This design comes from an exercise in tuning for small area, a short achievable clock period and few clock cycles on the open sky130 flow, not from production work. At most, simulation tests tie the RTL to the original design; equivalence was not proved. Some runs may be left out. An edit can pass the tests and still lose a function that they never use. Only the layout flow was run in runs 2 to 7; the RTL was not checked for function there.

Run 1, the metal 1 layer:
Drawn at 1 px/um. Supply wires on this layer in grey.
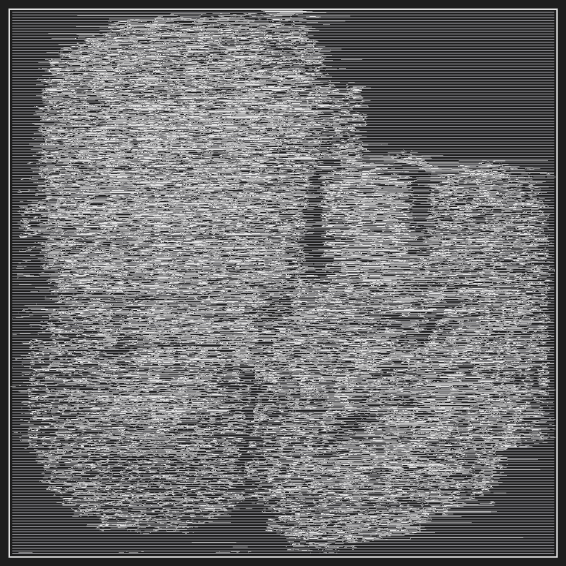
Run 1, met2 routing:
Drawn at 1 px/um.
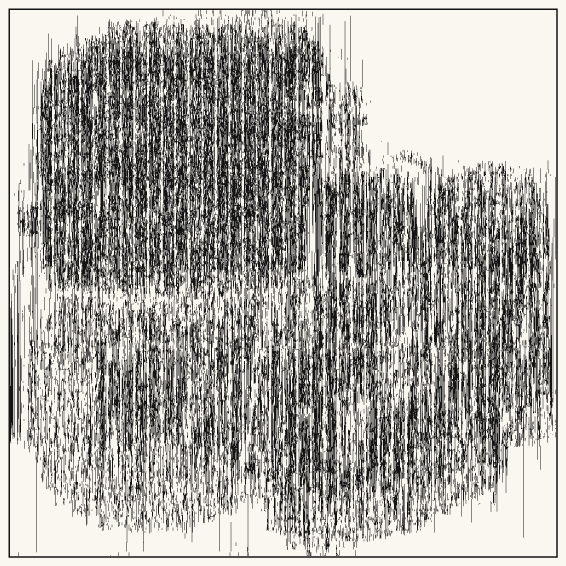
Run 1, the metal 3 layer:
Drawn at 1 px/um.
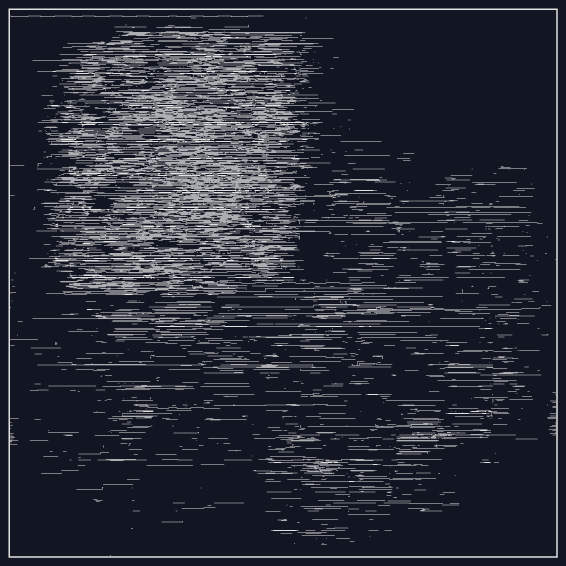
Run 1, signal wires on met4:
Drawn at 1 px/um. Supply wires on this layer in grey.
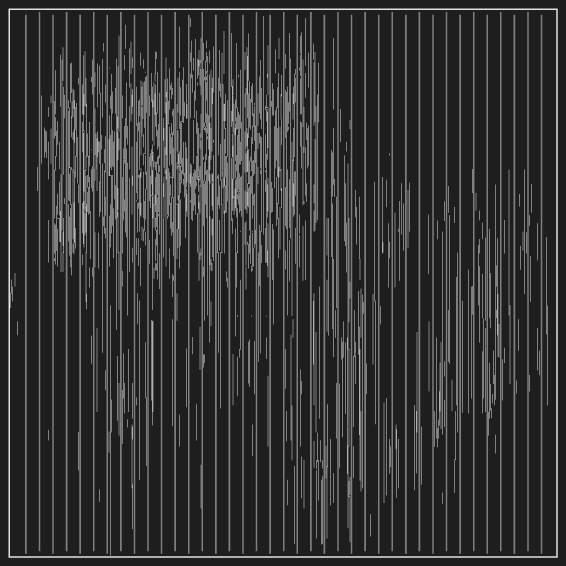
File: flow/config.mk
export PLATFORM = sky130hd
export DESIGN_NAME = sha256_v2
export DESIGN_NICKNAME = sha256_v2
export VERILOG_FILES = /design/flow/design.v
export SDC_FILE = /design/flow/constraint.sdc
export NUM_CORES = 8
export LEC_CHECK = 0
export CAP_MARGIN = 20
export CORE_MARGIN = 2
export CORE_UTILIZATION = 40
export SLEW_MARGIN = 20
File: flow/constraint.sdc
create_clock -name core_clock -period 20.0 [get_ports {i_clk}]
set_input_delay 4.0000 -clock core_clock [delete_from_list [all_inputs] [get_ports {i_clk}]]
set_output_delay 4.0000 -clock core_clock [all_outputs]
set_load 0.01 [all_outputs]
File: flow/design.v
module sha256_counter_data_v2 (
    input wire        i_clk,
    input wire        i_rst,
    input wire        clr_data,
    input wire        cnt_data_en,
    output reg [4:0]  counter_data
);
    always @(posedge i_clk or negedge i_rst) begin
        if (!i_rst) begin
            counter_data <= 0;
        end else begin
            if (clr_data) counter_data <= 0;
            else if (cnt_data_en) counter_data <= counter_data + 5'd1;
            else counter_data <= counter_data;
        end
    end
endmodule
module sha256_counter_i_v2 (
    input wire        i_clk,
    input wire        i_rst,
    input wire        clr_i,
    input wire        cnt_i_en,
    output reg [7:0]  i
);
    always @(posedge i_clk or negedge i_rst) begin
        if (!i_rst) begin
            i <= 0;
        end else begin
            if (clr_i) i <= 0;
            else if (cnt_i_en) i <= i + 8'd1;
            else i <= i;
        end
    end
endmodule
module sha256_counter_j_v2 (
    input wire        i_clk,
    input wire        i_rst,
    input wire        clr_j,
    input wire        cnt_j_en,
    output reg [6:0]  j
);
    always @(posedge i_clk or negedge i_rst) begin
        if (!i_rst) begin
            j <= 0;
        end else begin
            if (clr_j) j <= 0;
            else if (cnt_j_en) j <= j + 7'd1;
            else j <= j;
        end
    end
endmodule
module sha256_functions_v2 (
    input  wire [6:0]  j,
    output wire [31:0] k_j
);
    assign k_j   = func_k(j);
    function [31:0] func_k;
        input [6:0] j;
        begin
            case (j)
                7'd0 :  func_k = 32'h428a2f98;
                7'd1 :  func_k = 32'h71374491;
                7'd2 :  func_k = 32'hb5c0fbcf;
                7'd3 :  func_k = 32'he9b5dba5;
                7'd4 :  func_k = 32'h3956c25b;
                7'd5 :  func_k = 32'h59f111f1;
                7'd6 :  func_k = 32'h923f82a4;
                7'd7 :  func_k = 32'hab1c5ed5;
                7'd8 :  func_k = 32'hd807aa98;
                7'd9 :  func_k = 32'h12835b01;
                7'd10:  func_k = 32'h243185be;
                7'd11:  func_k = 32'h550c7dc3;
                7'd12:  func_k = 32'h72be5d74;
                7'd13:  func_k = 32'h80deb1fe;
                7'd14:  func_k = 32'h9bdc06a7;
                7'd15:  func_k = 32'hc19bf174;
                7'd16:  func_k = 32'he49b69c1;
                7'd17:  func_k = 32'hefbe4786;
                7'd18:  func_k = 32'h0fc19dc6;
                7'd19:  func_k = 32'h240ca1cc;
                7'd20:  func_k = 32'h2de92c6f;
                7'd21:  func_k = 32'h4a7484aa;
                7'd22:  func_k = 32'h5cb0a9dc;
                7'd23:  func_k = 32'h76f988da;
                7'd24:  func_k = 32'h983e5152;
                7'd25:  func_k = 32'ha831c66d;
                7'd26:  func_k = 32'hb00327c8;
                7'd27:  func_k = 32'hbf597fc7;
                7'd28:  func_k = 32'hc6e00bf3;
                7'd29:  func_k = 32'hd5a79147;
                7'd30:  func_k = 32'h06ca6351;
                7'd31:  func_k = 32'h14292967;
                7'd32:  func_k = 32'h27b70a85;
                7'd33:  func_k = 32'h2e1b2138;
                7'd34:  func_k = 32'h4d2c6dfc;
                7'd35:  func_k = 32'h53380d13;
                7'd36:  func_k = 32'h650a7354;
                7'd37:  func_k = 32'h766a0abb;
                7'd38:  func_k = 32'h81c2c92e;
                7'd39:  func_k = 32'h92722c85;
                7'd40:  func_k = 32'ha2bfe8a1;
                7'd41:  func_k = 32'ha81a664b;
                7'd42:  func_k = 32'hc24b8b70;
                7'd43:  func_k = 32'hc76c51a3;
                7'd44:  func_k = 32'hd192e819;
                7'd45:  func_k = 32'hd6990624;
                7'd46:  func_k = 32'hf40e3585;
                7'd47:  func_k = 32'h106aa070;
                7'd48:  func_k = 32'h19a4c116;
                7'd49:  func_k = 32'h1e376c08;
                7'd50:  func_k = 32'h2748774c;
                7'd51:  func_k = 32'h34b0bcb5;
                7'd52:  func_k = 32'h391c0cb3;
                7'd53:  func_k = 32'h4ed8aa4a;
                7'd54:  func_k = 32'h5b9cca4f;
                7'd55:  func_k = 32'h682e6ff3;
                7'd56:  func_k = 32'h748f82ee;
                7'd57:  func_k = 32'h78a5636f;
                7'd58:  func_k = 32'h84c87814;
                7'd59:  func_k = 32'h8cc70208;
                7'd60:  func_k = 32'h90befffa;
                7'd61:  func_k = 32'ha4506ceb;
                7'd62:  func_k = 32'hbef9a3f7;
                default:func_k = 32'hc67178f2;
            endcase
        end
    endfunction
endmodule
module sha256_padding_v2_top (
    input  wire [511:0] i_data,
    input  wire         output_block_pad2,
    input  wire [7:0]   i_N,
    input  wire [8:0]   i_bit_miss,
    output reg  [511:0] o_data_padding
);
    wire [9:0] valid_bits = 10'd512 - i_bit_miss;
    wire [63:0] length_data = ((i_N - 1) * 64'd512 + valid_bits);
    always @(*) begin
        o_data_padding = i_data & ({512{1'b1}} << i_bit_miss);
        if (valid_bits < 10'd448) begin
            o_data_padding[63:0] = length_data;
            o_data_padding[512'd511 - valid_bits] = 1'b1;
        end else if (valid_bits < 10'd512) begin
            o_data_padding[512'd511 - valid_bits] = 1'b1;
            if (output_block_pad2) begin
                o_data_padding = {448'd0, length_data};
            end
        end else begin
            if (output_block_pad2) begin
                o_data_padding = {1'b1, 447'd0, length_data};
            end
        end
    end
endmodule
module sha256_scheduler_v2 (
    input wire clk,
    input wire rst,
    input wire [511:0] i_block,
    input wire i_enable,
    output reg [31:0] W_out
);
    parameter  IDLE = 2'd0,
               LOAD = 2'd1,
               GEN  = 2'd2; 
    reg[1:0] state;
    reg [31:0] w_mem [0:15];
    wire [31:0] w_new;
    reg [5:0] j;
    assign w_new = sigma1(w_mem[14]) + w_mem[9] + sigma0(w_mem[1]) + w_mem[0];
    function [31:0] sigma0(input [31:0] x);
        sigma0 = {x[6:0], x[31:7]} ^ {x[17:0], x[31:18]} ^ (x >> 3);
    endfunction
    function [31:0] sigma1(input [31:0] x);
        sigma1 = {x[16:0], x[31:17]} ^ {x[18:0], x[31:19]} ^ (x >> 10);
    endfunction
    always @(posedge clk or negedge rst) begin
        if (!rst) begin
            state <= IDLE;
            j <= 0;
            W_out <= 0;
            w_mem[1] <= 0;
            w_mem[2] <= 0;
            w_mem[3] <= 0;
            w_mem[4] <= 0;
            w_mem[5] <= 0;
            w_mem[6] <= 0;
            w_mem[7] <= 0;
            w_mem[8] <= 0;
            w_mem[9] <= 0;
            w_mem[10] <= 0;
            w_mem[11] <= 0;
            w_mem[12] <= 0;
            w_mem[13] <= 0;
            w_mem[14] <= 0;
            w_mem[15] <= 0;
        end else begin
            case (state)
                IDLE: begin
                    j <= 0;
                    W_out <= 0;
                    if (i_enable) begin
                        state <= LOAD;
                        w_mem[j] <= i_block[512'd511 - j*512'd32 -: 512'd32];
                        W_out <= i_block[512'd511 - j*512'd32 -: 512'd32];
                        j <= j + 1;
                    end
                end
                LOAD: begin
                    w_mem[j] <= i_block[512'd511 - j*512'd32 -: 512'd32];
                    W_out <= i_block[512'd511 - j*512'd32 -: 512'd32];
                    if (j == 6'd15) begin
                        state <= GEN;
                    end
                    j <= j + 1;
                end
                GEN: begin
                    W_out <= w_new;
                    w_mem[0] <= w_mem[1];
                    w_mem[1] <= w_mem[2];
                    w_mem[2] <= w_mem[3];
                    w_mem[3] <= w_mem[4];
                    w_mem[4] <= w_mem[5];
                    w_mem[5] <= w_mem[6];
                    w_mem[6] <= w_mem[7];
                    w_mem[7] <= w_mem[8];
                    w_mem[8] <= w_mem[9];
                    w_mem[9] <= w_mem[10];
                    w_mem[10] <= w_mem[11];
                    w_mem[11] <= w_mem[12];
                    w_mem[12] <= w_mem[13];
                    w_mem[13] <= w_mem[14];
                    w_mem[14] <= w_mem[15];
                    w_mem[15] <= w_new;
                    if (j == 6'd63) begin
                        state <= IDLE;
                    end else begin
                        j <= j + 1;
                    end
                end
                default: state <= IDLE;
            endcase
        end
    end
endmodule
module sha256_v2(
    input wire i_clk,
    input wire i_rst,
    input wire i_write,
    input wire [7:0] i_N,  
    input wire [8:0] i_bit_miss,  
    input wire i_read, 
    input wire [31:0] i_data,
    output reg [31:0] o_data,
    output reg o_done
);
    parameter IDLE = 3'd0,
            GETDATA = 3'd1,
            PADDING = 3'd2, 
            INITIAL = 3'd3,
            COMPRESS = 3'd4,
            FINISH = 3'd5,  
            READ = 3'd6;
    reg i_write_reg;
    reg [31:0] i_data_reg;
    reg [8:0] i_bit_miss_reg;
    reg i_read_reg;
    reg [2:0] state, next_state;
    reg [31:0] data_use_reg [0:15];
    reg [31:0] a,b,c,d,e,f,g,h;
    reg [31:0] H [0:7];
    reg pad;
    reg output_pad2;
    reg cnt_j_en;
    reg cnt_i_en;
    reg clr_j;
    reg clr_i;
    reg clr_data;
    reg calc_w;
    reg [3:0] cnt_read;
    reg [511:0] data_use;
    wire [511:0] padded_block;
    wire [31:0] k_j;
    wire [31:0] w_out;
    wire [7:0] counter_i;
    wire [6:0] counter_j;
    wire [4:0] counter_data;
    wire output_block_pad2 = output_pad2;
    wire w_enable = calc_w;
    sha256_counter_j_v2 u_counter_j_v2(
        .i_clk(i_clk),
        .i_rst(i_rst),
        .clr_j(clr_j),
        .cnt_j_en(cnt_j_en),
        .j(counter_j)
    );
    sha256_counter_i_v2 u_counter_i_v2(
        .i_clk(i_clk),
        .i_rst(i_rst),
        .clr_i(clr_i),
        .cnt_i_en(cnt_i_en),
        .i(counter_i)
    );
    sha256_counter_data_v2 u_counter_data_v2(
        .i_clk(i_clk),
        .i_rst(i_rst),
        .clr_data(clr_data),
        .cnt_data_en(i_write_reg),  
        .counter_data(counter_data)
    );
    sha256_padding_v2_top u_padding_v2_top(
        .i_data(data_use),
        .i_N(i_N),
        .output_block_pad2(output_block_pad2),
        .i_bit_miss(i_bit_miss_reg),
        .o_data_padding(padded_block)
    );
    sha256_scheduler_v2 u_scheduler_v2(
        .clk(i_clk),
        .rst(i_rst),
        .i_block(data_use),
        .i_enable(w_enable),
        .W_out(w_out)
    );
    sha256_functions_v2 u_functions_v2 (    
        .j(counter_j),
        .k_j(k_j)
    );
    always @(*) begin
        clr_i    = 0;
        clr_j    = 0;
        clr_data = 0;
        cnt_i_en = 0;
        cnt_j_en = 0;
        next_state = state;
        case (next_state) 
            IDLE: begin
                clr_j = 1;
                clr_i = 1;
                if (i_write_reg) begin             
                    next_state = GETDATA;
                end
            end
            GETDATA: begin
                if (counter_data == 5'd16 ) begin
                    clr_data = 1;
                    if (counter_i == i_N-1) begin
                        next_state = PADDING;
                    end else next_state = INITIAL;
                end 
            end
            PADDING: begin
                next_state = INITIAL;
            end
            INITIAL: begin
                next_state = COMPRESS;
            end
            COMPRESS: begin
                cnt_j_en = 1;
                if (counter_j == 7'd64) begin
                    clr_j = 1;
                    cnt_j_en = 0;
                    cnt_i_en = 1;
                    next_state = FINISH; 
                end
            end
            FINISH: begin
                if (i_write_reg) begin           
                    next_state = GETDATA;
                end else begin
                    if (!pad && counter_i >= i_N) begin
                        next_state = READ;
                    end else if(pad) next_state = PADDING;
                end
            end
            READ: begin
                if (cnt_read == 4'd7) begin
                    next_state = IDLE;
                end
            end
            default: next_state = state;
        endcase
    end
    always@(posedge i_clk or negedge i_rst) begin
        if(!i_rst) begin
            i_write_reg <= 1'b0;
            i_data_reg  <= 32'b0;
            i_bit_miss_reg <= 9'd0;
            i_read_reg <= 1'b0;
            state <= IDLE;
            o_done <= 0;
            o_data <= 0;
            cnt_read <= 0; 
            pad <= 0;
            output_pad2 <= 0;
            calc_w <= 0;
            data_use_reg [0]  <=  32'b0;
            data_use_reg [1]  <=  32'b0;
            data_use_reg [2]  <=  32'b0;
            data_use_reg [3]  <=  32'b0;
            data_use_reg [4]  <=  32'b0;
            data_use_reg [5]  <=  32'b0;
            data_use_reg [6]  <=  32'b0;
            data_use_reg [7]  <=  32'b0;
            data_use_reg [8]  <=  32'b0;
            data_use_reg [9]  <=  32'b0;
            data_use_reg [10] <=  32'b0;
            data_use_reg [11] <=  32'b0;
            data_use_reg [12] <=  32'b0;
            data_use_reg [13] <=  32'b0;
            data_use_reg [14] <=  32'b0;
            data_use_reg [15] <=  32'b0;
            H[0] <= 32'h6a09e667;
            H[1] <= 32'hbb67ae85;
            H[2] <= 32'h3c6ef372;
            H[3] <= 32'ha54ff53a;
            H[4] <= 32'h510e527f;
            H[5] <= 32'h9b05688c;
            H[6] <= 32'h1f83d9ab;
            H[7] <= 32'h5be0cd19;
        end else begin
            i_write_reg <= i_write;
            i_data_reg  <= i_data;
            i_bit_miss_reg <= i_bit_miss;
            i_read_reg <= i_read;
            state <= next_state;
            case(state)
                IDLE: begin
                    o_done <= 1;
                    cnt_read <= 0;
                    output_pad2 <= 0;
                    H[0] <= 32'h6a09e667;
                    H[1] <= 32'hbb67ae85;
                    H[2] <= 32'h3c6ef372;
                    H[3] <= 32'ha54ff53a;
                    H[4] <= 32'h510e527f;
                    H[5] <= 32'h9b05688c;
                    H[6] <= 32'h1f83d9ab;
                    H[7] <= 32'h5be0cd19;
                    a <= H[0]; b <= H[1];
                    c <= H[2]; d <= H[3];
                    e <= H[4]; f <= H[5];
                    g <= H[6]; h <= H[7];
                    if (i_write_reg) begin
                        data_use[512'd511 - counter_data*512'd32 -: 512'd32] <= i_data_reg;
                    end
                end
                GETDATA: begin
                    o_done <= 0;
                    if (i_write_reg) begin
                        data_use[512'd511 - counter_data*512'd32 -: 512'd32] <= i_data_reg;
                    end 
                    if (counter_data == 5'd16) begin
                        if (counter_i == i_N - 1) begin
                            pad <= (i_bit_miss_reg <= 9'd64);
                        end else begin
                            calc_w <= 1;
                        end
                    end
                end
                PADDING: begin
                    data_use <= padded_block;
                    calc_w <= 1;
                    if (pad && output_pad2) begin
                        pad <= 0;
                    end
                end
                INITIAL: begin
                    a <= H[0]; b <= H[1];
                    c <= H[2]; d <= H[3];
                    e <= H[4]; f <= H[5];
                    g <= H[6]; h <= H[7];
                    o_done <= 0;
                end
                COMPRESS: begin 
                    calc_w <= 0;
                    if (counter_j < 7'd64) begin
                        a <= t1 + t2;
                        b <= a;
                        c <= b;
                        d <= c;
                        e <= d + t1;
                        f <= e;
                        g <= f;
                        h <= g;
                    end
                    else begin
                        if (counter_i == i_N-1 && i_bit_miss_reg <= 9'd64) begin
                            o_done <= 0;
                        end else o_done <= 1;
                        H[0] <= a + H[0];
                        H[1] <= b + H[1];
                        H[2] <= c + H[2];
                        H[3] <= d + H[3];
                        H[4] <= e + H[4];
                        H[5] <= f + H[5];
                        H[6] <= g + H[6];
                        H[7] <= h + H[7];
                        data_use_reg [0]  <=  32'b0;
                        data_use_reg [1]  <=  32'b0;
                        data_use_reg [2]  <=  32'b0;
                        data_use_reg [3]  <=  32'b0;
                        data_use_reg [4]  <=  32'b0;
                        data_use_reg [5]  <=  32'b0;
                        data_use_reg [6]  <=  32'b0;
                        data_use_reg [7]  <=  32'b0;
                        data_use_reg [8]  <=  32'b0;
                        data_use_reg [9]  <=  32'b0;
                        data_use_reg [10] <=  32'b0;
                        data_use_reg [11] <=  32'b0;
                        data_use_reg [12] <=  32'b0;
                        data_use_reg [13] <=  32'b0;
                        data_use_reg [14] <=  32'b0;
                        data_use_reg [15] <=  32'b0;
                    end 
                end
                FINISH: begin
                    if (i_write_reg ) begin
                        data_use[512'd511 - counter_data*512'd32 -: 512'd32] <= i_data_reg;
                    end else begin
                        if (pad) begin
                            output_pad2 <= 1;
                        end
                    end
                end
                READ: begin
                    if (i_read_reg) begin
                        if (cnt_read < 4'd8) begin
                            cnt_read <= cnt_read + 1;
                        end
                    end
                    case(cnt_read)
                        4'd0: o_data <= H[0];
                        4'd1: o_data <= H[1];
                        4'd2: o_data <= H[2];
                        4'd3: o_data <= H[3];
                        4'd4: o_data <= H[4];
                        4'd5: o_data <= H[5];
                        4'd6: o_data <= H[6];
                        4'd7: o_data <= H[7];
                        default: o_data <= 0;
                    endcase
                end
                default: state <= IDLE;
            endcase
        end
    end
    function [31:0] func_ch;
        input [31:0] x, y, z;
        begin
            func_ch = (x & y) ^ (~x & z);
    end
    endfunction
    function [31:0] func_maj;
        input [31:0] x, y, z;
        begin
            func_maj = (x & y) ^ (x & z) ^ (y & z);
        end
    endfunction
    function [31:0] func_sigma0;
        input [31:0] x;
        begin
            func_sigma0 = {x[1:0], x[31:2]} ^ {x[12:0], x[31:13]} ^ {x[21:0], x[31:22]};
        end
    endfunction
    function [31:0] func_sigma1;
        input [31:0] x;
        begin
            func_sigma1 = {x[5:0], x[31:6]} ^ {x[10:0], x[31:11]} ^ {x[24:0], x[31:25]};
        end
    endfunction
    wire [31:0] ch   = func_ch(e, f, g);
    wire [31:0] maj  = func_maj(a, b, c);
    wire [31:0] sig0 = func_sigma0(a);
    wire [31:0] sig1 = func_sigma1(e);
    wire [31:0] t1 = h + sig1 + ch + k_j + w_out;
    wire [31:0] t2 = sig0 + maj;
endmodule
File: flow/run.sh
#!/bin/bash
# synth_recipe.tcl (not shown) runs the flow's synth.tcl, then flattens the netlist and writes it again
# the make line also repeats each setting of config.mk as NAME=value (left out here)
make -C /OpenROAD-flow-scripts/flow DESIGN_CONFIG=/design/flow/config.mk WORK_HOME=/design/flow/orfs CLKGATE_MAP_FILE= SYNTH_SCRIPT=/design/flow/synth_recipe.tcl finish
==> results.sh, run 1 <==
export IMPL_min_period_ns=10.57
export IMPL_wl_met3_mm=66.3
export IMPL_finalNonFillerCells=16910
export IMPL_die_x_um=546
export IMPL_postCtsHoldBufs=0
export IMPL_grt_pass1_vias=102969
export IMPL_syn_to_final_growth_pct=9.08
export IMPL_clock_sinks=1682
export IMPL_cts_max_level=4
export IMPL_finClkSkew_ns=0.127
export IMPL_slew_headroom_pct=9.46
export IMPL_cts_buffers=205
export IMPL_slowest_stage="fa_1"
export IMPL_ys_async_sr_fraction_pct=52.4
export IMPL_hold_violations=0
export IMPL_port_buffers=85
export IMPL_wl_met2_mm=221
export IMPL_drv_cap=0
export IMPL_syn_nets=14137
export IMPL_drtIter0Drc=17740
export IMPL_dp_hpwl_mm=343
export IMPL_setup_viol=0
export IMPL_routed_wirelength_mm=522
export IMPL_coreArea_um2=293000
export IMPL_rows=199
export IMPL_worst_skew_pair_late_latency_ns=0.97
export IMPL_min_path_type="reg2reg"
export IMPL_place_congestion=1.01
export IMPL_mappedNetlistArea_um2=118000
export IMPL_synth_distinct_cells=98
export IMPL_grt_pass1_wl_mm=748
export IMPL_grt_setup_unrepaired="no"
export IMPL_cpMostUsedCell="o21ai_0"
export IMPL_start_util_pct=40.1
export IMPL_cp_end_kind="flop"
export IMPL_cts_setup_buffers=0
export IMPL_synthCells=13424
export IMPL_max_freq_mhz=94.6
export IMPL_start_kind="flop"
export IMPL_slew_viol_final=0
export IMPL_track_usage_pct=33.7
export IMPL_drt_pass1_iter_count=12
export IMPL_synth_ff_type="edfxtp_1"
export IMPL_status="no timing/DRC/antenna violations"
export IMPL_n_fill_cell=28869
export IMPL_arrival_ns=11.21
export IMPL_cp_required_ns=20.64
export IMPL_drive_gt1_share_pct=8.16
export IMPL_vias=111453
export IMPL_synth_seq_area_share_pct=39.3
export IMPL_clk_pin_slew_worst_paths_ns=0.06
export IMPL_ys_warnings_count=10
export IMPL_layout_nets=13512
export IMPL_setup_tns_ns=0
export IMPL_cpPeakStageDelay_ns=0.61
export IMPL_tightest_slew_ns=1.36
export IMPL_ys_seq_elements=1682
export IMPL_ctsResizeCount=0
export IMPL_ioPinCount=86
export IMPL_routedWlPerCell_um=30.9
export IMPL_post_route_period_util_pct=52.8
export IMPL_critPathKind="reg2reg"
export IMPL_path_max_fanout=21
export IMPL_synth_edf_count=800
export IMPL_tritoncts="done"
export IMPL_die_y_um=546
export IMPL_top_layer="met5"
export IMPL_dieArea_um2=298000
export IMPL_vias_per_cell=6.59
export IMPL_cts_root_buf="clkbuf_16"
export IMPL_syn_area_per_cell_um2=8.76
export IMPL_clock_path_buffers=4
export IMPL_antenna_found_initial=32
export IMPL_dp_cells=16509
export IMPL_ant_nets=0
export IMPL_grt_max_degree=233
export IMPL_drc_errors=0
export IMPL_met1_length_mm=198
export IMPL_grt_ovfl_total=0
Testbench counts for the RTL of run 1, summed over its fixed seeds: cycles 16,472.
Notes on 'the metal 1 layer' above:
main direction = horizontal
longest straight run = 113 um
wire length on this layer = 198 mm

Notes on 'met2 routing' above:
longest straight run = 258 um
wire length on this layer = 221 mm

Notes on 'the metal 3 layer' above:
longest straight run = 158 um
wire length on this layer = 66.3 mm
nets with wire on the layer = 1465

Notes on 'signal wires on met4' above:
share of all routed wire = 7.0%
main direction = vertical

==> run 1: synthesized netlist by cell type, drive strengths merged, types with 21 or more instances <==
| master | instances | area [um2] |
|---|---|---|
| nand2 | 1815 | 6820 |
| a21oi | 1702 | 8530 |
| nor2 | 1224 | 4640 |
| clkbuf | 967 | 3630 |
| o21ai | 883 | 4420 |
| edfxtp | 800 | 24000 |
| dfrtp | 746 | 18700 |
| ha | 463 | 5790 |
| a31oi | 445 | 2780 |
| inv | 422 | 1580 |
| xnor2 | 371 | 3250 |
| nand3 | 269 | 1350 |
| a221oi | 264 | 2310 |
| a21o | 250 | 1880 |
| xor2 | 239 | 2090 |
| fa | 197 | 3940 |
| nor3 | 193 | 976 |
| buf | 192 | 873 |
| mux4 | 166 | 3740 |
| o22ai | 140 | 876 |
| a311oi | 139 | 1220 |
| dfstp | 136 | 3570 |
| a22oi | 135 | 1010 |
| o211ai | 122 | 916 |
| mux2i | 100 | 1000 |
| and2 | 84 | 526 |
| nand2b | 77 | 482 |
| nand4 | 69 | 438 |
| o21a | 66 | 495 |
| and3 | 64 | 400 |
| a211oi | 60 | 450 |
| nor2b | 59 | 369 |
| o21bai | 57 | 428 |
| or3 | 54 | 338 |
| a22o | 50 | 438 |
| o31ai | 44 | 330 |
| nand3b | 33 | 248 |
| or2 | 30 | 188 |
| nor4 | 24 | 150 |
| a32oi | 21 | 184 |
==> run 1: final timing paths <==
check,start,endpoint,slack (ns),cells past startpoint
worst min register to register,u_scheduler_v2.w_mem[15][21],u_scheduler_v2.w_mem[15][21],0.48,2
min in group asynchronous,i_rst,u_scheduler_v2.w_mem[15][11],3.34,2
max in group asynchronous,i_rst,u_scheduler_v2.w_mem[4][17],14.37,4
worst min-delay path,u_scheduler_v2.w_mem[15][21],u_scheduler_v2.w_mem[15][21],0.48,2
worst max-delay path,u_counter_j_v2.j[1],a[28],9.43,36
worst max register to register,u_counter_j_v2.j[1],a[28],9.43,36
==> run 1: layout make-up <==
class | instances | area, um2 | area share, %
Sequential cell | 1682 | 46300 | 36.1
Clock buffer | 278 | 5760 | 4.49
Tap cell | 3919 | 4900 | 3.82
Antenna cell | 23 | 57.6 | 0.0448
Timing Repair Buffer | 327 | 2880 | 2.24
Clock inverter | 98 | 1010 | 0.790
Multi-Input combinational cell | 10159 | 65800 | 51.3
Inverter | 424 | 1590 | 1.24
==> run 1: logic make-up after synthesis <==
group           synth area share (%)
compound gates                  23.7
xor+xnor                        4.54
simple gates                    14.7
flops                           39.3
mux                             4.22
buf+inv                         5.18
fa+ha+maj                       8.29
==> run 1: metrics by stage <==
step | util, % | hold slack, ns | instance area (um2) | setup WS, ns
after floorplan | - | 0.439 | 118000 | 2.37
after global placement | 41.4 | 0.464 | 121000 | 9.56
after detailed placement | 41.4 | 0.460 | 121000 | 9.62
after CTS | 43.7 | 0.476 | 128000 | 9.62
after global routing | 43.7 | 0.500 | 128000 | 8.83
final | 43.8 | 0.476 | 128000 | 9.43
==> run 1: layout by cell type (no fill, tap or decap), types with 211 or more instances in the layout <==
cell	count
a221oi_1	264
inv_1	419
o21ai_0	879
buf_4	225
a21o_1	250
xnor2_1	370
edfxtp_1	800
a31oi_1	445
ha_1	461
nor2_1	1186
xor2_1	239
nand2_1	1790
clkbuf_16	211
a21oi_1	1698
dfrtp_1	733
nand3_1	265
==> run 1: metal layers <==
metal	global-route usage, %	up-vias
met5	0.657	-
met4	19.0	18
met3	10.3	1970
met2	49.5	7788
met1	43.9	54111
li1	-	47566
==> run 1: worst max-delay path, delay by kind of cell (launching register included) <==
family          cells  cell delay (ns)
buf+inv             7             0.93
flops               1             0.36
fa+ha+maj           8             3.74
compound gates     14             3.70
simple gates        5             1.17
xor+xnor            2             0.39
Run 1, clock tree after CTS:
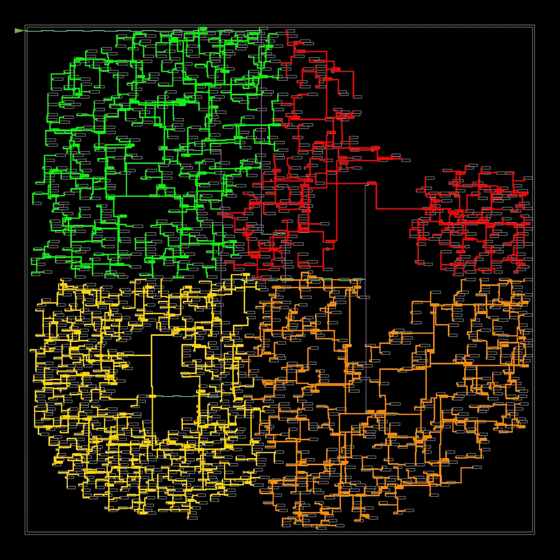

--- run 2 (changed files replaced; the others as in run 1) ---
==> flow/design.v <==
module sha256_counter_data_v2 (
    input wire        i_clk,
    input wire        i_rst,
    input wire        clr_data,
    input wire        cnt_data_en,
    output reg [4:0]  counter_data
);
    always @(posedge i_clk or negedge i_rst) begin
        if (!i_rst) begin
            counter_data <= 0;
        end else begin
            if (clr_data) counter_data <= 0;
            else if (cnt_data_en) counter_data <= counter_data + 5'd1;
            else counter_data <= counter_data;
        end
    end
endmodule
module sha256_counter_i_v2 (
    input wire        i_clk,
    input wire        i_rst,
    input wire        clr_i,
    input wire        cnt_i_en,
    output reg [7:0]  i
);
    always @(posedge i_clk or negedge i_rst) begin
        if (!i_rst) begin
            i <= 0;
        end else begin
            if (clr_i) i <= 0;
            else if (cnt_i_en) i <= i + 8'd1;
            else i <= i;
        end
    end
endmodule
module sha256_counter_j_v2 (
    input wire        i_clk,
    input wire        i_rst,
    input wire        clr_j,
    input wire        cnt_j_en,
    output reg [6:0]  j
);
    always @(posedge i_clk or negedge i_rst) begin
        if (!i_rst) begin
            j <= 0;
        end else begin
            if (clr_j) j <= 0;
            else if (cnt_j_en) j <= j + 7'd1;
            else j <= j;
        end
    end
endmodule
module sha256_functions_v2 (
    input  wire [5:0]  j,
    output wire [31:0] k_j
);
    assign k_j   = func_k(j);
    function [31:0] func_k;
        input [5:0] j;
        begin
            case (j)
                6'd0:  func_k = 32'h428a2f98;
                6'd1:  func_k = 32'h71374491;
                6'd2:  func_k = 32'hb5c0fbcf;
                6'd3:  func_k = 32'he9b5dba5;
                6'd4:  func_k = 32'h3956c25b;
                6'd5:  func_k = 32'h59f111f1;
                6'd6:  func_k = 32'h923f82a4;
                6'd7:  func_k = 32'hab1c5ed5;
                6'd8:  func_k = 32'hd807aa98;
                6'd9:  func_k = 32'h12835b01;
                6'd10:  func_k = 32'h243185be;
                6'd11:  func_k = 32'h550c7dc3;
                6'd12:  func_k = 32'h72be5d74;
                6'd13:  func_k = 32'h80deb1fe;
                6'd14:  func_k = 32'h9bdc06a7;
                6'd15:  func_k = 32'hc19bf174;
                6'd16:  func_k = 32'he49b69c1;
                6'd17:  func_k = 32'hefbe4786;
                6'd18:  func_k = 32'h0fc19dc6;
                6'd19:  func_k = 32'h240ca1cc;
                6'd20:  func_k = 32'h2de92c6f;
                6'd21:  func_k = 32'h4a7484aa;
                6'd22:  func_k = 32'h5cb0a9dc;
                6'd23:  func_k = 32'h76f988da;
                6'd24:  func_k = 32'h983e5152;
                6'd25:  func_k = 32'ha831c66d;
                6'd26:  func_k = 32'hb00327c8;
                6'd27:  func_k = 32'hbf597fc7;
                6'd28:  func_k = 32'hc6e00bf3;
                6'd29:  func_k = 32'hd5a79147;
                6'd30:  func_k = 32'h06ca6351;
                6'd31:  func_k = 32'h14292967;
                6'd32:  func_k = 32'h27b70a85;
                6'd33:  func_k = 32'h2e1b2138;
                6'd34:  func_k = 32'h4d2c6dfc;
                6'd35:  func_k = 32'h53380d13;
                6'd36:  func_k = 32'h650a7354;
                6'd37:  func_k = 32'h766a0abb;
                6'd38:  func_k = 32'h81c2c92e;
                6'd39:  func_k = 32'h92722c85;
                6'd40:  func_k = 32'ha2bfe8a1;
                6'd41:  func_k = 32'ha81a664b;
                6'd42:  func_k = 32'hc24b8b70;
                6'd43:  func_k = 32'hc76c51a3;
                6'd44:  func_k = 32'hd192e819;
                6'd45:  func_k = 32'hd6990624;
                6'd46:  func_k = 32'hf40e3585;
                6'd47:  func_k = 32'h106aa070;
                6'd48:  func_k = 32'h19a4c116;
                6'd49:  func_k = 32'h1e376c08;
                6'd50:  func_k = 32'h2748774c;
                6'd51:  func_k = 32'h34b0bcb5;
                6'd52:  func_k = 32'h391c0cb3;
                6'd53:  func_k = 32'h4ed8aa4a;
                6'd54:  func_k = 32'h5b9cca4f;
                6'd55:  func_k = 32'h682e6ff3;
                6'd56:  func_k = 32'h748f82ee;
                6'd57:  func_k = 32'h78a5636f;
                6'd58:  func_k = 32'h84c87814;
                6'd59:  func_k = 32'h8cc70208;
                6'd60:  func_k = 32'h90befffa;
                6'd61:  func_k = 32'ha4506ceb;
                6'd62:  func_k = 32'hbef9a3f7;
                default:func_k = 32'hc67178f2;
            endcase
        end
    endfunction
endmodule
module sha256_padding_v2_top (
    input  wire [31:0] i_word,
    input  wire [3:0]  i_k,
    input  wire        i_wphase,    
    input  wire        i_last,      
    input  wire        i_padblk,    
    input  wire [7:0]  i_N,
    input  wire [8:0]  i_bit_miss,
    output wire [31:0] o_word
);
    wire [3:0]  q = i_bit_miss[8:5];
    wire [4:0]  s = i_bit_miss[4:0];
    wire [3:0]  kb = 4'd15 - q;                  
    wire [16:0] len = {i_N, 9'd0} - {8'd0, i_bit_miss};
    wire at_b   = (i_k == kb);
    wire past_b = (i_k > kb);
    wire at_b1  = (i_k == kb + 4'd1) & (q != 4'd0);   
    wire [31:0] mask_b = {32{1'b1}} << s;
    wire [31:0] one_b  = {31'd0, 1'b1} << (s - 5'd1);
    wire act_l = i_wphase & i_last;
    wire act_p = i_wphase & i_padblk;
    wire [31:0] keep = act_p ? 32'd0 :
                       ~act_l ? {32{1'b1}} :
                       past_b ? 32'd0 :
                       at_b ? mask_b : {32{1'b1}};
    wire pad_at   = act_l & at_b & (s != 5'd0);
    wire pad_31   = (act_l & at_b1 & (s == 5'd0)) |
                    (act_p & (i_k == 4'd0) & (i_bit_miss == 9'd0));
    wire len_here = (i_k == 4'd15) & (act_p | (act_l & ~(i_bit_miss <= 9'd64)));
    assign o_word = (i_word & keep)
                  | (pad_at ? one_b : 32'd0)
                  | {pad_31, 31'd0}
                  | (len_here ? {15'd0, len} : 32'd0);
endmodule
module sha256_scheduler_v2 (
    input  wire [31:0] w0,
    input  wire [31:0] w1,
    input  wire [31:0] w9,
    input  wire [31:0] w14,
    output wire [31:0] w_new
);
    wire [31:0] sg0 = {w1[6:0], w1[31:7]} ^ {w1[17:0], w1[31:18]} ^ (w1 >> 3);
    wire [31:0] sg1 = {w14[16:0], w14[31:17]} ^ {w14[18:0], w14[31:19]} ^ (w14 >> 10);
    assign w_new = sg1 + w9 + sg0 + w0;
endmodule
module sha256_v2(
    input wire i_clk,
    input wire i_rst,
    input wire i_write,
    input wire [7:0] i_N,
    input wire [8:0] i_bit_miss,
    input wire i_read,
    input wire [31:0] i_data,
    output reg [31:0] o_data,
    output reg o_done
);
    localparam [255:0] IV = {32'h6a09e667, 32'hbb67ae85, 32'h3c6ef372, 32'ha54ff53a,
                             32'h510e527f, 32'h9b05688c, 32'h1f83d9ab, 32'h5be0cd19};
    reg        wr_r;         
    reg        rd_r, rd_d2;  
    reg [7:0]  n_r;          
    reg [8:0]  bm_r;         
    reg [6:0]  t;            
    reg        padblk;       
    reg [7:0]  blk;          
    reg        ro_d, ro_en;  
    reg [2:0]  rc;           
    wire first    = (blk == 8'd0) & ~padblk;
    wire last     = (blk == n_r - 8'd1) & ~padblk;
    wire need_pad = (bm_r <= 9'd64);
    wire t_lo     = ~t[6] & ~t[5] & ~t[4];           
    wire rnd_en   = t_lo ? (wr_r | padblk) : ~t[6];   
    wire t64      = t[6];
    wire fin      = t64 & (padblk | (last & ~need_pad));
    wire ring_add = t64 | (t[5] & t[4] & t[3] & t[2] & (t[1] | t[0]));  
    wire iv_ld    = (t == 7'd0) & first & ~wr_r;
    wire rot      = ro_en & rd_d2 & (rc != 3'd7);
    always @(posedge i_clk or negedge i_rst) begin
        if (!i_rst) begin
            wr_r   <= 1'b0;
            t      <= 7'd0;
            padblk <= 1'b0;
            blk    <= 8'd0;
            ro_d   <= 1'b0;
            ro_en  <= 1'b0;
            rc     <= 3'd0;
            o_done <= 1'b0;
        end else begin
            wr_r  <= i_write;
            ro_d  <= fin;
            ro_en <= ro_d | (ro_en & (t == 7'd0));
            o_done <= (t == 7'd63) & ~(last & need_pad);
            if (rot) rc <= rc + 3'd1;
            if (fin) rc <= 3'd0;
            if (rnd_en) t <= t + 7'd1;
            else if (t64) t <= 7'd0;
            if (t64) begin
                if (fin) begin
                    blk    <= 8'd0;
                    padblk <= 1'b0;
                end else if (last) begin
                    padblk <= 1'b1;
                end else begin
                    blk <= blk + 8'd1;
                end
            end
        end
    end
    always @(posedge i_clk) begin
        rd_r  <= i_read;
        rd_d2 <= rd_r;
        n_r   <= i_N;
        bm_r  <= i_bit_miss;
    end
    reg [31:0] W [0:15];
    wire [31:0] wt;       
    wire [31:0] w_new;
    sha256_padding_v2_top u_pad (
        .i_word(W[15]),
        .i_k(t[3:0]),
        .i_wphase(t_lo),
        .i_last(last),
        .i_padblk(padblk),
        .i_N(n_r),
        .i_bit_miss(bm_r),
        .o_word(wt)
    );
    sha256_scheduler_v2 u_sched (
        .w0(W[0]), .w1(W[1]), .w9(W[9]), .w14(W[14]),
        .w_new(w_new)
    );
    wire w15_sched = rnd_en & (t >= 7'd15) & (t <= 7'd62);
    integer i;
    always @(posedge i_clk) begin
        if (rnd_en) begin
            for (i = 0; i < 14; i = i + 1) W[i] <= W[i+1];
            W[14] <= wt;
        end
        W[15] <= w15_sched ? w_new : i_data;
    end
    reg [31:0] a, b, c, d, e, f, g, h;
    reg [31:0] HA1, HA2, HA3, HE0, HE1, HE2, HE3;
    wire [31:0] k_t;
    sha256_functions_v2 u_k (.j(t[5:0]), .k_j(k_t));
    wire [31:0] s0  = {a[1:0], a[31:2]} ^ {a[12:0], a[31:13]} ^ {a[21:0], a[31:22]};
    wire [31:0] s1  = {e[5:0], e[31:6]} ^ {e[10:0], e[31:11]} ^ {e[24:0], e[31:25]};
    wire [31:0] ch  = (e & f) ^ (~e & g);
    wire [31:0] maj = (a & b) ^ (a & c) ^ (b & c);
    wire [31:0] t1  = h + s1 + ch + k_t + wt;
    wire [31:0] t2  = s0 + maj;
    reg [31:0] iva, ive;
    always @(*) begin
        case (t[1:0])
            2'd0: begin iva = IV[255:224]; ive = IV[127:96]; end
            2'd1: begin iva = IV[159:128]; ive = IV[31:0];   end
            2'd2: begin iva = IV[191:160]; ive = IV[63:32];  end
            default: begin iva = IV[223:192]; ive = IV[95:64]; end
        endcase
    end
    wire [31:0] add_a = (first ? iva : HA3) + a;
    wire [31:0] add_e = (first ? ive : HE3) + e;
    always @(posedge i_clk) begin
        if (iv_ld) begin
            a <= IV[255:224]; b <= IV[223:192]; c <= IV[191:160]; d <= IV[159:128];
            e <= IV[127:96];  f <= IV[95:64];   g <= IV[63:32];   h <= IV[31:0];
        end else if (t64) begin
            a <= add_a; b <= o_data; c <= HA1; d <= HA2;
            e <= add_e; f <= HE0; g <= HE1; h <= HE2;
        end else if (rnd_en) begin
            a <= t1 + t2; b <= a; c <= b; d <= c;
            e <= d + t1;  f <= e; g <= f; h <= g;
        end
    end
    always @(posedge i_clk) begin
        if (ring_add) begin
            o_data <= add_a; HA1 <= o_data; HA2 <= HA1; HA3 <= HA2;
            HE0 <= add_e; HE1 <= HE0; HE2 <= HE1; HE3 <= HE2;
        end else if (rot) begin
            o_data <= HA1; HA1 <= HA2; HA2 <= HA3; HA3 <= HE0;
            HE0 <= HE1; HE1 <= HE2; HE2 <= HE3;
        end
    end
endmodule
Run 2, clock tree after CTS:
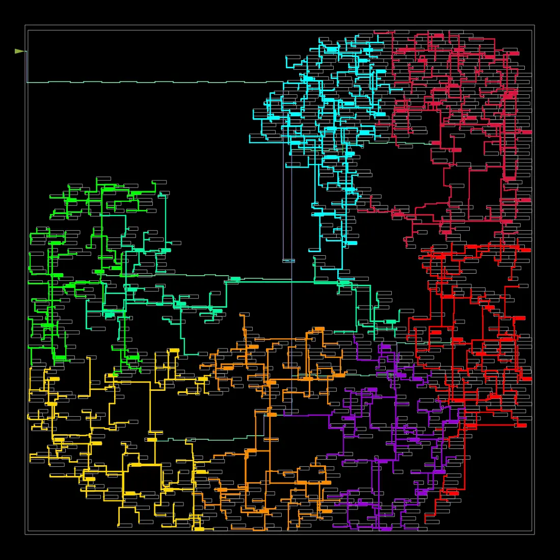
H-tree levels: 3
total CTS buffers: 115
num sequential: 1066

Run 2, the metal 1 layer:
Drawn at 1.5 px/um. Supply wires on this layer in grey.
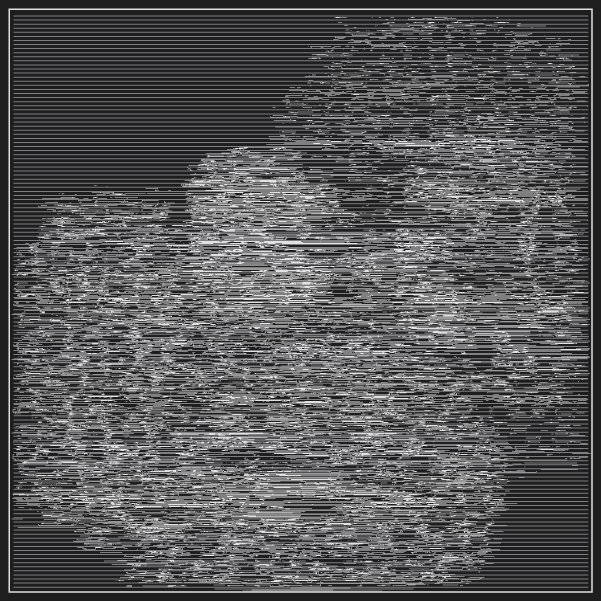
main direction = horizontal
share of all routed wire = 45%
nets with wire on the layer = 5905
wire length on this layer = 88.8 mm

Run 2, the clock network:
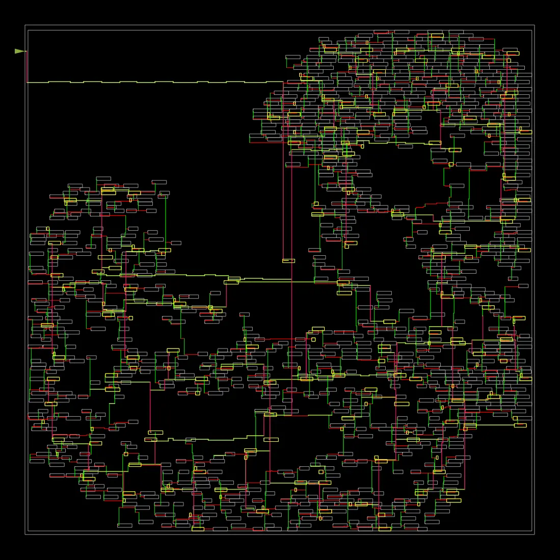
Worst Skew: 0.0719 ns
Clock Sinks: 1066
clock buf count: 146

==> results.sh, run 2 <==
export IMPL_syn_area_per_cell_um2=10.2
export IMPL_grt_pass1_vias=41849
export IMPL_cts_setup_buffers=0
export IMPL_worst_skew_pair_late_latency_ns=0.78
export IMPL_vias_per_cell=5.79
export IMPL_min_path_type="reg2reg"
export IMPL_cts_root_buf="clkbuf_16"
export IMPL_max_freq_mhz=94.1
export IMPL_drv_cap=0
export IMPL_ys_async_sr_fraction_pct=2.16
export IMPL_synth_seq_area_share_pct=49.0
export IMPL_ys_seq_elements=1066
export IMPL_synth_ff_type="edfxtp_1"
export IMPL_slew_viol_final=0
export IMPL_slew_headroom_pct=7.23
export IMPL_grt_pass1_wl_mm=287
export IMPL_drive_gt1_share_pct=5.71
export IMPL_routedWlPerCell_um=25.5
export IMPL_slowest_stage="ha_1"
export IMPL_synth_top_family_by_area="compound AO/OA/AOI/OAI gates"
export IMPL_hold_violations=0
export IMPL_ioPinCount=86
export IMPL_tritoncts="done"
export IMPL_routed_wirelength_mm=197
export IMPL_vias=44834
export IMPL_grt_setup_unrepaired="no"
export IMPL_wl_met3_mm=15.2
export IMPL_synth_xor_area_share_pct=6.67
export IMPL_critPathKind="reg2reg"
export IMPL_synth_top_area_cell="edfxtp_1"
export IMPL_antenna_found_initial=4
export IMPL_layout_common_cells="1118 x nand2_1, 736 x edfxtp_1, 336 x inv_1, 330 x a21oi_1, 307 x dfxtp_1"
export IMPL_ant_nets=0
export IMPL_coreArea_um2=146000
export IMPL_top_register="W"
export IMPL_tightest_slew_ns=1.39
export IMPL_largest_reg_flops=512
export IMPL_wl_met2_mm=87.6
export IMPL_dieArea_um2=150000
export IMPL_synth_edf_count=736
export IMPL_syn_nets=6237
export IMPL_finalNonFillerCells=7737
export IMPL_grt_ovfl_total=0
export IMPL_multi_input_area_um2=27500
export IMPL_mappedNetlistArea_um2=58800
export IMPL_ys_top_cells_by_area="edfxtp_1 38%, dfxtp_1 10%, nand2_1 7.2%"
export IMPL_synthAdderAreaFrac_pct=11.2
export IMPL_drtIter0Drc=4975
export IMPL_cp_required_ns=20.65
export IMPL_status="no timing/DRC/antenna violations"
export IMPL_dp_hpwl_mm=142
export IMPL_min_period_ns=10.62
export IMPL_die_x_um=388
export IMPL_synth_distinct_cells=91
export IMPL_ff_latch_area_um2=28800
export IMPL_start_util_pct=40.3
export IMPL_synth_compound_area_share_pct=14.9
export IMPL_synthCells=5773
export IMPL_ys_warnings_count=4
export IMPL_cp_end_kind="flop"
export IMPL_drt_pass1_iter_count=8
export IMPL_yosysTopAreaCellShare_pct=37.6
export IMPL_ctsResizeCount=0
export IMPL_cpPeakStageDelay_ns=0.63
export IMPL_drc_errors=0
export IMPL_clk_pin_slew_worst_paths_ns=0.07
export IMPL_n_fill_cell=13728
export IMPL_yosys_top_cells_count="1121 x nand2_1, 736 x edfxtp_1, 337 x inv_1"
export IMPL_final_common_cell="nand2_1"
export IMPL_layout_nets=6182
export IMPL_postCtsHoldBufs=0
export IMPL_synthSimpleGateAreaFrac_pct=12.8
export IMPL_arrival_ns=11.27
export IMPL_muxShareOfSynthArea_pct=1.11
export IMPL_start_kind="flop"
export IMPL_die_y_um=388
export IMPL_port_buffers=85
export IMPL_syn_to_final_growth_pct=10.9
export IMPL_path_max_fanout=23
export IMPL_place_congestion=0.969
export IMPL_cpMostUsedCell="fa_1"
export IMPL_post_route_period_util_pct=53.1
export IMPL_setup_tns_ns=0
export IMPL_top_layer="met5"
export IMPL_setup_viol=0
export IMPL_rows=140
export IMPL_clock_path_buffers=3
export IMPL_grt_max_degree=215
export IMPL_dp_cells=7514
export IMPL_synth_most_common_cell="nand2_1"
export IMPL_met1_length_mm=88.8
export IMPL_track_usage_pct=25.6
-- run 2: final timing paths --
check / from / endpoint / slack [ns] / depth (start not counted)
max reg2reg: t[0] / a[30] / 9.38 / 34
min in group asynchronous: i_rst / blk[2] / 3.62 / 2
max in group asynchronous: i_rst / t[6] / 16.00 / 2
min reg2reg: rd_r / rd_d2 / 0.34 / 0
max: t[0] / a[30] / 9.38 / 34
min: rd_r / rd_d2 / 0.34 / 0
-- run 2: area by class of cell --
class / instances / area share, %
antenna: 1 / 0.00384
clock buffer: 146 / 4.68
clock inverter: 72 / 1.02
inverter: 340 / 1.98
multi-input combinational: 4033 / 42.2
sequential: 1066 / 44.2
tap: 1917 / 3.68
timing repair buffer: 162 / 2.27
-- run 2: per-layer routing --
layer	global-route usage, %	up-vias
met5	0	-
met4	7.31	2
met3	4.35	295
met2	38.9	1958
met1	37.5	22378
li1	-	20201
-- run 2: cell families (layout without fill, tap and decap cells) --
kind of cell               after synthesis  after routing
other                                    0              1
xor gates and xnor gates               445            445
AOI/OAI and AO/OA                     1347           1347
and+or+nand+nor                       1772           1772
muxes                                   56             56
buffers and inverters                  674            720
adders and majority gates              413            413
DFF                                   1066           1066
-- run 2: critical path, delay by kind of cell, from the launching register on --
kind,cells,cell delay (ns)
xor gates and xnor gates,1,0.32
buffers and inverters,5,1.08
DFF,1,0.34
AOI/OAI and AO/OA,12,3.04
adders and majority gates,8,3.72
and+or+nand+nor,8,2.00
-- run 2: stage by stage --
stage / instance area, um2 / setup WS (ns) / hold WS, ns / util (%)
6_report: 65200 / 9.38 / 0.338 / 44.7
5_1_grt: 65200 / 8.93 / 0.355 / 44.7
4_1_cts: 65200 / 9.53 / 0.337 / 44.7
3_5_place_dp: 61500 / 9.61 / 0.315 / 42.1
3_3_place_gp: 61500 / 9.86 / 0.317 / 42.1
2_1_floorplan: 58800 / 4.16 / 0.310 / -
Run 2, signal wires on met4:
Drawn at 1.5 px/um. Supply wires on this layer in grey.
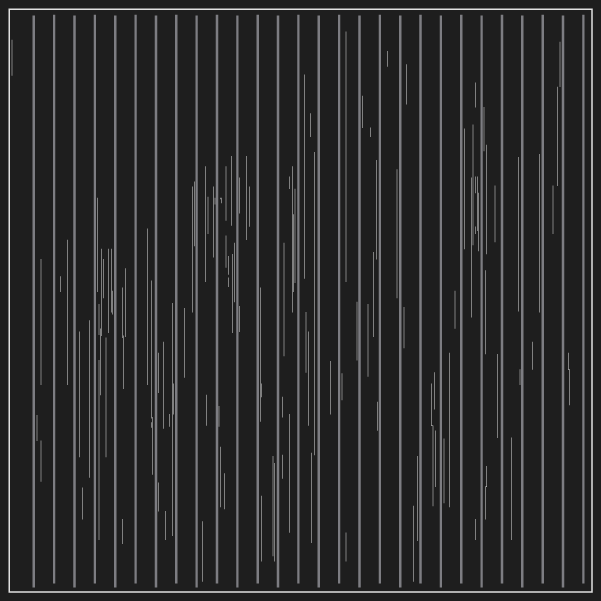

==> inputs of run 3 (changes only) <==
--- a/flow/design.v
+++ b/flow/design.v
@@ -195,5 +195,6 @@
     reg [2:0]  rc;           
     wire first    = (blk == 8'd0) & ~padblk;
-    wire last     = (blk == n_r - 8'd1) & ~padblk;
+    reg        last_r;       
+    wire last     = last_r & ~padblk;
     wire need_pad = (bm_r <= 9'd64);
     wire t_lo     = ~t[6] & ~t[5] & ~t[4];           
@@ -204,4 +205,5 @@
     wire iv_ld    = (t == 7'd0) & first & ~wr_r;
     wire rot      = ro_en & rd_d2 & (rc != 3'd7);
+    wire [7:0] blk_nx = ~t64 ? blk : (fin ? 8'd0 : (last ? blk : blk + 8'd1));
     always @(posedge i_clk or negedge i_rst) begin
         if (!i_rst) begin
@@ -214,6 +216,8 @@
             rc     <= 3'd0;
             o_done <= 1'b0;
+            last_r <= 1'b0;
         end else begin
             wr_r  <= i_write;
+            last_r <= (i_N == blk_nx + 8'd1);
             ro_d  <= fin;
             ro_en <= ro_d | (ro_en & (t == 7'd0));
--- a/flow/config.mk
+++ b/flow/config.mk
@@ -6,4 +6,5 @@
 export NUM_CORES = 8
 export LEC_CHECK = 0
+export ABC_CLOCK_PERIOD_IN_PS = 4000
 export CAP_MARGIN = 20
 export CORE_MARGIN = 2
Run 3, signal wires on met4:
Drawn at 1.5 px/um. Supply wires on this layer in grey.
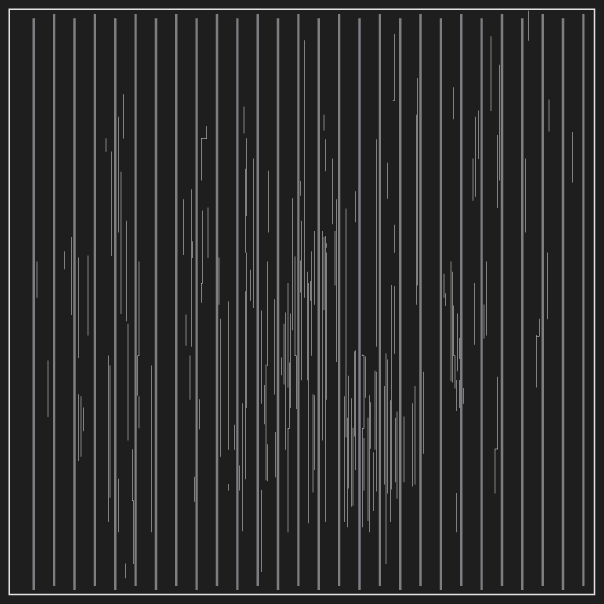
share of all routed wire = 4.5%
wire length on this layer = 8650 um

Run 3, the metal 1 layer:
Drawn at 1.5 px/um. Supply wires on this layer in grey.
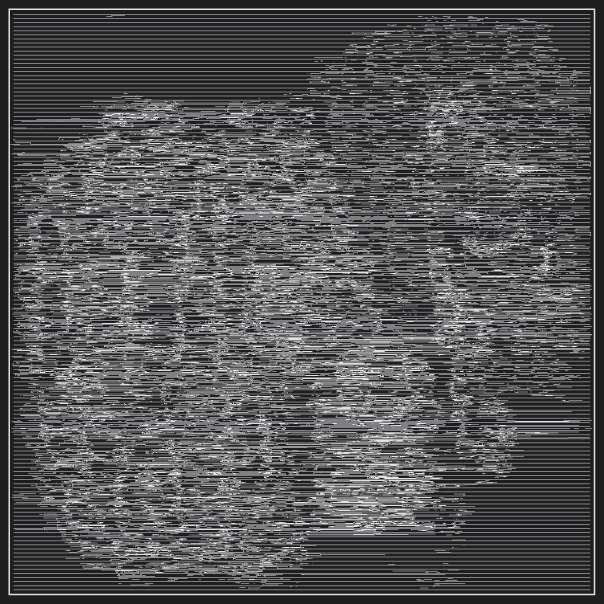
nets with wire on the layer = 5981
share of all routed wire = 43%
longest straight run = 173 um
main direction = horizontal

Run 3, the metal 3 layer:
Drawn at 1.5 px/um.
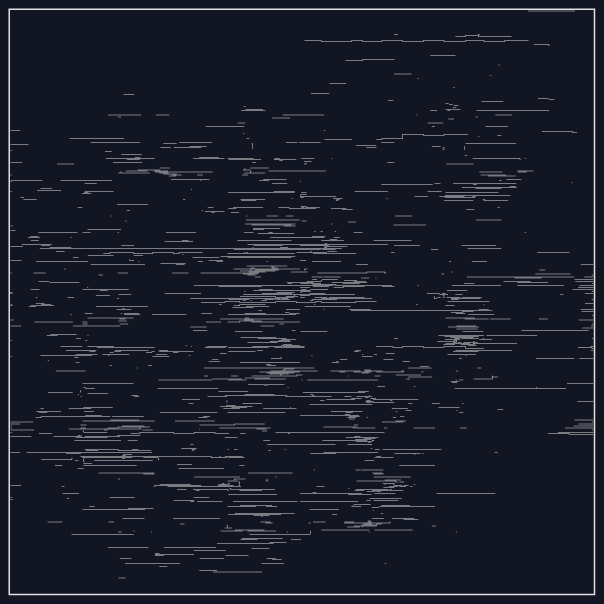
main direction = horizontal
share of all routed wire = 6.6%
nets with wire on the layer = 543
longest straight run = 201 um

==> results.sh, run 3 <==
export IMPL_status="no timing/DRC/antenna violations"
export IMPL_ys_async_sr_fraction_pct=2.25
export IMPL_drc_errors=0
export IMPL_cts_setup_buffers=0
export IMPL_r2r_slack_ns=9.93
export IMPL_vias=44042
export IMPL_synthCells=5845
export IMPL_vias_per_cell=5.64
export IMPL_min_path_type="reg2reg"
export IMPL_hold_violations=0
export IMPL_cp_required_ns=20.61
export IMPL_worst_path_buf_inv=4
export IMPL_routedWlPerCell_um=24.6
export IMPL_syn_to_final_growth_pct=11.0
export IMPL_finalWorstSetupSlack_ns=9.93
export IMPL_critPathLaunch="t[0]"
export IMPL_max_freq_mhz=99.3
export IMPL_start_util_pct=40.2
export IMPL_syn_nets=6310
export IMPL_slew_headroom_pct=23.3
export IMPL_min_period_ns=10.07
export IMPL_crit_cells=33
export IMPL_tightest_slew_ns=1.14
export IMPL_start_kind="flop"
export IMPL_mappedNetlistArea_um2=59400
export IMPL_clock_sinks=1067
export IMPL_slowest_stage="ha_1"
export IMPL_port_buffers=85
export IMPL_final_common_cell="nand2_1"
export IMPL_place_congestion=0.953
export IMPL_ioPinCount=86
export IMPL_synth_top_area_cell="edfxtp_1"
export IMPL_ys_seq_elements=1067
export IMPL_cts_root_buf="clkbuf_16"
export IMPL_arrival_ns=10.68
export IMPL_postCtsHoldBufs=0
export IMPL_drt_pass1_iter_count=6
export IMPL_post_route_period_util_pct=50.3
export IMPL_whs_ns=0.331
export IMPL_tritoncts="done"
export IMPL_synth_seq_area_share_pct=48.6
export IMPL_n_fill_cell=13950
export IMPL_layout_common_cells="1102 x nand2_1, 736 x edfxtp_1, 388 x inv_1, 351 x a21oi_1, 307 x dfxtp_1"
export IMPL_cts_max_level=3
export IMPL_grt_pass1_vias=42219
export IMPL_ant_nets=0
export IMPL_finalCoreUtilization_pct=44.7
export IMPL_worst_skew_pair_late_latency_ns=0.77
export IMPL_drive_gt1_share_pct=6.19
export IMPL_layout_nets=6247
export IMPL_grt_ovfl_total=0
export IMPL_ctsResizeCount=0
export IMPL_die_y_um=389
export IMPL_r2r_start="t[0]"
export IMPL_dp_slack_ns=10.15
export IMPL_cp_top_family="adder cells"
export IMPL_multi_input_area_um2=27800
export IMPL_ys_top_cells_by_area="edfxtp_1 37%, dfxtp_1 10%, nand2_1 7.0%"
export IMPL_grt_setup_unrepaired="no"
export IMPL_regToRegEndpoint="a[31]"
export IMPL_yosys_top_cells_count="1104 x nand2_1, 736 x edfxtp_1, 388 x inv_1"
export IMPL_syn_area_per_cell_um2=10.2
export IMPL_die_x_um=389
export IMPL_antenna_found_initial=1
export IMPL_yosysTopAreaCellShare_pct=37.2
export IMPL_cpPeakStageDelay_ns=0.87
export IMPL_dieArea_um2=151000
export IMPL_r2r_cells=33
export IMPL_setup_viol=0
export IMPL_ff_latch_area_um2=28900
export IMPL_largest_reg_flops=512
export IMPL_coreArea_um2=147000
export IMPL_grt_pass1_wl_mm=283
export IMPL_path_max_fanout=25
export IMPL_synth_most_common_cell="nand2_1"
export IMPL_clk_pin_slew_worst_paths_ns=0.06
export IMPL_rows=141
export IMPL_grt_max_degree=168
export IMPL_ys_warnings_count=4
export IMPL_synth_edf_count=736
export IMPL_cts_buffers=116
export IMPL_drtIter0Drc=4773
export IMPL_critPathKind="reg2reg"
export IMPL_cp_end_kind="flop"
export IMPL_routed_wirelength_mm=192
export IMPL_setup_tns_ns=0
export IMPL_slew_viol_final=0
export IMPL_finClkSkew_ns=0.0726
export IMPL_synth_distinct_cells=100
export IMPL_top_register="W"
export IMPL_dp_hpwl_mm=138
export IMPL_track_usage_pct=25.0
export IMPL_crit_end="a[31]"
export IMPL_cpMostUsedCell="fa_1"
export IMPL_clock_path_buffers=3
export IMPL_synth_ff_type="edfxtp_1"
export IMPL_antennaDiodeCount=0
export IMPL_drv_cap=0
[run 3: how the worst min path moves through the flow]
stage               startpoint     to  slack (ns)  cells after the start
floorplan                 rd_r  rd_d2        0.31                      0
global placement          rd_r  rd_d2        0.32                      0
detailed placement        rd_r  rd_d2        0.31                      0
CTS                       rd_r  rd_d2        0.33                      0
global route              rd_r  rd_d2        0.35                      0
finish                    rd_r  rd_d2        0.33                      0
[run 3: area by class of cell]
cell class | count | share of cell area, %
inverter | 393 | 2.26
tap | 1930 | 3.66
clock inverter | 73 | 1.16
sequential | 1067 | 43.8
clock buffer | 147 | 4.81
multi-input combinational | 4051 | 42.2
timing repair buffer | 153 | 2.11
[run 3: cell families (layout without fill, tap and decap cells)]
kind of cell	count (synthesis)	in the layout	synth area share [%]
adder cells (fa/ha/maj)	414	414	11.1
buffers and inverters	727	766	4.65
AND/OR/NAND/NOR	1766	1766	12.7
XOR/XNOR	462	462	6.86
AO/OA/AOI/OAI	1342	1342	14.7
flip-flops	1067	1067	48.6
multiplexers	67	67	1.36
[run 3: through the flow]
step / cells / instance area [um2]
detailed placement: 7594 / 61900
global placement: 7594 / 61900
global route: 7814 / 65900
floorplan: 5845 / 59400
CTS: 7814 / 65900
finish: 7814 / 65900
[run 3: metal layers]
metal / track usage (%) / vias up / share of wire (%)
met4: 10.2 / 0 / 4.5
met3: 3.33 / 347 / 6.6
met2: 39.5 / 1743 / 45
met5: 0 / - / 0
met1: 34.6 / 21639 / 43
li1: - / 20313 / -
Run 3, the clock network:
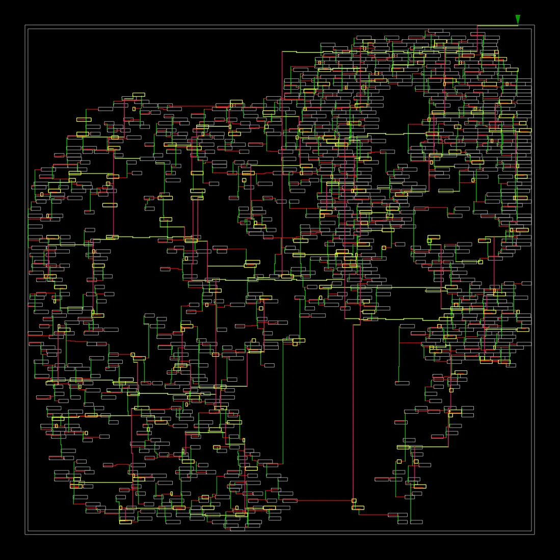

==> inputs of run 4 (changes only) <==
--- a/flow/design.v
+++ b/flow/design.v
@@ -129,35 +129,19 @@
 module sha256_padding_v2_top (
     input  wire [31:0] i_word,
-    input  wire [3:0]  i_k,
-    input  wire        i_wphase,    
-    input  wire        i_last,      
-    input  wire        i_padblk,    
-    input  wire [7:0]  i_N,
-    input  wire [8:0]  i_bit_miss,
+    input  wire [4:0]  i_bit_miss,    
+    input  wire [16:0] i_len,
+    input  wire        i_full,
+    input  wire        i_bnd,
+    input  wire        i_p31,
+    input  wire        i_len_here,
     output wire [31:0] o_word
 );
-    wire [3:0]  q = i_bit_miss[8:5];
-    wire [4:0]  s = i_bit_miss[4:0];
-    wire [3:0]  kb = 4'd15 - q;                  
-    wire [16:0] len = {i_N, 9'd0} - {8'd0, i_bit_miss};
-    wire at_b   = (i_k == kb);
-    wire past_b = (i_k > kb);
-    wire at_b1  = (i_k == kb + 4'd1) & (q != 4'd0);   
-    wire [31:0] mask_b = {32{1'b1}} << s;
-    wire [31:0] one_b  = {31'd0, 1'b1} << (s - 5'd1);
-    wire act_l = i_wphase & i_last;
-    wire act_p = i_wphase & i_padblk;
-    wire [31:0] keep = act_p ? 32'd0 :
-                       ~act_l ? {32{1'b1}} :
-                       past_b ? 32'd0 :
-                       at_b ? mask_b : {32{1'b1}};
-    wire pad_at   = act_l & at_b & (s != 5'd0);
-    wire pad_31   = (act_l & at_b1 & (s == 5'd0)) |
-                    (act_p & (i_k == 4'd0) & (i_bit_miss == 9'd0));
-    wire len_here = (i_k == 4'd15) & (act_p | (act_l & ~(i_bit_miss <= 9'd64)));
+    wire [31:0] mask_b = {32{1'b1}} << i_bit_miss;
+    wire [31:0] pad_b  = (mask_b >> 1) & ~mask_b;         
+    wire [31:0] keep   = {32{i_full}} | ({32{i_bnd}} & mask_b);
     assign o_word = (i_word & keep)
-                  | (pad_at ? one_b : 32'd0)
-                  | {pad_31, 31'd0}
-                  | (len_here ? {15'd0, len} : 32'd0);
+                  | ({32{i_bnd}} & pad_b)
+                  | {i_p31, 31'd0}
+                  | ({32{i_len_here}} & {15'd0, i_len});
 endmodule
 module sha256_scheduler_v2 (
@@ -170,5 +154,9 @@
     wire [31:0] sg0 = {w1[6:0], w1[31:7]} ^ {w1[17:0], w1[31:18]} ^ (w1 >> 3);
     wire [31:0] sg1 = {w14[16:0], w14[31:17]} ^ {w14[18:0], w14[31:19]} ^ (w14 >> 10);
-    assign w_new = sg1 + w9 + sg0 + w0;
+    wire [31:0] y1s = w0 ^ w9 ^ sg0;
+    wire [31:0] y1c = {(w0[30:0] & w9[30:0]) | (w0[30:0] & sg0[30:0]) | (w9[30:0] & sg0[30:0]), 1'b0};
+    wire [31:0] y2s = y1s ^ y1c ^ sg1;
+    wire [31:0] y2c = {(y1s[30:0] & y1c[30:0]) | (y1s[30:0] & sg1[30:0]) | (y1c[30:0] & sg1[30:0]), 1'b0};
+    assign w_new = y2s + y2c;
 endmodule
 module sha256_v2(
@@ -189,11 +177,16 @@
     reg [7:0]  n_r;          
     reg [8:0]  bm_r;         
+    reg [16:0] len_r;        
     reg [6:0]  t;            
     reg        padblk;       
     reg [7:0]  blk;          
+    reg        last_r;       
     reg        ro_d, ro_en;  
     reg [2:0]  rc;           
+    reg        c_full;       
+    reg        c_bnd;        
+    reg        c_p31;        
+    reg        c_len;        
     wire first    = (blk == 8'd0) & ~padblk;
-    reg        last_r;       
     wire last     = last_r & ~padblk;
     wire need_pad = (bm_r <= 9'd64);
@@ -205,5 +198,15 @@
     wire iv_ld    = (t == 7'd0) & first & ~wr_r;
     wire rot      = ro_en & rd_d2 & (rc != 3'd7);
-    wire [7:0] blk_nx = ~t64 ? blk : (fin ? 8'd0 : (last ? blk : blk + 8'd1));
+    wire [6:0] t_nx      = rnd_en ? t + 7'd1 : (t64 ? 7'd0 : t);
+    wire       padblk_nx = t64 ? (~fin & (last | padblk)) : padblk;
+    wire [7:0] blk_nx    = ~t64 ? blk : (fin ? 8'd0 : (last ? blk : blk + 8'd1));
+    wire       last_nx   = (i_N == blk_nx + 8'd1);
+    wire [3:0] k_nx   = t_nx[3:0];
+    wire       lo_nx  = ~t_nx[6] & ~t_nx[5] & ~t_nx[4];
+    wire       actl_nx = lo_nx & last_nx & ~padblk_nx;
+    wire       actp_nx = lo_nx & padblk_nx;
+    wire [3:0] q_in   = i_bit_miss[8:5];
+    wire [4:0] s_in   = i_bit_miss[4:0];
+    wire [3:0] kb_in  = ~q_in;                       
     always @(posedge i_clk or negedge i_rst) begin
         if (!i_rst) begin
@@ -212,29 +215,29 @@
             padblk <= 1'b0;
             blk    <= 8'd0;
+            last_r <= 1'b0;
             ro_d   <= 1'b0;
             ro_en  <= 1'b0;
             rc     <= 3'd0;
             o_done <= 1'b0;
-            last_r <= 1'b0;
+            c_full <= 1'b1;
+            c_bnd  <= 1'b0;
+            c_p31  <= 1'b0;
+            c_len  <= 1'b0;
         end else begin
-            wr_r  <= i_write;
-            last_r <= (i_N == blk_nx + 8'd1);
-            ro_d  <= fin;
-            ro_en <= ro_d | (ro_en & (t == 7'd0));
+            wr_r   <= i_write;
+            t      <= t_nx;
+            padblk <= padblk_nx;
+            blk    <= blk_nx;
+            last_r <= last_nx;
+            ro_d   <= fin;
+            ro_en  <= ro_d | (ro_en & (t == 7'd0));
             o_done <= (t == 7'd63) & ~(last & need_pad);
-            if (rot) rc <= rc + 3'd1;
             if (fin) rc <= 3'd0;
-            if (rnd_en) t <= t + 7'd1;
-            else if (t64) t <= 7'd0;
-            if (t64) begin
-                if (fin) begin
-                    blk    <= 8'd0;
-                    padblk <= 1'b0;
-                end else if (last) begin
-                    padblk <= 1'b1;
-                end else begin
-                    blk <= blk + 8'd1;
-                end
-            end
+            else if (rot) rc <= rc + 3'd1;
+            c_full <= ~actp_nx & (~actl_nx | (k_nx < kb_in));
+            c_bnd  <= actl_nx & (k_nx == kb_in);
+            c_p31  <= (actl_nx & (k_nx == kb_in + 4'd1) & (q_in != 4'd0) & (s_in == 5'd0)) |
+                      (actp_nx & (k_nx == 4'd0) & (i_bit_miss == 9'd0));
+            c_len  <= (k_nx == 4'd15) & (actp_nx | (actl_nx & (i_bit_miss > 9'd64)));
         end
     end
@@ -244,4 +247,5 @@
         n_r   <= i_N;
         bm_r  <= i_bit_miss;
+        len_r <= {n_r, 9'd0} - {8'd0, bm_r};
     end
     reg [31:0] W [0:15];
@@ -250,10 +254,10 @@
     sha256_padding_v2_top u_pad (
         .i_word(W[15]),
-        .i_k(t[3:0]),
-        .i_wphase(t_lo),
-        .i_last(last),
-        .i_padblk(padblk),
-        .i_N(n_r),
-        .i_bit_miss(bm_r),
+        .i_bit_miss(bm_r[4:0]),
+        .i_len(len_r),
+        .i_full(c_full),
+        .i_bnd(c_bnd),
+        .i_p31(c_p31),
+        .i_len_here(c_len),
         .o_word(wt)
     );
@@ -278,7 +282,19 @@
     wire [31:0] s1  = {e[5:0], e[31:6]} ^ {e[10:0], e[31:11]} ^ {e[24:0], e[31:25]};
     wire [31:0] ch  = (e & f) ^ (~e & g);
-    wire [31:0] maj = (a & b) ^ (a & c) ^ (b & c);
-    wire [31:0] t1  = h + s1 + ch + k_t + wt;
-    wire [31:0] t2  = s0 + maj;
+    wire [31:0] maj = (a & b) | (a & c) | (b & c);
+    wire [31:0] x1s = h ^ ch ^ wt;
+    wire [31:0] x1c = {(h[30:0] & ch[30:0]) | (h[30:0] & wt[30:0]) | (ch[30:0] & wt[30:0]), 1'b0};
+    wire [31:0] x2s = x1s ^ x1c ^ k_t;
+    wire [31:0] x2c = {(x1s[30:0] & x1c[30:0]) | (x1s[30:0] & k_t[30:0]) | (x1c[30:0] & k_t[30:0]), 1'b0};
+    wire [31:0] x3s = x2s ^ x2c ^ s1;
+    wire [31:0] x3c = {(x2s[30:0] & x2c[30:0]) | (x2s[30:0] & s1[30:0]) | (x2c[30:0] & s1[30:0]), 1'b0};
+    wire [31:0] xes = x3s ^ x3c ^ d;
+    wire [31:0] xec = {(x3s[30:0] & x3c[30:0]) | (x3s[30:0] & d[30:0]) | (x3c[30:0] & d[30:0]), 1'b0};
+    wire [31:0] x4s = x3s ^ x3c ^ s0;
+    wire [31:0] x4c = {(x3s[30:0] & x3c[30:0]) | (x3s[30:0] & s0[30:0]) | (x3c[30:0] & s0[30:0]), 1'b0};
+    wire [31:0] x5s = x4s ^ x4c ^ maj;
+    wire [31:0] x5c = {(x4s[30:0] & x4c[30:0]) | (x4s[30:0] & maj[30:0]) | (x4c[30:0] & maj[30:0]), 1'b0};
+    wire [31:0] a_new = x5s + x5c;
+    wire [31:0] e_new = xes + xec;
     reg [31:0] iva, ive;
     always @(*) begin
@@ -300,6 +316,6 @@
             e <= add_e; f <= HE0; g <= HE1; h <= HE2;
         end else if (rnd_en) begin
-            a <= t1 + t2; b <= a; c <= b; d <= c;
-            e <= d + t1;  f <= e; g <= f; h <= g;
+            a <= a_new; b <= a; c <= b; d <= c;
+            e <= e_new; f <= e; g <= f; h <= g;
         end
     end
--- a/flow/config.mk
+++ b/flow/config.mk
@@ -6,5 +6,4 @@
 export NUM_CORES = 8
 export LEC_CHECK = 0
-export ABC_CLOCK_PERIOD_IN_PS = 4000
 export CAP_MARGIN = 20
 export CORE_MARGIN = 2
Run 4, the clock network:
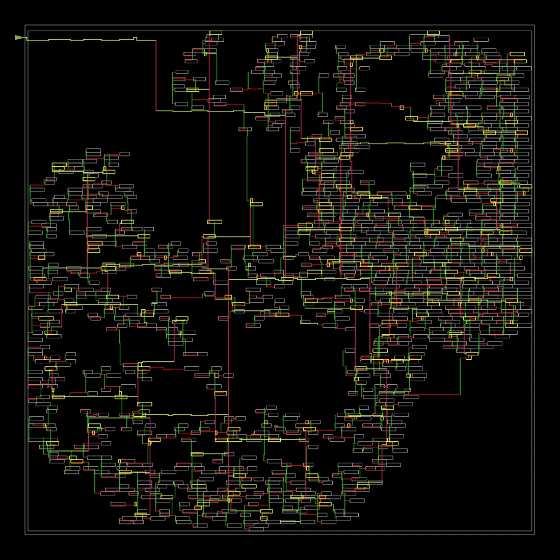
Worst Skew: 0.0853 ns
Worst-Skew Late Latency: 0.79 ns
clock buf count: 150

Run 4, clock tree after CTS:
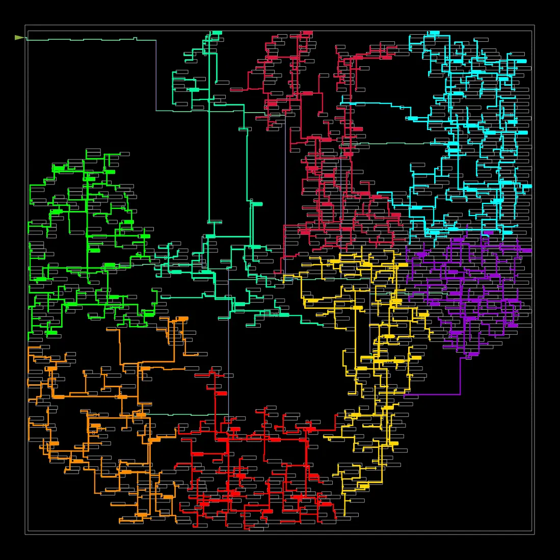
Clock Sinks: 1088
num sequential: 1088
total CTS buffers: 117
root buffer cell: clkbuf_16

==> results.sh, run 4 <==
export IMPL_top_register="W"
export IMPL_syn_nets=6124
export IMPL_largest_reg_flops=512
export IMPL_start_kind="flop"
export IMPL_grt_max_degree=204
export IMPL_finalNonFillerCells=7605
export IMPL_synth_distinct_cells=86
export IMPL_path_max_fanout=27
export IMPL_cp_top_family="compound AO/OA/AOI/OAI gates"
export IMPL_grt_ovfl_total=0
export IMPL_cts_setup_buffers=0
export IMPL_tightest_slew_ns=1.26
export IMPL_rows=140
export IMPL_post_route_period_util_pct=45.2
export IMPL_track_usage_pct=25.2
export IMPL_synthSimpleGateAreaFrac_pct=12.9
export IMPL_hold_violations=0
export IMPL_grt_pass1_vias=41953
export IMPL_ys_warnings_count=4
export IMPL_finalWorstSetupSlack_ns=10.95
export IMPL_dp_hpwl_mm=139
export IMPL_start_util_pct=40.4
export IMPL_routed_wirelength_mm=192
export IMPL_muxShareOfSynthArea_pct=1.18
export IMPL_max_freq_mhz=111
export IMPL_min_period_ns=9.05
export IMPL_die_y_um=388
export IMPL_ys_async_sr_fraction_pct=2.57
export IMPL_status="no timing/DRC/antenna violations"
export IMPL_routedWlPerCell_um=25.2
export IMPL_synth_most_common_cell="nand2_1"
export IMPL_layout_common_cells="1110 x nand2_1, 736 x edfxtp_1, 325 x a21oi_1, 324 x dfxtp_1, 295 x xnor2_1"
export IMPL_clock_path_buffers=3
export IMPL_synth_edf_count=736
export IMPL_setup_viol=0
export IMPL_n_fill_cell=13785
export IMPL_cp_end_kind="flop"
export IMPL_vias_per_cell=5.70
export IMPL_cts_max_level=3
export IMPL_yosysTopAreaCellShare_pct=37.5
export IMPL_dp_slack_ns=11.34
export IMPL_mappedNetlistArea_um2=59000
export IMPL_coreArea_um2=146000
export IMPL_grt_pass1_wl_mm=283
export IMPL_arrival_ns=9.69
export IMPL_slowest_stage="o21ai_0"
export IMPL_synthCells=5630
export IMPL_die_x_um=388
export IMPL_postCtsHoldBufs=0
export IMPL_cpMostUsedCell="fa_1"
export IMPL_ys_top_cells_by_area="edfxtp_1 37%, dfxtp_1 11%, fa_1 8.4%"
export IMPL_syn_to_final_growth_pct=11.4
export IMPL_slew_headroom_pct=15.8
export IMPL_grt_setup_unrepaired="no"
export IMPL_worst_path_buf_inv=4
Run 4, the metal 3 layer:
Drawn at 1.5 px/um.
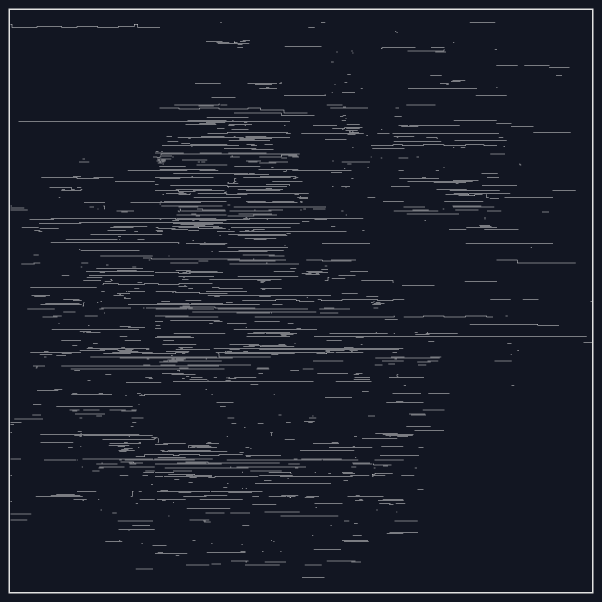
nets with wire on the layer = 530
wire length on this layer = 14100 um
longest straight run = 182 um
main direction = horizontal

-- run 4: cell types whose count changed after synthesis, moves of 19 or more --
cell     before  now
maj3_1        2   29
fa_1        189  247
o21a_1       40   21
xor2_1      185  126
a21oi_1     351  325
ha_1        223  194
inv_1       388  278
xnor2_1     275  295
a21o_1      134   68
o21ai_1      29    2
-- run 4: cell type report --
type | instances | area (um2) | area share [%]
multi-input combinational | 3933 | 27400 | 41.8
inverter | 284 | 1080 | 1.65
clock buffer | 150 | 3140 | 4.78
clock inverter | 72 | 870 | 1.32
antenna | 3 | 7.51 | 0.0114
timing repair buffer | 158 | 1440 | 2.19
tap | 1917 | 2400 | 3.65
sequential | 1088 | 29300 | 44.6
-- run 4: worst paths after layout --
| kind | slack, ns | start | endpoint |
|---|---|---|---|
| worst max-delay path | 10.95 | t[1] | a[30] |
| worst min-delay path | 0.34 | rd_r | rd_d2 |
| worst max register to register | 10.95 | t[1] | a[30] |
| worst min register to register | 0.34 | rd_r | rd_d2 |
| max in group asynchronous | 16.14 | i_rst | t[6] |
| min in group asynchronous | 3.25 | i_rst | o_done |
-- run 4: cell families after synthesis --
group,Yosys count
AND/OR/NAND/NOR,1780
AO/OA/AOI/OAI,1203
flip-flops,1088
buffers and inverters,609
adder cells (fa/ha/maj),470
XOR/XNOR,422
multiplexers,58
-- run 4: metal layers --
metal / vias to the layer above / wire [um] / track usage, %
met4: 6 / 10200 / 12.0
met2: 1786 / 87500 / 39.4
met3: 379 / 14100 / 4.49
met1: 21469 / 79900 / 33.8
li1: 19706 / - / -
met5: - / 34 / 0
Run 4, signal wires on met4:
Drawn at 1.5 px/um. Supply wires on this layer in grey.
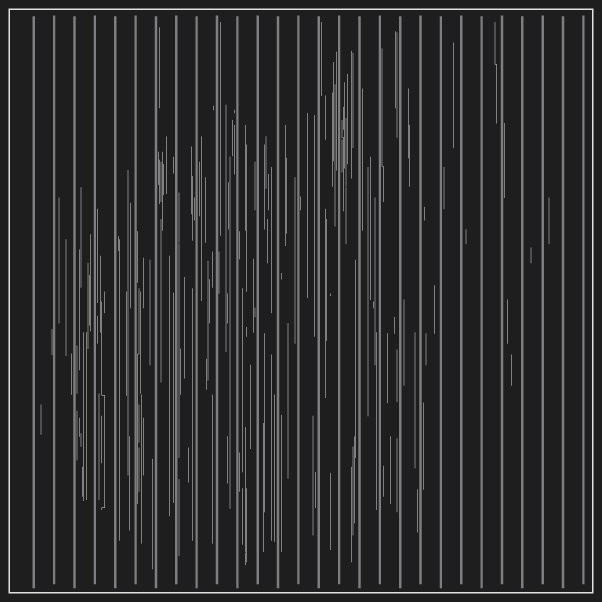

==> inputs of run 5 (changes only) <==
==> flow/flow/run.sh (new file) <==
#!/bin/bash
# Layout flow: the standard synthesis, then the standard layout with
# the timing repair told to keep a setup margin, so that it closes the design
# at a shorter period than the 20 ns constraint. Each step's full output goes
# to a log file of its own here.
set -euo pipefail
MARGIN=14.8
bash standard.sh synth > synth.log 2>&1
bash standard.sh SETUP_SLACK_MARGIN=$MARGIN finish > layout.log 2>&1
==> flow/standard.sh (new file) <==
#!/bin/bash
# synth_recipe.tcl (not shown) runs the flow's synth.tcl, then flattens the netlist and writes it again
# the make line also repeats each setting of config.mk as NAME=value (left out here)
make -C /OpenROAD-flow-scripts/flow DESIGN_CONFIG=/design/flow/config.mk WORK_HOME=/design/flow/orfs CLKGATE_MAP_FILE= SYNTH_SCRIPT=/design/flow/synth_recipe.tcl "${@:-finish}"
removed: flow/run.sh
Run 5, signal wires on met4:
Drawn at 1.5 px/um. Supply wires on this layer in grey.
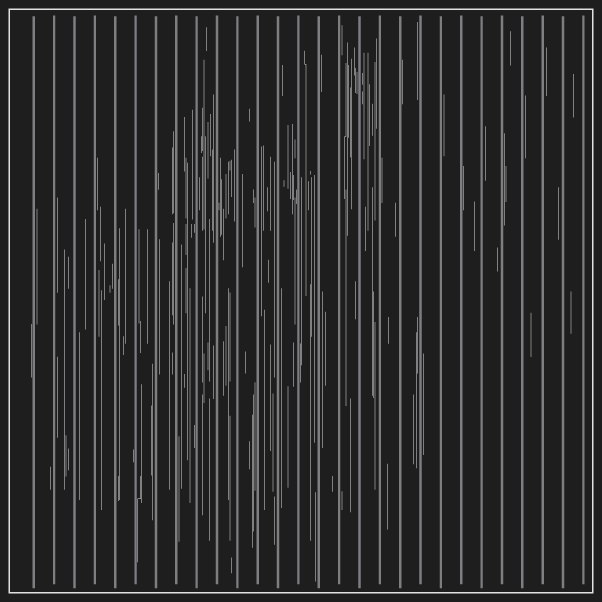
longest straight run = 198 um
main direction = vertical
nets with wire on the layer = 132
wire length on this layer = 9710 um

Run 5, the metal 3 layer:
Drawn at 1.5 px/um.
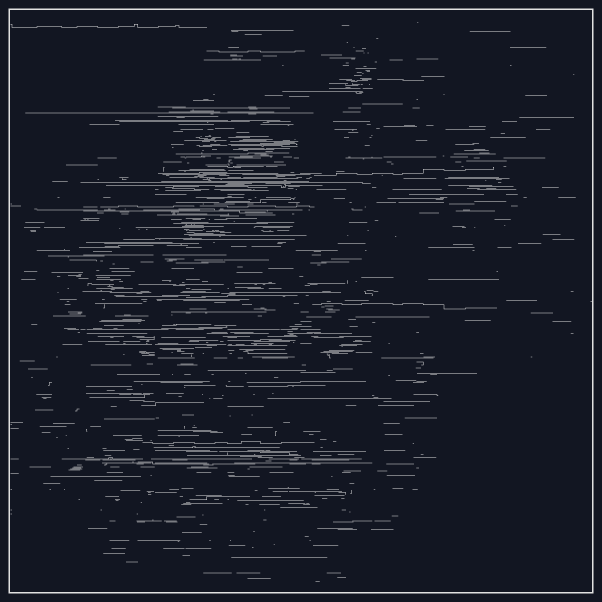
nets with wire on the layer = 509
main direction = horizontal
share of all routed wire = 6.9%

Run 5, the clock network:
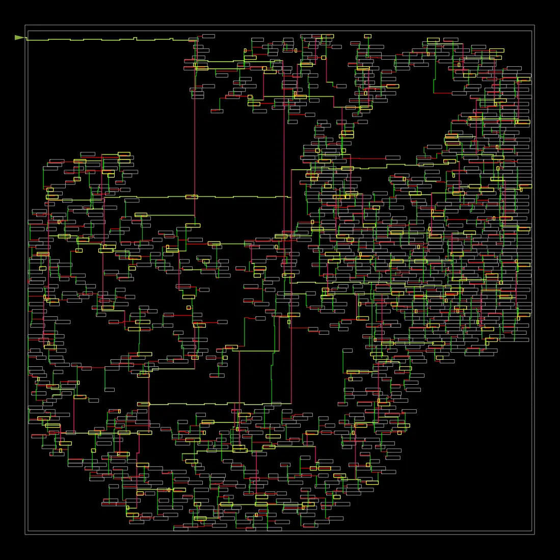
clock buf count: 159

==> results.sh, run 5 <==
export IMPL_finalNonFillerCells=7753
export IMPL_max_freq_mhz=153
export IMPL_dieArea_um2=151000
export IMPL_grt_max_degree=165
export IMPL_synth_edf_count=736
export IMPL_grt_setup_unrepaired="yes"
export IMPL_muxShareOfSynthArea_pct=1.18
export IMPL_layout_common_cells="1084 x nand2_1, 736 x edfxtp_1, 319 x dfxtp_1, 286 x xnor2_1, 281 x a21oi_1"
export IMPL_slowest_stage="fa_2"
export IMPL_synth_ff_type="edfxtp_1"
export IMPL_clk_pin_slew_worst_paths_ns=0.06
export IMPL_place_congestion=0.949
export IMPL_coreArea_um2=146000
export IMPL_final_area_um2=69300
export IMPL_dp_cells=7367
export IMPL_die_x_um=388
export IMPL_clock_sinks=1088
export IMPL_layout_nets=6230
export IMPL_ys_top_cells_by_area="edfxtp_1 37%, dfxtp_1 11%, fa_1 8.4%"
export IMPL_cts_max_level=3
export IMPL_drtIter0Drc=4253
export IMPL_slew_headroom_pct=7.90
export IMPL_min_period_ns=6.56
export IMPL_start_util_pct=40.4
export IMPL_die_y_um=388
export IMPL_top_register="W"
export IMPL_critPathKind="reg2reg"
export IMPL_slew_viol_final=0
export IMPL_synth_xor_area_share_pct=6.29
export IMPL_ioPinCount=86
export IMPL_finClkSkew_ns=0.0818
export IMPL_drt_pass1_iter_count=6
export IMPL_yosys_top_cells_count="1113 x nand2_1, 736 x edfxtp_1, 325 x a21oi_1"
export IMPL_dp_hpwl_mm=136
export IMPL_setup_viol=0
export IMPL_cp_end_kind="flop"
export IMPL_grt_pass1_wl_mm=287
export IMPL_grt_ovfl_total=0
export IMPL_synthSimpleGateAreaFrac_pct=12.9
export IMPL_tritoncts="done"
export IMPL_grt_pass1_vias=42968
export IMPL_arrival_ns=7.21
export IMPL_cts_root_buf="clkbuf_16"
export IMPL_drv_cap=0
export IMPL_place_area_um2=61900
export IMPL_n_fill_cell=13453
export IMPL_finalCoreUtilization_pct=47.5
export IMPL_hold_violations=0
export IMPL_ff_latch_area_um2=29300
export IMPL_largest_reg_flops=512
export IMPL_drc_errors=0
export IMPL_worst_skew_pair_late_latency_ns=0.79
export IMPL_tightest_slew_ns=1.38
export IMPL_rows=140
export IMPL_yosysTopAreaCellShare_pct=37.5
export IMPL_cp_required_ns=20.65
export IMPL_status="no timing/DRC/antenna violations"
export IMPL_postCtsHoldBufs=0
export IMPL_clock_path_buffers=3
export IMPL_cpPeakStageDelay_ns=0.59
export IMPL_synthCells=5630
export IMPL_synthAdderAreaFrac_pct=13.0
export IMPL_final_common_cell="nand2_1"
export IMPL_path_max_fanout=6
export IMPL_ys_warnings_count=4
export IMPL_port_buffers=85
export IMPL_min_path_type="reg2reg"
export IMPL_syn_nets=6124
export IMPL_vias=44445
export IMPL_synth_top_area_cell="edfxtp_1"
export IMPL_ys_seq_elements=1088
export IMPL_setup_tns_ns=0
export IMPL_start_kind="flop"
export IMPL_post_route_period_util_pct=32.8
export IMPL_synth_distinct_cells=86
export IMPL_routed_wirelength_mm=196
export IMPL_ys_async_sr_fraction_pct=2.57
export IMPL_worst_path_buf_inv=5
export IMPL_syn_to_final_growth_pct=17.6
export IMPL_synth_seq_area_share_pct=49.7
export IMPL_track_usage_pct=25.4
export IMPL_routedWlPerCell_um=25.2
export IMPL_multi_input_area_um2=29500
export IMPL_synth_most_common_cell="nand2_1"
export IMPL_crit_chain="clkinvlp_4, ha_4, buf_8, buf_4, nand2b_4, nand3_4, o21ai_1, mux4_2, fa_2, fa_2, fa_1, inv_1, fa_1, ha_4, a211oi_2, nor2_2, buf_4, nor3_2, a21oi_4, o41ai_4, o21ai_2, a31oi_2, mux2i_1, a221o_1"
export IMPL_drive_gt1_share_pct=14.9
export IMPL_synth_top_family_by_area="compound AO/OA/AOI/OAI gates"
export IMPL_vias_per_cell=5.73
export IMPL_syn_area_per_cell_um2=10.5
export IMPL_antenna_found_initial=5
export IMPL_mappedNetlistArea_um2=59000
export IMPL_ant_nets=0
export IMPL_r2r_slack_ns=13.44
export IMPL_cts_buffers=117
export IMPL_cp_top_family="adder cells"
export IMPL_synth_compound_area_share_pct=13.1
==> run 5: cell counts after synthesis <==
Identical to the previous run, type by type.
==> run 5: layer usage <==
layer | track usage [%] | vias up | wire (um)
li1 | - | 20019 | -
met1 | 34.4 | 22277 | 81700
met2 | 40.3 | 1751 | 90600
met3 | 3.67 | 396 | 13400
met4 | 11.5 | 2 | 9710
met5 | 0 | - | 17
==> run 5: path summary, 6_finish.rpt <==
check | start | end | cells past startpoint
max reg2reg | t[1] | a[30] | 24
min | rd_r | rd_d2 | 0
max | t[1] | a[30] | 24
max in group asynchronous | i_rst | blk[0] | 1
min in group asynchronous | i_rst | c_bnd | 1
min reg2reg | rd_r | rd_d2 | 0
==> run 5: cell type report <==
| class | count | area share, % |
|---|---|---|
| multi-input cells | 3933 | 42.6 |
| inverters | 284 | 1.61 |
| diodes | 2 | 0.00722 |
| repair buffers | 312 | 4.25 |
| clock inverters | 58 | 1.03 |
| well taps | 1917 | 3.46 |
| clock buffers | 159 | 4.78 |
| flip-flops and latches | 1088 | 42.3 |
==> run 5: what timing repair did <==
action	in CTS	in global routing
pin swaps	75	127
gates resized for setup	394	221
setup buffers	92	69
gates cloned	4	2
endpoints found under the setup margin	226	113
==> run 5: logic make-up after synthesis <==
family | Yosys count
AND/OR/NAND/NOR | 1780
AO/OA/AOI/OAI | 1203
flip-flops | 1088
buffers and inverters | 609
adder cells (fa/ha/maj) | 470
XOR/XNOR | 422
multiplexers | 58
==> run 5: per-stage QoR <==
stage	hold slack (ns)	setup WS [ns]
2_1_floorplan	0.310	13.79
3_3_place_gp	0.317	12.00
3_5_place_dp	0.325	12.07
4_1_cts	0.334	13.50
5_1_grt	0.353	13.26
6_report	0.330	13.44
Run 5, clock tree after CTS:
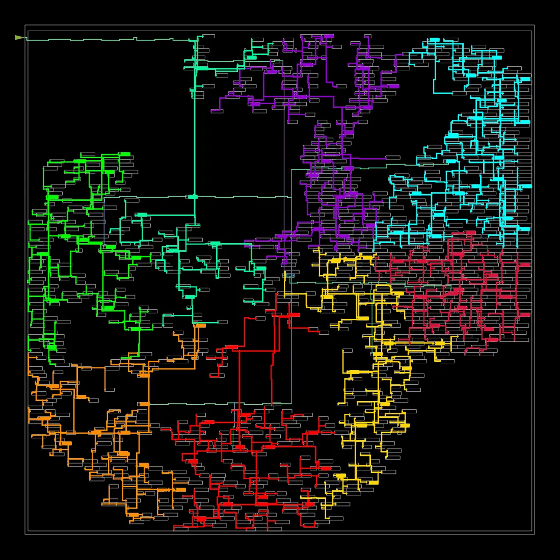

==> inputs of run 6 (changes only) <==
--- a/flow/design.v
+++ b/flow/design.v
@@ -168,5 +168,5 @@
     input wire i_read,
     input wire [31:0] i_data,
-    output reg [31:0] o_data,
+    output reg [31:0] o_data,    
     output reg o_done
 );
@@ -174,5 +174,5 @@
                              32'h510e527f, 32'h9b05688c, 32'h1f83d9ab, 32'h5be0cd19};
     reg        wr_r;         
-    reg        rd_r, rd_d2;  
+    reg        rd_r;         
     reg [7:0]  n_r;          
     reg [8:0]  bm_r;         
@@ -182,5 +182,5 @@
     reg [7:0]  blk;          
     reg        last_r;       
-    reg        ro_d, ro_en;  
+    reg        ro_en;        
     reg [2:0]  rc;           
     reg        c_full;       
@@ -197,5 +197,5 @@
     wire ring_add = t64 | (t[5] & t[4] & t[3] & t[2] & (t[1] | t[0]));  
     wire iv_ld    = (t == 7'd0) & first & ~wr_r;
-    wire rot      = ro_en & rd_d2 & (rc != 3'd7);
+    wire rot      = ro_en & rd_r & (rc != 3'd7);
     wire [6:0] t_nx      = rnd_en ? t + 7'd1 : (t64 ? 7'd0 : t);
     wire       padblk_nx = t64 ? (~fin & (last | padblk)) : padblk;
@@ -216,5 +216,4 @@
             blk    <= 8'd0;
             last_r <= 1'b0;
-            ro_d   <= 1'b0;
             ro_en  <= 1'b0;
             rc     <= 3'd0;
@@ -230,6 +229,5 @@
             blk    <= blk_nx;
             last_r <= last_nx;
-            ro_d   <= fin;
-            ro_en  <= ro_d | (ro_en & (t == 7'd0));
+            ro_en  <= fin | (ro_en & (t == 7'd0));
             o_done <= (t == 7'd63) & ~(last & need_pad);
             if (fin) rc <= 3'd0;
@@ -244,5 +242,4 @@
     always @(posedge i_clk) begin
         rd_r  <= i_read;
-        rd_d2 <= rd_r;
         n_r   <= i_N;
         bm_r  <= i_bit_miss;
@@ -275,26 +272,26 @@
         W[15] <= w15_sched ? w_new : i_data;
     end
-    reg [31:0] a, b, c, d, e, f, g, h;
-    reg [31:0] HA1, HA2, HA3, HE0, HE1, HE2, HE3;
-    wire [31:0] k_t;
-    sha256_functions_v2 u_k (.j(t[5:0]), .k_j(k_t));
+    reg [31:0] a, b, c, d, e, f, g, hk;
+    reg [31:0] HA0, HA1, HA2, HA3, HE0, HE1, HE2, HE3;
+    wire [31:0] kc_nx;
+    sha256_functions_v2 u_k (.j(t_nx[5:0]), .k_j(kc_nx));
     wire [31:0] s0  = {a[1:0], a[31:2]} ^ {a[12:0], a[31:13]} ^ {a[21:0], a[31:22]};
     wire [31:0] s1  = {e[5:0], e[31:6]} ^ {e[10:0], e[31:11]} ^ {e[24:0], e[31:25]};
     wire [31:0] ch  = (e & f) ^ (~e & g);
     wire [31:0] maj = (a & b) | (a & c) | (b & c);
-    wire [31:0] x1s = h ^ ch ^ wt;
-    wire [31:0] x1c = {(h[30:0] & ch[30:0]) | (h[30:0] & wt[30:0]) | (ch[30:0] & wt[30:0]), 1'b0};
-    wire [31:0] x2s = x1s ^ x1c ^ k_t;
-    wire [31:0] x2c = {(x1s[30:0] & x1c[30:0]) | (x1s[30:0] & k_t[30:0]) | (x1c[30:0] & k_t[30:0]), 1'b0};
-    wire [31:0] x3s = x2s ^ x2c ^ s1;
-    wire [31:0] x3c = {(x2s[30:0] & x2c[30:0]) | (x2s[30:0] & s1[30:0]) | (x2c[30:0] & s1[30:0]), 1'b0};
-    wire [31:0] xes = x3s ^ x3c ^ d;
-    wire [31:0] xec = {(x3s[30:0] & x3c[30:0]) | (x3s[30:0] & d[30:0]) | (x3c[30:0] & d[30:0]), 1'b0};
-    wire [31:0] x4s = x3s ^ x3c ^ s0;
-    wire [31:0] x4c = {(x3s[30:0] & x3c[30:0]) | (x3s[30:0] & s0[30:0]) | (x3c[30:0] & s0[30:0]), 1'b0};
-    wire [31:0] x5s = x4s ^ x4c ^ maj;
-    wire [31:0] x5c = {(x4s[30:0] & x4c[30:0]) | (x4s[30:0] & maj[30:0]) | (x4c[30:0] & maj[30:0]), 1'b0};
-    wire [31:0] a_new = x5s + x5c;
-    wire [31:0] e_new = xes + xec;
+    wire [31:0] p_s = hk ^ wt ^ ch;
+    wire [31:0] p_c = {(hk[30:0] & wt[30:0]) | (hk[30:0] & ch[30:0]) | (wt[30:0] & ch[30:0]), 1'b0};
+    wire [31:0] m_s = s1 ^ s0 ^ maj;
+    wire [31:0] m_c = {(s1[30:0] & s0[30:0]) | (s1[30:0] & maj[30:0]) | (s0[30:0] & maj[30:0]), 1'b0};
+    wire [31:0] ea_s = p_s ^ p_c ^ d;
+    wire [31:0] ea_c = {(p_s[30:0] & p_c[30:0]) | (p_s[30:0] & d[30:0]) | (p_c[30:0] & d[30:0]), 1'b0};
+    wire [31:0] eb_s = ea_s ^ ea_c ^ s1;
+    wire [31:0] eb_c = {(ea_s[30:0] & ea_c[30:0]) | (ea_s[30:0] & s1[30:0]) | (ea_c[30:0] & s1[30:0]), 1'b0};
+    wire [31:0] aa_s = p_s ^ p_c ^ m_s;
+    wire [31:0] aa_c = {(p_s[30:0] & p_c[30:0]) | (p_s[30:0] & m_s[30:0]) | (p_c[30:0] & m_s[30:0]), 1'b0};
+    wire [31:0] ab_s = aa_s ^ aa_c ^ m_c;
+    wire [31:0] ab_c = {(aa_s[30:0] & aa_c[30:0]) | (aa_s[30:0] & m_c[30:0]) | (aa_c[30:0] & m_c[30:0]), 1'b0};
+    wire [31:0] a_new = ab_s + ab_c;
+    wire [31:0] e_new = eb_s + eb_c;
     reg [31:0] iva, ive;
     always @(*) begin
@@ -308,24 +305,26 @@
     wire [31:0] add_a = (first ? iva : HA3) + a;
     wire [31:0] add_e = (first ? ive : HE3) + e;
+    wire [31:0] hk_nx = (t64 ? HE2 : g) + kc_nx;
     always @(posedge i_clk) begin
         if (iv_ld) begin
             a <= IV[255:224]; b <= IV[223:192]; c <= IV[191:160]; d <= IV[159:128];
-            e <= IV[127:96];  f <= IV[95:64];   g <= IV[63:32];   h <= IV[31:0];
+            e <= IV[127:96];  f <= IV[95:64];   g <= IV[63:32];   hk <= IV[31:0] + 32'h428a2f98;
         end else if (t64) begin
-            a <= add_a; b <= o_data; c <= HA1; d <= HA2;
-            e <= add_e; f <= HE0; g <= HE1; h <= HE2;
+            a <= add_a; b <= HA0; c <= HA1; d <= HA2;
+            e <= add_e; f <= HE0; g <= HE1; hk <= hk_nx;
         end else if (rnd_en) begin
             a <= a_new; b <= a; c <= b; d <= c;
-            e <= e_new; f <= e; g <= f; h <= g;
+            e <= e_new; f <= e; g <= f; hk <= hk_nx;
         end
     end
     always @(posedge i_clk) begin
         if (ring_add) begin
-            o_data <= add_a; HA1 <= o_data; HA2 <= HA1; HA3 <= HA2;
+            HA0 <= add_a; HA1 <= HA0; HA2 <= HA1; HA3 <= HA2;
             HE0 <= add_e; HE1 <= HE0; HE2 <= HE1; HE3 <= HE2;
         end else if (rot) begin
-            o_data <= HA1; HA1 <= HA2; HA2 <= HA3; HA3 <= HE0;
+            HA0 <= HA1; HA1 <= HA2; HA2 <= HA3; HA3 <= HE0;
             HE0 <= HE1; HE1 <= HE2; HE2 <= HE3;
         end
     end
+    always @(posedge i_clk) o_data <= HA0;
 endmodule
Run 6, clock tree after CTS:
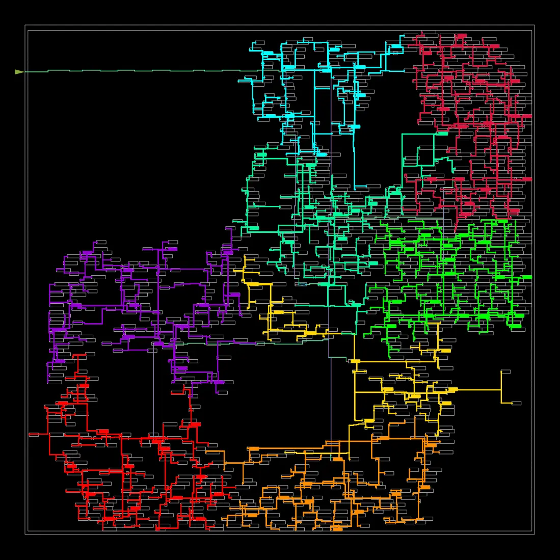
Clock Sinks: 1118
num sequential: 1118

Run 6, the metal 1 layer:
Drawn at 1.5 px/um. Supply wires on this layer in grey.
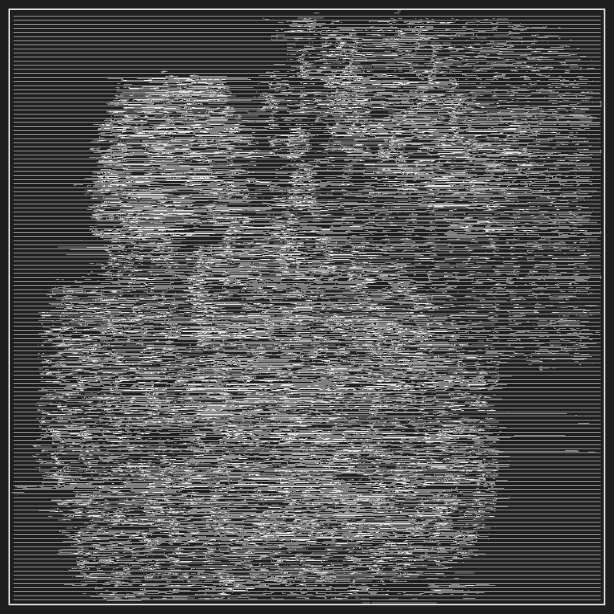
share of all routed wire = 42%
nets with wire on the layer = 6310
main direction = horizontal
wire length on this layer = 87.9 mm

==> results.sh, run 6 <==
export IMPL_syn_nets=6437
export IMPL_die_x_um=396
export IMPL_mappedNetlistArea_um2=61400
export IMPL_die_y_um=396
export IMPL_ys_top_cells_by_area="edfxtp_1 36%, dfxtp_1 12%, fa_1 8.1%"
export IMPL_dp_slack_ns=11.65
export IMPL_synth_xor_area_share_pct=6.37
export IMPL_start_kind="flop"
export IMPL_critPathKind="reg2reg"
export IMPL_holdPathStages=0
export IMPL_crit_chain="nor2b_4, nand2_4, nor2_4, o21ai_2, nand3_4, fa_2, inv_2, fa_1, fa_1, inv_1, ha_2, inv_2, fa_2, nor2b_4, o31a_1, o21ai_4, nand4_1, a221oi_2, buf_4, o21bai_4, o311ai_4, a21oi_2, mux2_4, a221oi_2"
export IMPL_ys_seq_elements=1118
export IMPL_min_period_ns=5.85
export IMPL_routedWlPerCell_um=25.6
export IMPL_place_congestion=0.980
export IMPL_drv_cap=0
export IMPL_drc_errors=0
export IMPL_slew_viol_final=0
export IMPL_coreArea_um2=152000
export IMPL_synth_ff_type="edfxtp_1"
export IMPL_synth_most_common_cell="nand2_1"
export IMPL_vias=46603
export IMPL_finalNonFillerCells=8208
export IMPL_cts_root_buf="clkbuf_16"
export IMPL_vias_per_cell=5.68
export IMPL_syn_to_final_growth_pct=19.4
export IMPL_top_register="W"
export IMPL_cpPeakStageDelay_ns=0.64
export IMPL_grt_pass1_vias=44656
export IMPL_layout_common_cells="1146 x nand2_1, 736 x edfxtp_1, 337 x dfxtp_1, 301 x inv_1, 288 x a21oi_1"
export IMPL_largest_reg_flops=512
export IMPL_synthSimpleGateAreaFrac_pct=12.0
export IMPL_synth_distinct_cells=102
export IMPL_finalWorstSetupSlack_ns=14.15
export IMPL_arrival_ns=6.55
export IMPL_ys_async_sr_fraction_pct=2.42
export IMPL_dp_hpwl_mm=145
export IMPL_grt_setup_unrepaired="yes"
export IMPL_synthCells=5901
export IMPL_rows=143
export IMPL_layout_nets=6607
export IMPL_drtIter0Drc=4801
export IMPL_yosys_top_cells_count="1179 x nand2_1, 736 x edfxtp_1, 355 x dfxtp_1"
export IMPL_r2r_cells=24
export IMPL_synth_top_family_by_area="compound AO/OA/AOI/OAI gates"
export IMPL_muxShareOfSynthArea_pct=1.55
export IMPL_yosysTopAreaCellShare_pct=36.0
export IMPL_track_usage_pct=25.8
export IMPL_grt_pass1_wl_mm=301
export IMPL_synth_edf_count=736
export IMPL_grt_max_degree=199
export IMPL_synthAdderAreaFrac_pct=12.9
export IMPL_ys_warnings_count=4
export IMPL_routed_wirelength_mm=210
export IMPL_grt_ovfl_total=0
export IMPL_drive_gt1_share_pct=16.9
export IMPL_synth_top_area_cell="edfxtp_1"
export IMPL_slowest_stage="fa_2"
export IMPL_cts_buffers=117
export IMPL_final_common_cell="nand2_1"
export IMPL_max_freq_mhz=171
export IMPL_antenna_found_initial=9
export IMPL_postCtsHoldBufs=0
export IMPL_cp_end_kind="flop"
export IMPL_dp_cells=7740
export IMPL_clock_path_buffers=3
export IMPL_start_util_pct=40.3
export IMPL_synth_seq_area_share_pct=48.7
export IMPL_cp_required_ns=20.70
export IMPL_syn_area_per_cell_um2=10.4
export IMPL_path_max_fanout=4
export IMPL_port_buffers=85
export IMPL_setup_viol=0
export IMPL_cts_max_level=3
export IMPL_tritoncts="done"
export IMPL_drt_pass1_iter_count=6
export IMPL_min_path_type="reg2reg"
export IMPL_setup_tns_ns=0
export IMPL_status="no timing/DRC/antenna violations"
export IMPL_post_route_period_util_pct=29.3
export IMPL_clk_pin_slew_worst_paths_ns=0.07
export IMPL_ioPinCount=86
export IMPL_slew_headroom_pct=22.4
export IMPL_worst_skew_pair_late_latency_ns=0.79
export IMPL_dieArea_um2=157000
export IMPL_ant_nets=0
export IMPL_n_fill_cell=13797
export IMPL_synth_compound_area_share_pct=14.3
export IMPL_hold_violations=0
export IMPL_tightest_slew_ns=1.16
Run 6, the clock network:
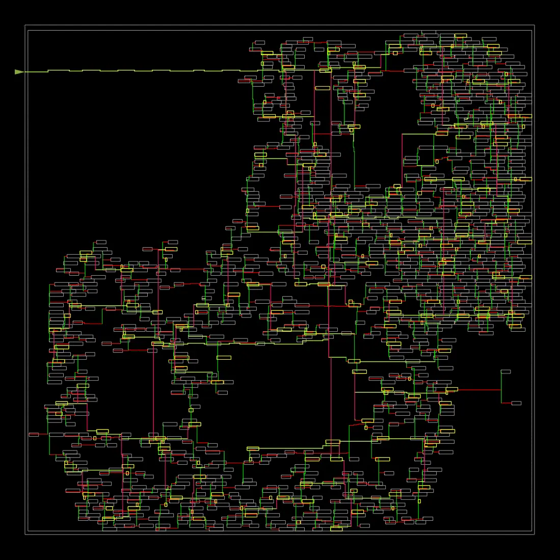
clock buf count: 150
Worst Skew: 0.0707 ns

## run 6: worst max-delay path, delay by kind of cell (launching register included)
family / cells / cell delay [ns]
adder cells (fa/ha/maj): 5 / 2.04
AO/OA/AOI/OAI: 8 / 1.79
AND/OR/NAND/NOR: 6 / 0.85
flip-flops: 1 / 0.51
buffers and inverters: 4 / 0.32
multiplexers: 1 / 0.32
## run 6: repair_timing
| item | 4_1_cts | 5_1_grt |
|---|---|---|
| endpoints found under the setup margin | 472 | 166 |
| cloned | 8 | 8 |
| buffers inserted | 126 | 100 |
| pin swaps | 125 | 178 |
| gates resized for setup | 560 | 298 |
## run 6: final timing paths
kind                           start        end  slack [ns]
max in group asynchronous      i_rst     c_full       16.02
hold reg to reg            W[13][14]  W[12][14]        0.38
hold / removal             W[13][14]  W[12][14]        0.38
setup reg to reg               c_bnd      e[31]       14.15
setup / recovery               c_bnd      e[31]       14.15
min in group asynchronous      i_rst     blk[1]        3.63
## run 6: logic make-up after synthesis
logic type | after synthesis
adders and majority gates | 484
AOI/OAI and AO/OA | 1333
buffers and inverters | 673
xor gates and xnor gates | 447
and+or+nand+nor | 1759
muxes | 87
DFF | 1118
## run 6: stage by stage
stage	util, %	instance area, um2	hold slack [ns]
final	48.2	73400	0.377
after global placement	42.1	64100	0.392
after CTS	46.6	71000	0.371
after detailed placement	42.1	64100	0.396
after floorplan	-	61500	0.370
after global routing	48.2	73300	0.371
## run 6: area by class of cell
cell class                 count  area (um2)  share of cell area, %
antenna                        4        10.0                 0.0136
clock inverter                72         900                   1.23
sequential                  1118       29900                   40.8
timing repair buffer         389        3800                   5.19
inverter                     333        1370                   1.86
multi-input combinational   4110       31600                   43.1
clock buffer                 150        3190                   4.35
tap                         2030        2540                   3.46
timing repair inverter         2        20.0                 0.0273
## run 6: per-layer routing
layer  routed length (um)  global-route usage, %  up-vias  share of wire [%]
li1                     -                      -    21064                  -
met1                87900                   35.1    23345                 42
met2                98000                   41.3     1793                 47
met3                15300                   4.25      387                7.3
met4                 8630                   9.76       14                4.1
met5                  100                      0        -              0.048
Run 6, signal wires on met4:
Drawn at 1.5 px/um. Supply wires on this layer in grey.
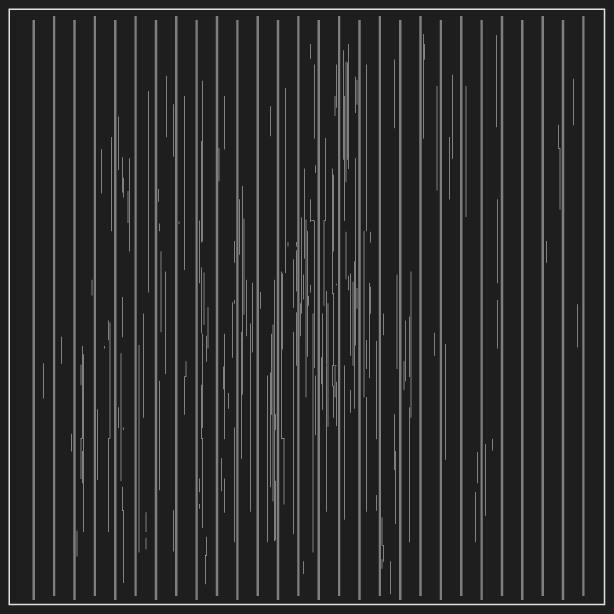

==> inputs of run 7 (changes only) <==
--- a/flow/config.mk
+++ b/flow/config.mk
@@ -8,4 +8,4 @@
 export CAP_MARGIN = 20
 export CORE_MARGIN = 2
-export CORE_UTILIZATION = 40
+export CORE_UTILIZATION = 60
 export SLEW_MARGIN = 20
Run 7, signal wires on met4:
Drawn at 2 px/um. Supply wires on this layer in grey.
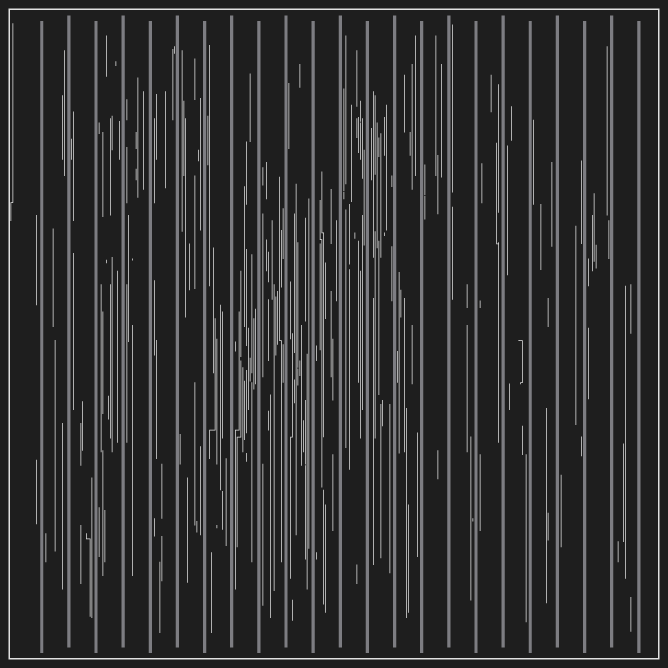
main direction = vertical
nets with wire on the layer = 176
wire length on this layer = 11200 um
longest straight run = 175 um
share of all routed wire = 5.6%

Run 7, the metal 3 layer:
Drawn at 2 px/um.
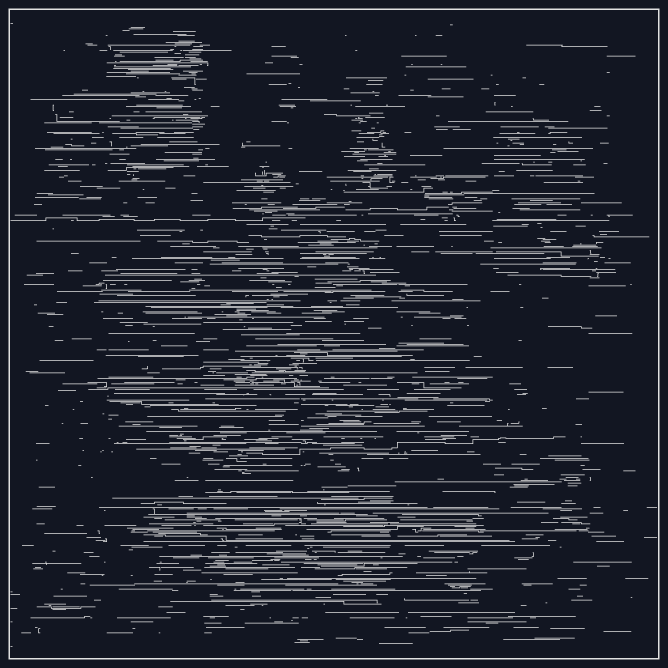
wire length on this layer = 20.2 mm
nets with wire on the layer = 749
main direction = horizontal
share of all routed wire = 10%
longest straight run = 185 um

==> results.sh, run 7 <==
export IMPL_cp_end_kind="flop"
export IMPL_drive_gt1_share_pct=15.0
export IMPL_yosysTopAreaCellShare_pct=36.0
export IMPL_tritoncts="done"
export IMPL_final_common_cell="nand2_1"
export IMPL_drtIter0Drc=5566
export IMPL_ant_nets=0
export IMPL_finalCoreUtilization_pct=69.9
export IMPL_routedWlPerCell_um=26.7
export IMPL_setup_viol=0
export IMPL_layout_nets=6558
export IMPL_finClkSkew_ns=0.0757
export IMPL_whs_ns=0.404
export IMPL_antenna_found_initial=10
export IMPL_slew_viol_final=0
export IMPL_synth_distinct_cells=102
export IMPL_vias_per_cell=6.31
export IMPL_crit_chain="nor2b_4, nand2b_4, buf_4, nor2_1, o22ai_1, nand2_2, fa_2, inv_2, fa_2, fa_1, inv_1, ha_2, o211ai_1, a2111oi_4, o21ai_4, nand4_1, a221oi_2, o21bai_2, o311ai_4, a21oi_2, mux2_4, a221oi_2"
export IMPL_min_path_type="reg2reg"
export IMPL_synthCells=5901
export IMPL_yosys_top_cells_count="1179 x nand2_1, 736 x edfxtp_1, 355 x dfxtp_1"
export IMPL_dp_cells=7069
export IMPL_dieArea_um2=105000
export IMPL_min_period_ns=5.99
export IMPL_slew_headroom_pct=26.0
export IMPL_vias=47268
export IMPL_ys_warnings_count=4
export IMPL_mappedNetlistArea_um2=61400
export IMPL_worst_skew_pair_late_latency_ns=0.76
export IMPL_syn_to_final_growth_pct=15.6
export IMPL_drt_pass1_iter_count=6
export IMPL_postCtsHoldBufs=0
export IMPL_grt_max_degree=217
export IMPL_synth_seq_area_share_pct=48.7
export IMPL_die_x_um=324
export IMPL_grt_setup_unrepaired="yes"
export IMPL_clock_sinks=1118
export IMPL_layout_common_cells="1154 x nand2_1, 736 x edfxtp_1, 345 x dfxtp_1, 298 x inv_1, 287 x a21oi_1"
export IMPL_start_kind="flop"
export IMPL_arrival_ns=6.62
export IMPL_dp_hpwl_mm=137
export IMPL_r2r_start="c_bnd"
export IMPL_start_util_pct=60.5
export IMPL_routed_wirelength_mm=200
export IMPL_syn_area_per_cell_um2=10.4
export IMPL_cp_required_ns=20.63
export IMPL_synth_most_common_cell="nand2_1"
export IMPL_track_usage_pct=37.5
export IMPL_cpPeakStageDelay_ns=0.66
export IMPL_clk_pin_slew_worst_paths_ns=0.06
export IMPL_tightest_slew_ns=1.11
export IMPL_cts_root_buf="clkbuf_16"
export IMPL_ys_seq_elements=1118
export IMPL_drv_cap=0
export IMPL_slowest_stage="fa_2"
export IMPL_ys_async_sr_fraction_pct=2.42
export IMPL_r2r_cells=22
export IMPL_dp_slack_ns=12.05
export IMPL_coreArea_um2=102000
export IMPL_cts_buffers=113
export IMPL_critPathKind="reg2reg"
export IMPL_regToRegEndpoint="e[31]"
export IMPL_cp_top_family="compound AO/OA/AOI/OAI gates"
export IMPL_die_y_um=324
export IMPL_ys_top_cells_by_area="edfxtp_1 36%, dfxtp_1 12%, fa_1 8.1%"
export IMPL_place_congestion=0.996
export IMPL_r2r_slack_ns=14.01
export IMPL_synth_top_area_cell="edfxtp_1"
export IMPL_rows=117
export IMPL_synth_ff_type="edfxtp_1"
export IMPL_setup_tns_ns=0
export IMPL_grt_pass1_wl_mm=289
export IMPL_cts_max_level=3
export IMPL_syn_nets=6437
export IMPL_drc_errors=0
export IMPL_largest_reg_flops=512
export IMPL_port_buffers=85
export IMPL_status="no timing/DRC/antenna violations"
export IMPL_max_freq_mhz=167
export IMPL_grt_pass1_vias=44608
export IMPL_ioPinCount=86
export IMPL_hold_violations=0
Run 7, the metal 1 layer:
Drawn at 2 px/um. Supply wires on this layer in grey.
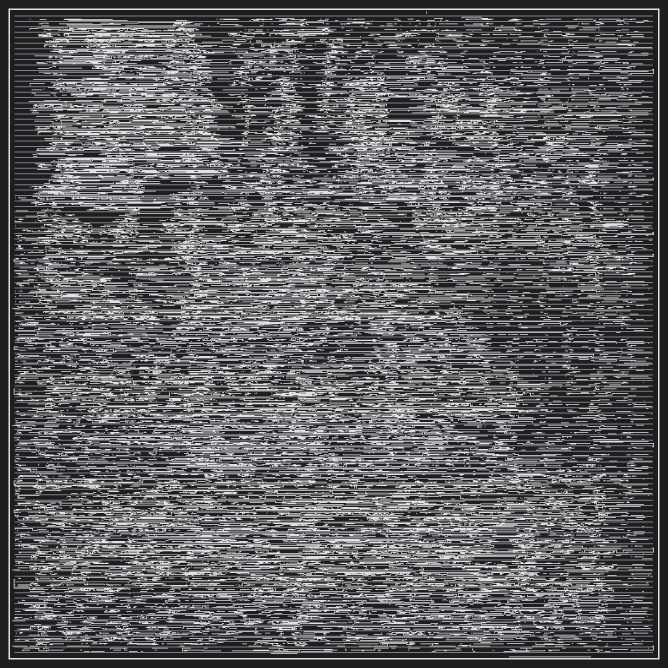
longest straight run = 141 um
share of all routed wire = 39%
nets with wire on the layer = 6239

run 7: worst max-delay path by stage:
stage | cells past startpoint | slack, ns | from | end
6_report | 22 | 14.01 | c_bnd | e[31]
5_1_grt | 23 | 13.94 | bm_r[0] | e[31]
4_1_cts | 23 | 14.09 | bm_r[0] | e[31]
3_5_place_dp | 26 | 12.05 | t[6] | hk[31]
3_3_place_gp | 24 | 12.21 | t[6] | hk[31]
2_1_floorplan | 25 | 14.64 | bm_r[1] | e[31]
run 7: timing repair:
item	CTS	global route
cloned	10	2
setup endpoints to repair	309	80
buffers inserted	118	75
resized for setup	492	222
pin swaps	126	178
run 7: logic make-up (layout without fill, tap and decap cells):
group / count (synthesis) / after routing / share of synthesized area [%]
adder cells (fa/ha/maj): 484 / 484 / 12.9
buffers and inverters: 673 / 890 / 4.18
AO/OA/AOI/OAI: 1333 / 1333 / 14.3
XOR/XNOR: 447 / 447 / 6.37
multiplexers: 87 / 87 / 1.55
flip-flops: 1118 / 1118 / 48.7
other: 0 / 3 / 0
AND/OR/NAND/NOR: 1759 / 1761 / 12.0
run 7: per-layer routing:
| layer | vias to the layer above | GRT usage (%) | part of all wire [%] |
|---|---|---|---|
| li1 | 20978 | - | - |
| met1 | 23185 | 51.0 | 39 |
| met2 | 2561 | 57.9 | 45 |
| met3 | 530 | 7.53 | 10 |
| met4 | 14 | 18.3 | 5.6 |
| met5 | - | 0 | 0.047 |
run 7: stage by stage:
stage | cell area [um2]
2_1_floorplan | 61500
3_3_place_gp | 63200
3_5_place_dp | 63200
4_1_cts | 69500
5_1_grt | 71000
6_report | 71000
run 7: area by class of cell:
cell class                 count  area [um2]
clock inverter                54         622
antenna                        3        7.51
inverter                     333        1340
timing repair buffer         344        3230
clock buffer                 159        3120
tap                         1368        1710
sequential                  1118       29900
multi-input combinational   4112       31000
fill                        7576       30600

==> layout pictures side by side <==
Met2 routing.
shot_01.png
Drawn at 1.5 px/um.
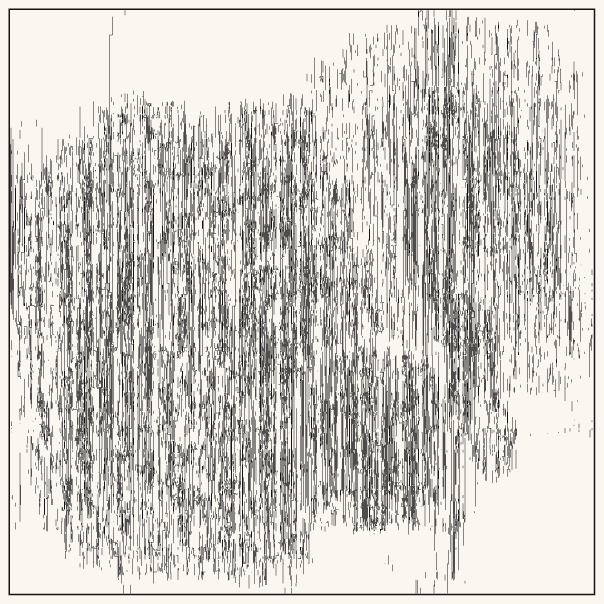
shot_02.png
Drawn at 1.5 px/um.
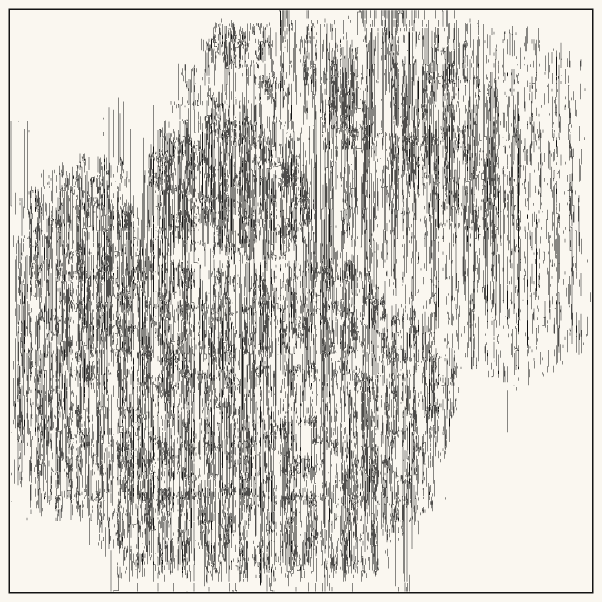
shot_03.png
Drawn at 1.5 px/um.
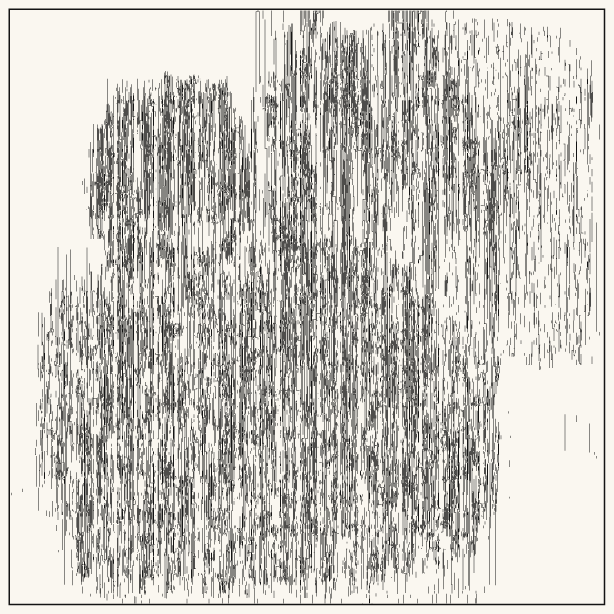
shot_04.png
Drawn at 1.5 px/um.
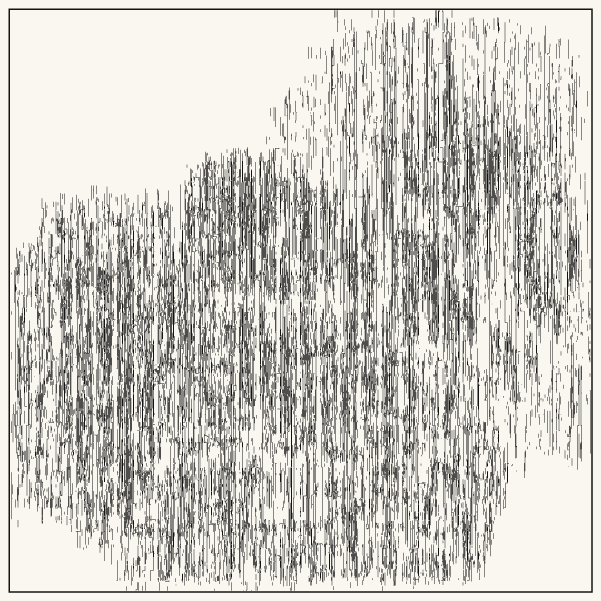
shot_05.png
Drawn at 2 px/um.
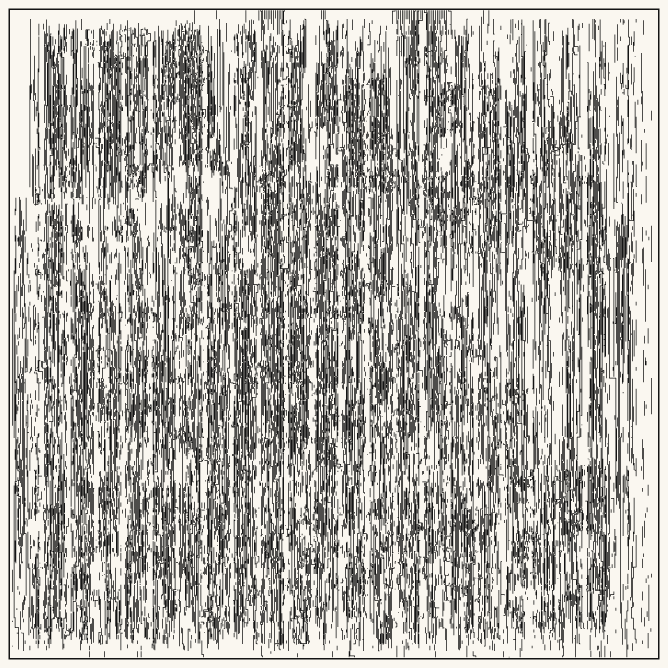
run 4 -> shot_02.png
run 7 -> shot_05.png
run 3 -> shot_01.png
run 6 -> shot_03.png
run 2 -> shot_04.png

Key to shot_01.png:
longest straight run = 123 um
main direction = vertical
nets with wire on the layer = 5079
share of all routed wire = 45%
wire length on this layer = 87.3 mm

port drivers added, routing unchanged:
Ports are ideal in the flow. The routed layouts listed here were re-timed in OpenROAD. Step 1 (the two cells are an assumption about what drives the block):
set clk [get_ports {i_clk}]
set_driving_cell -lib_cell sky130_fd_sc_hd__clkbuf_16 $clk
set_driving_cell -lib_cell sky130_fd_sc_hd__buf_2 [delete_from_list [all_inputs] $clk]
Step 2 moves the port delays by t, midway between the first and last clock arrival at a register: inputs arrive t later, outputs are due t later. That takes back most of the time a late clock gives input paths. a / b / c = no drivers / after step 1 / after step 2; a / b = the first two.
run | shift t [ns] | setup WS [ns] | worst data-port slew with drivers (ns)
run 1 | 1.015 | 9.433 / 9.433 / 9.433 | 0.22
run 2 | 0.825 | 9.378 / 9.378 / 9.378 | 0.05
run 3 | 0.816 | 9.932 / 9.932 / 9.932 | 0.06
run 4 | 0.832 | 10.954 / 10.954 / 10.954 | 0.09
run 5 | 0.834 | 13.444 / 13.444 / 13.444 | 0.07
run 6 | 0.828 | 14.146 / 14.146 / 14.070 | 0.07
run 7 | 0.789 | 14.015 / 14.015 / 14.015 | 0.05
After both steps setup and hold are still met in every run listed. For run 6, which loses most, drivers alone change the setup slack by 0.000 ns; drivers and shift together by -0.076 ns.
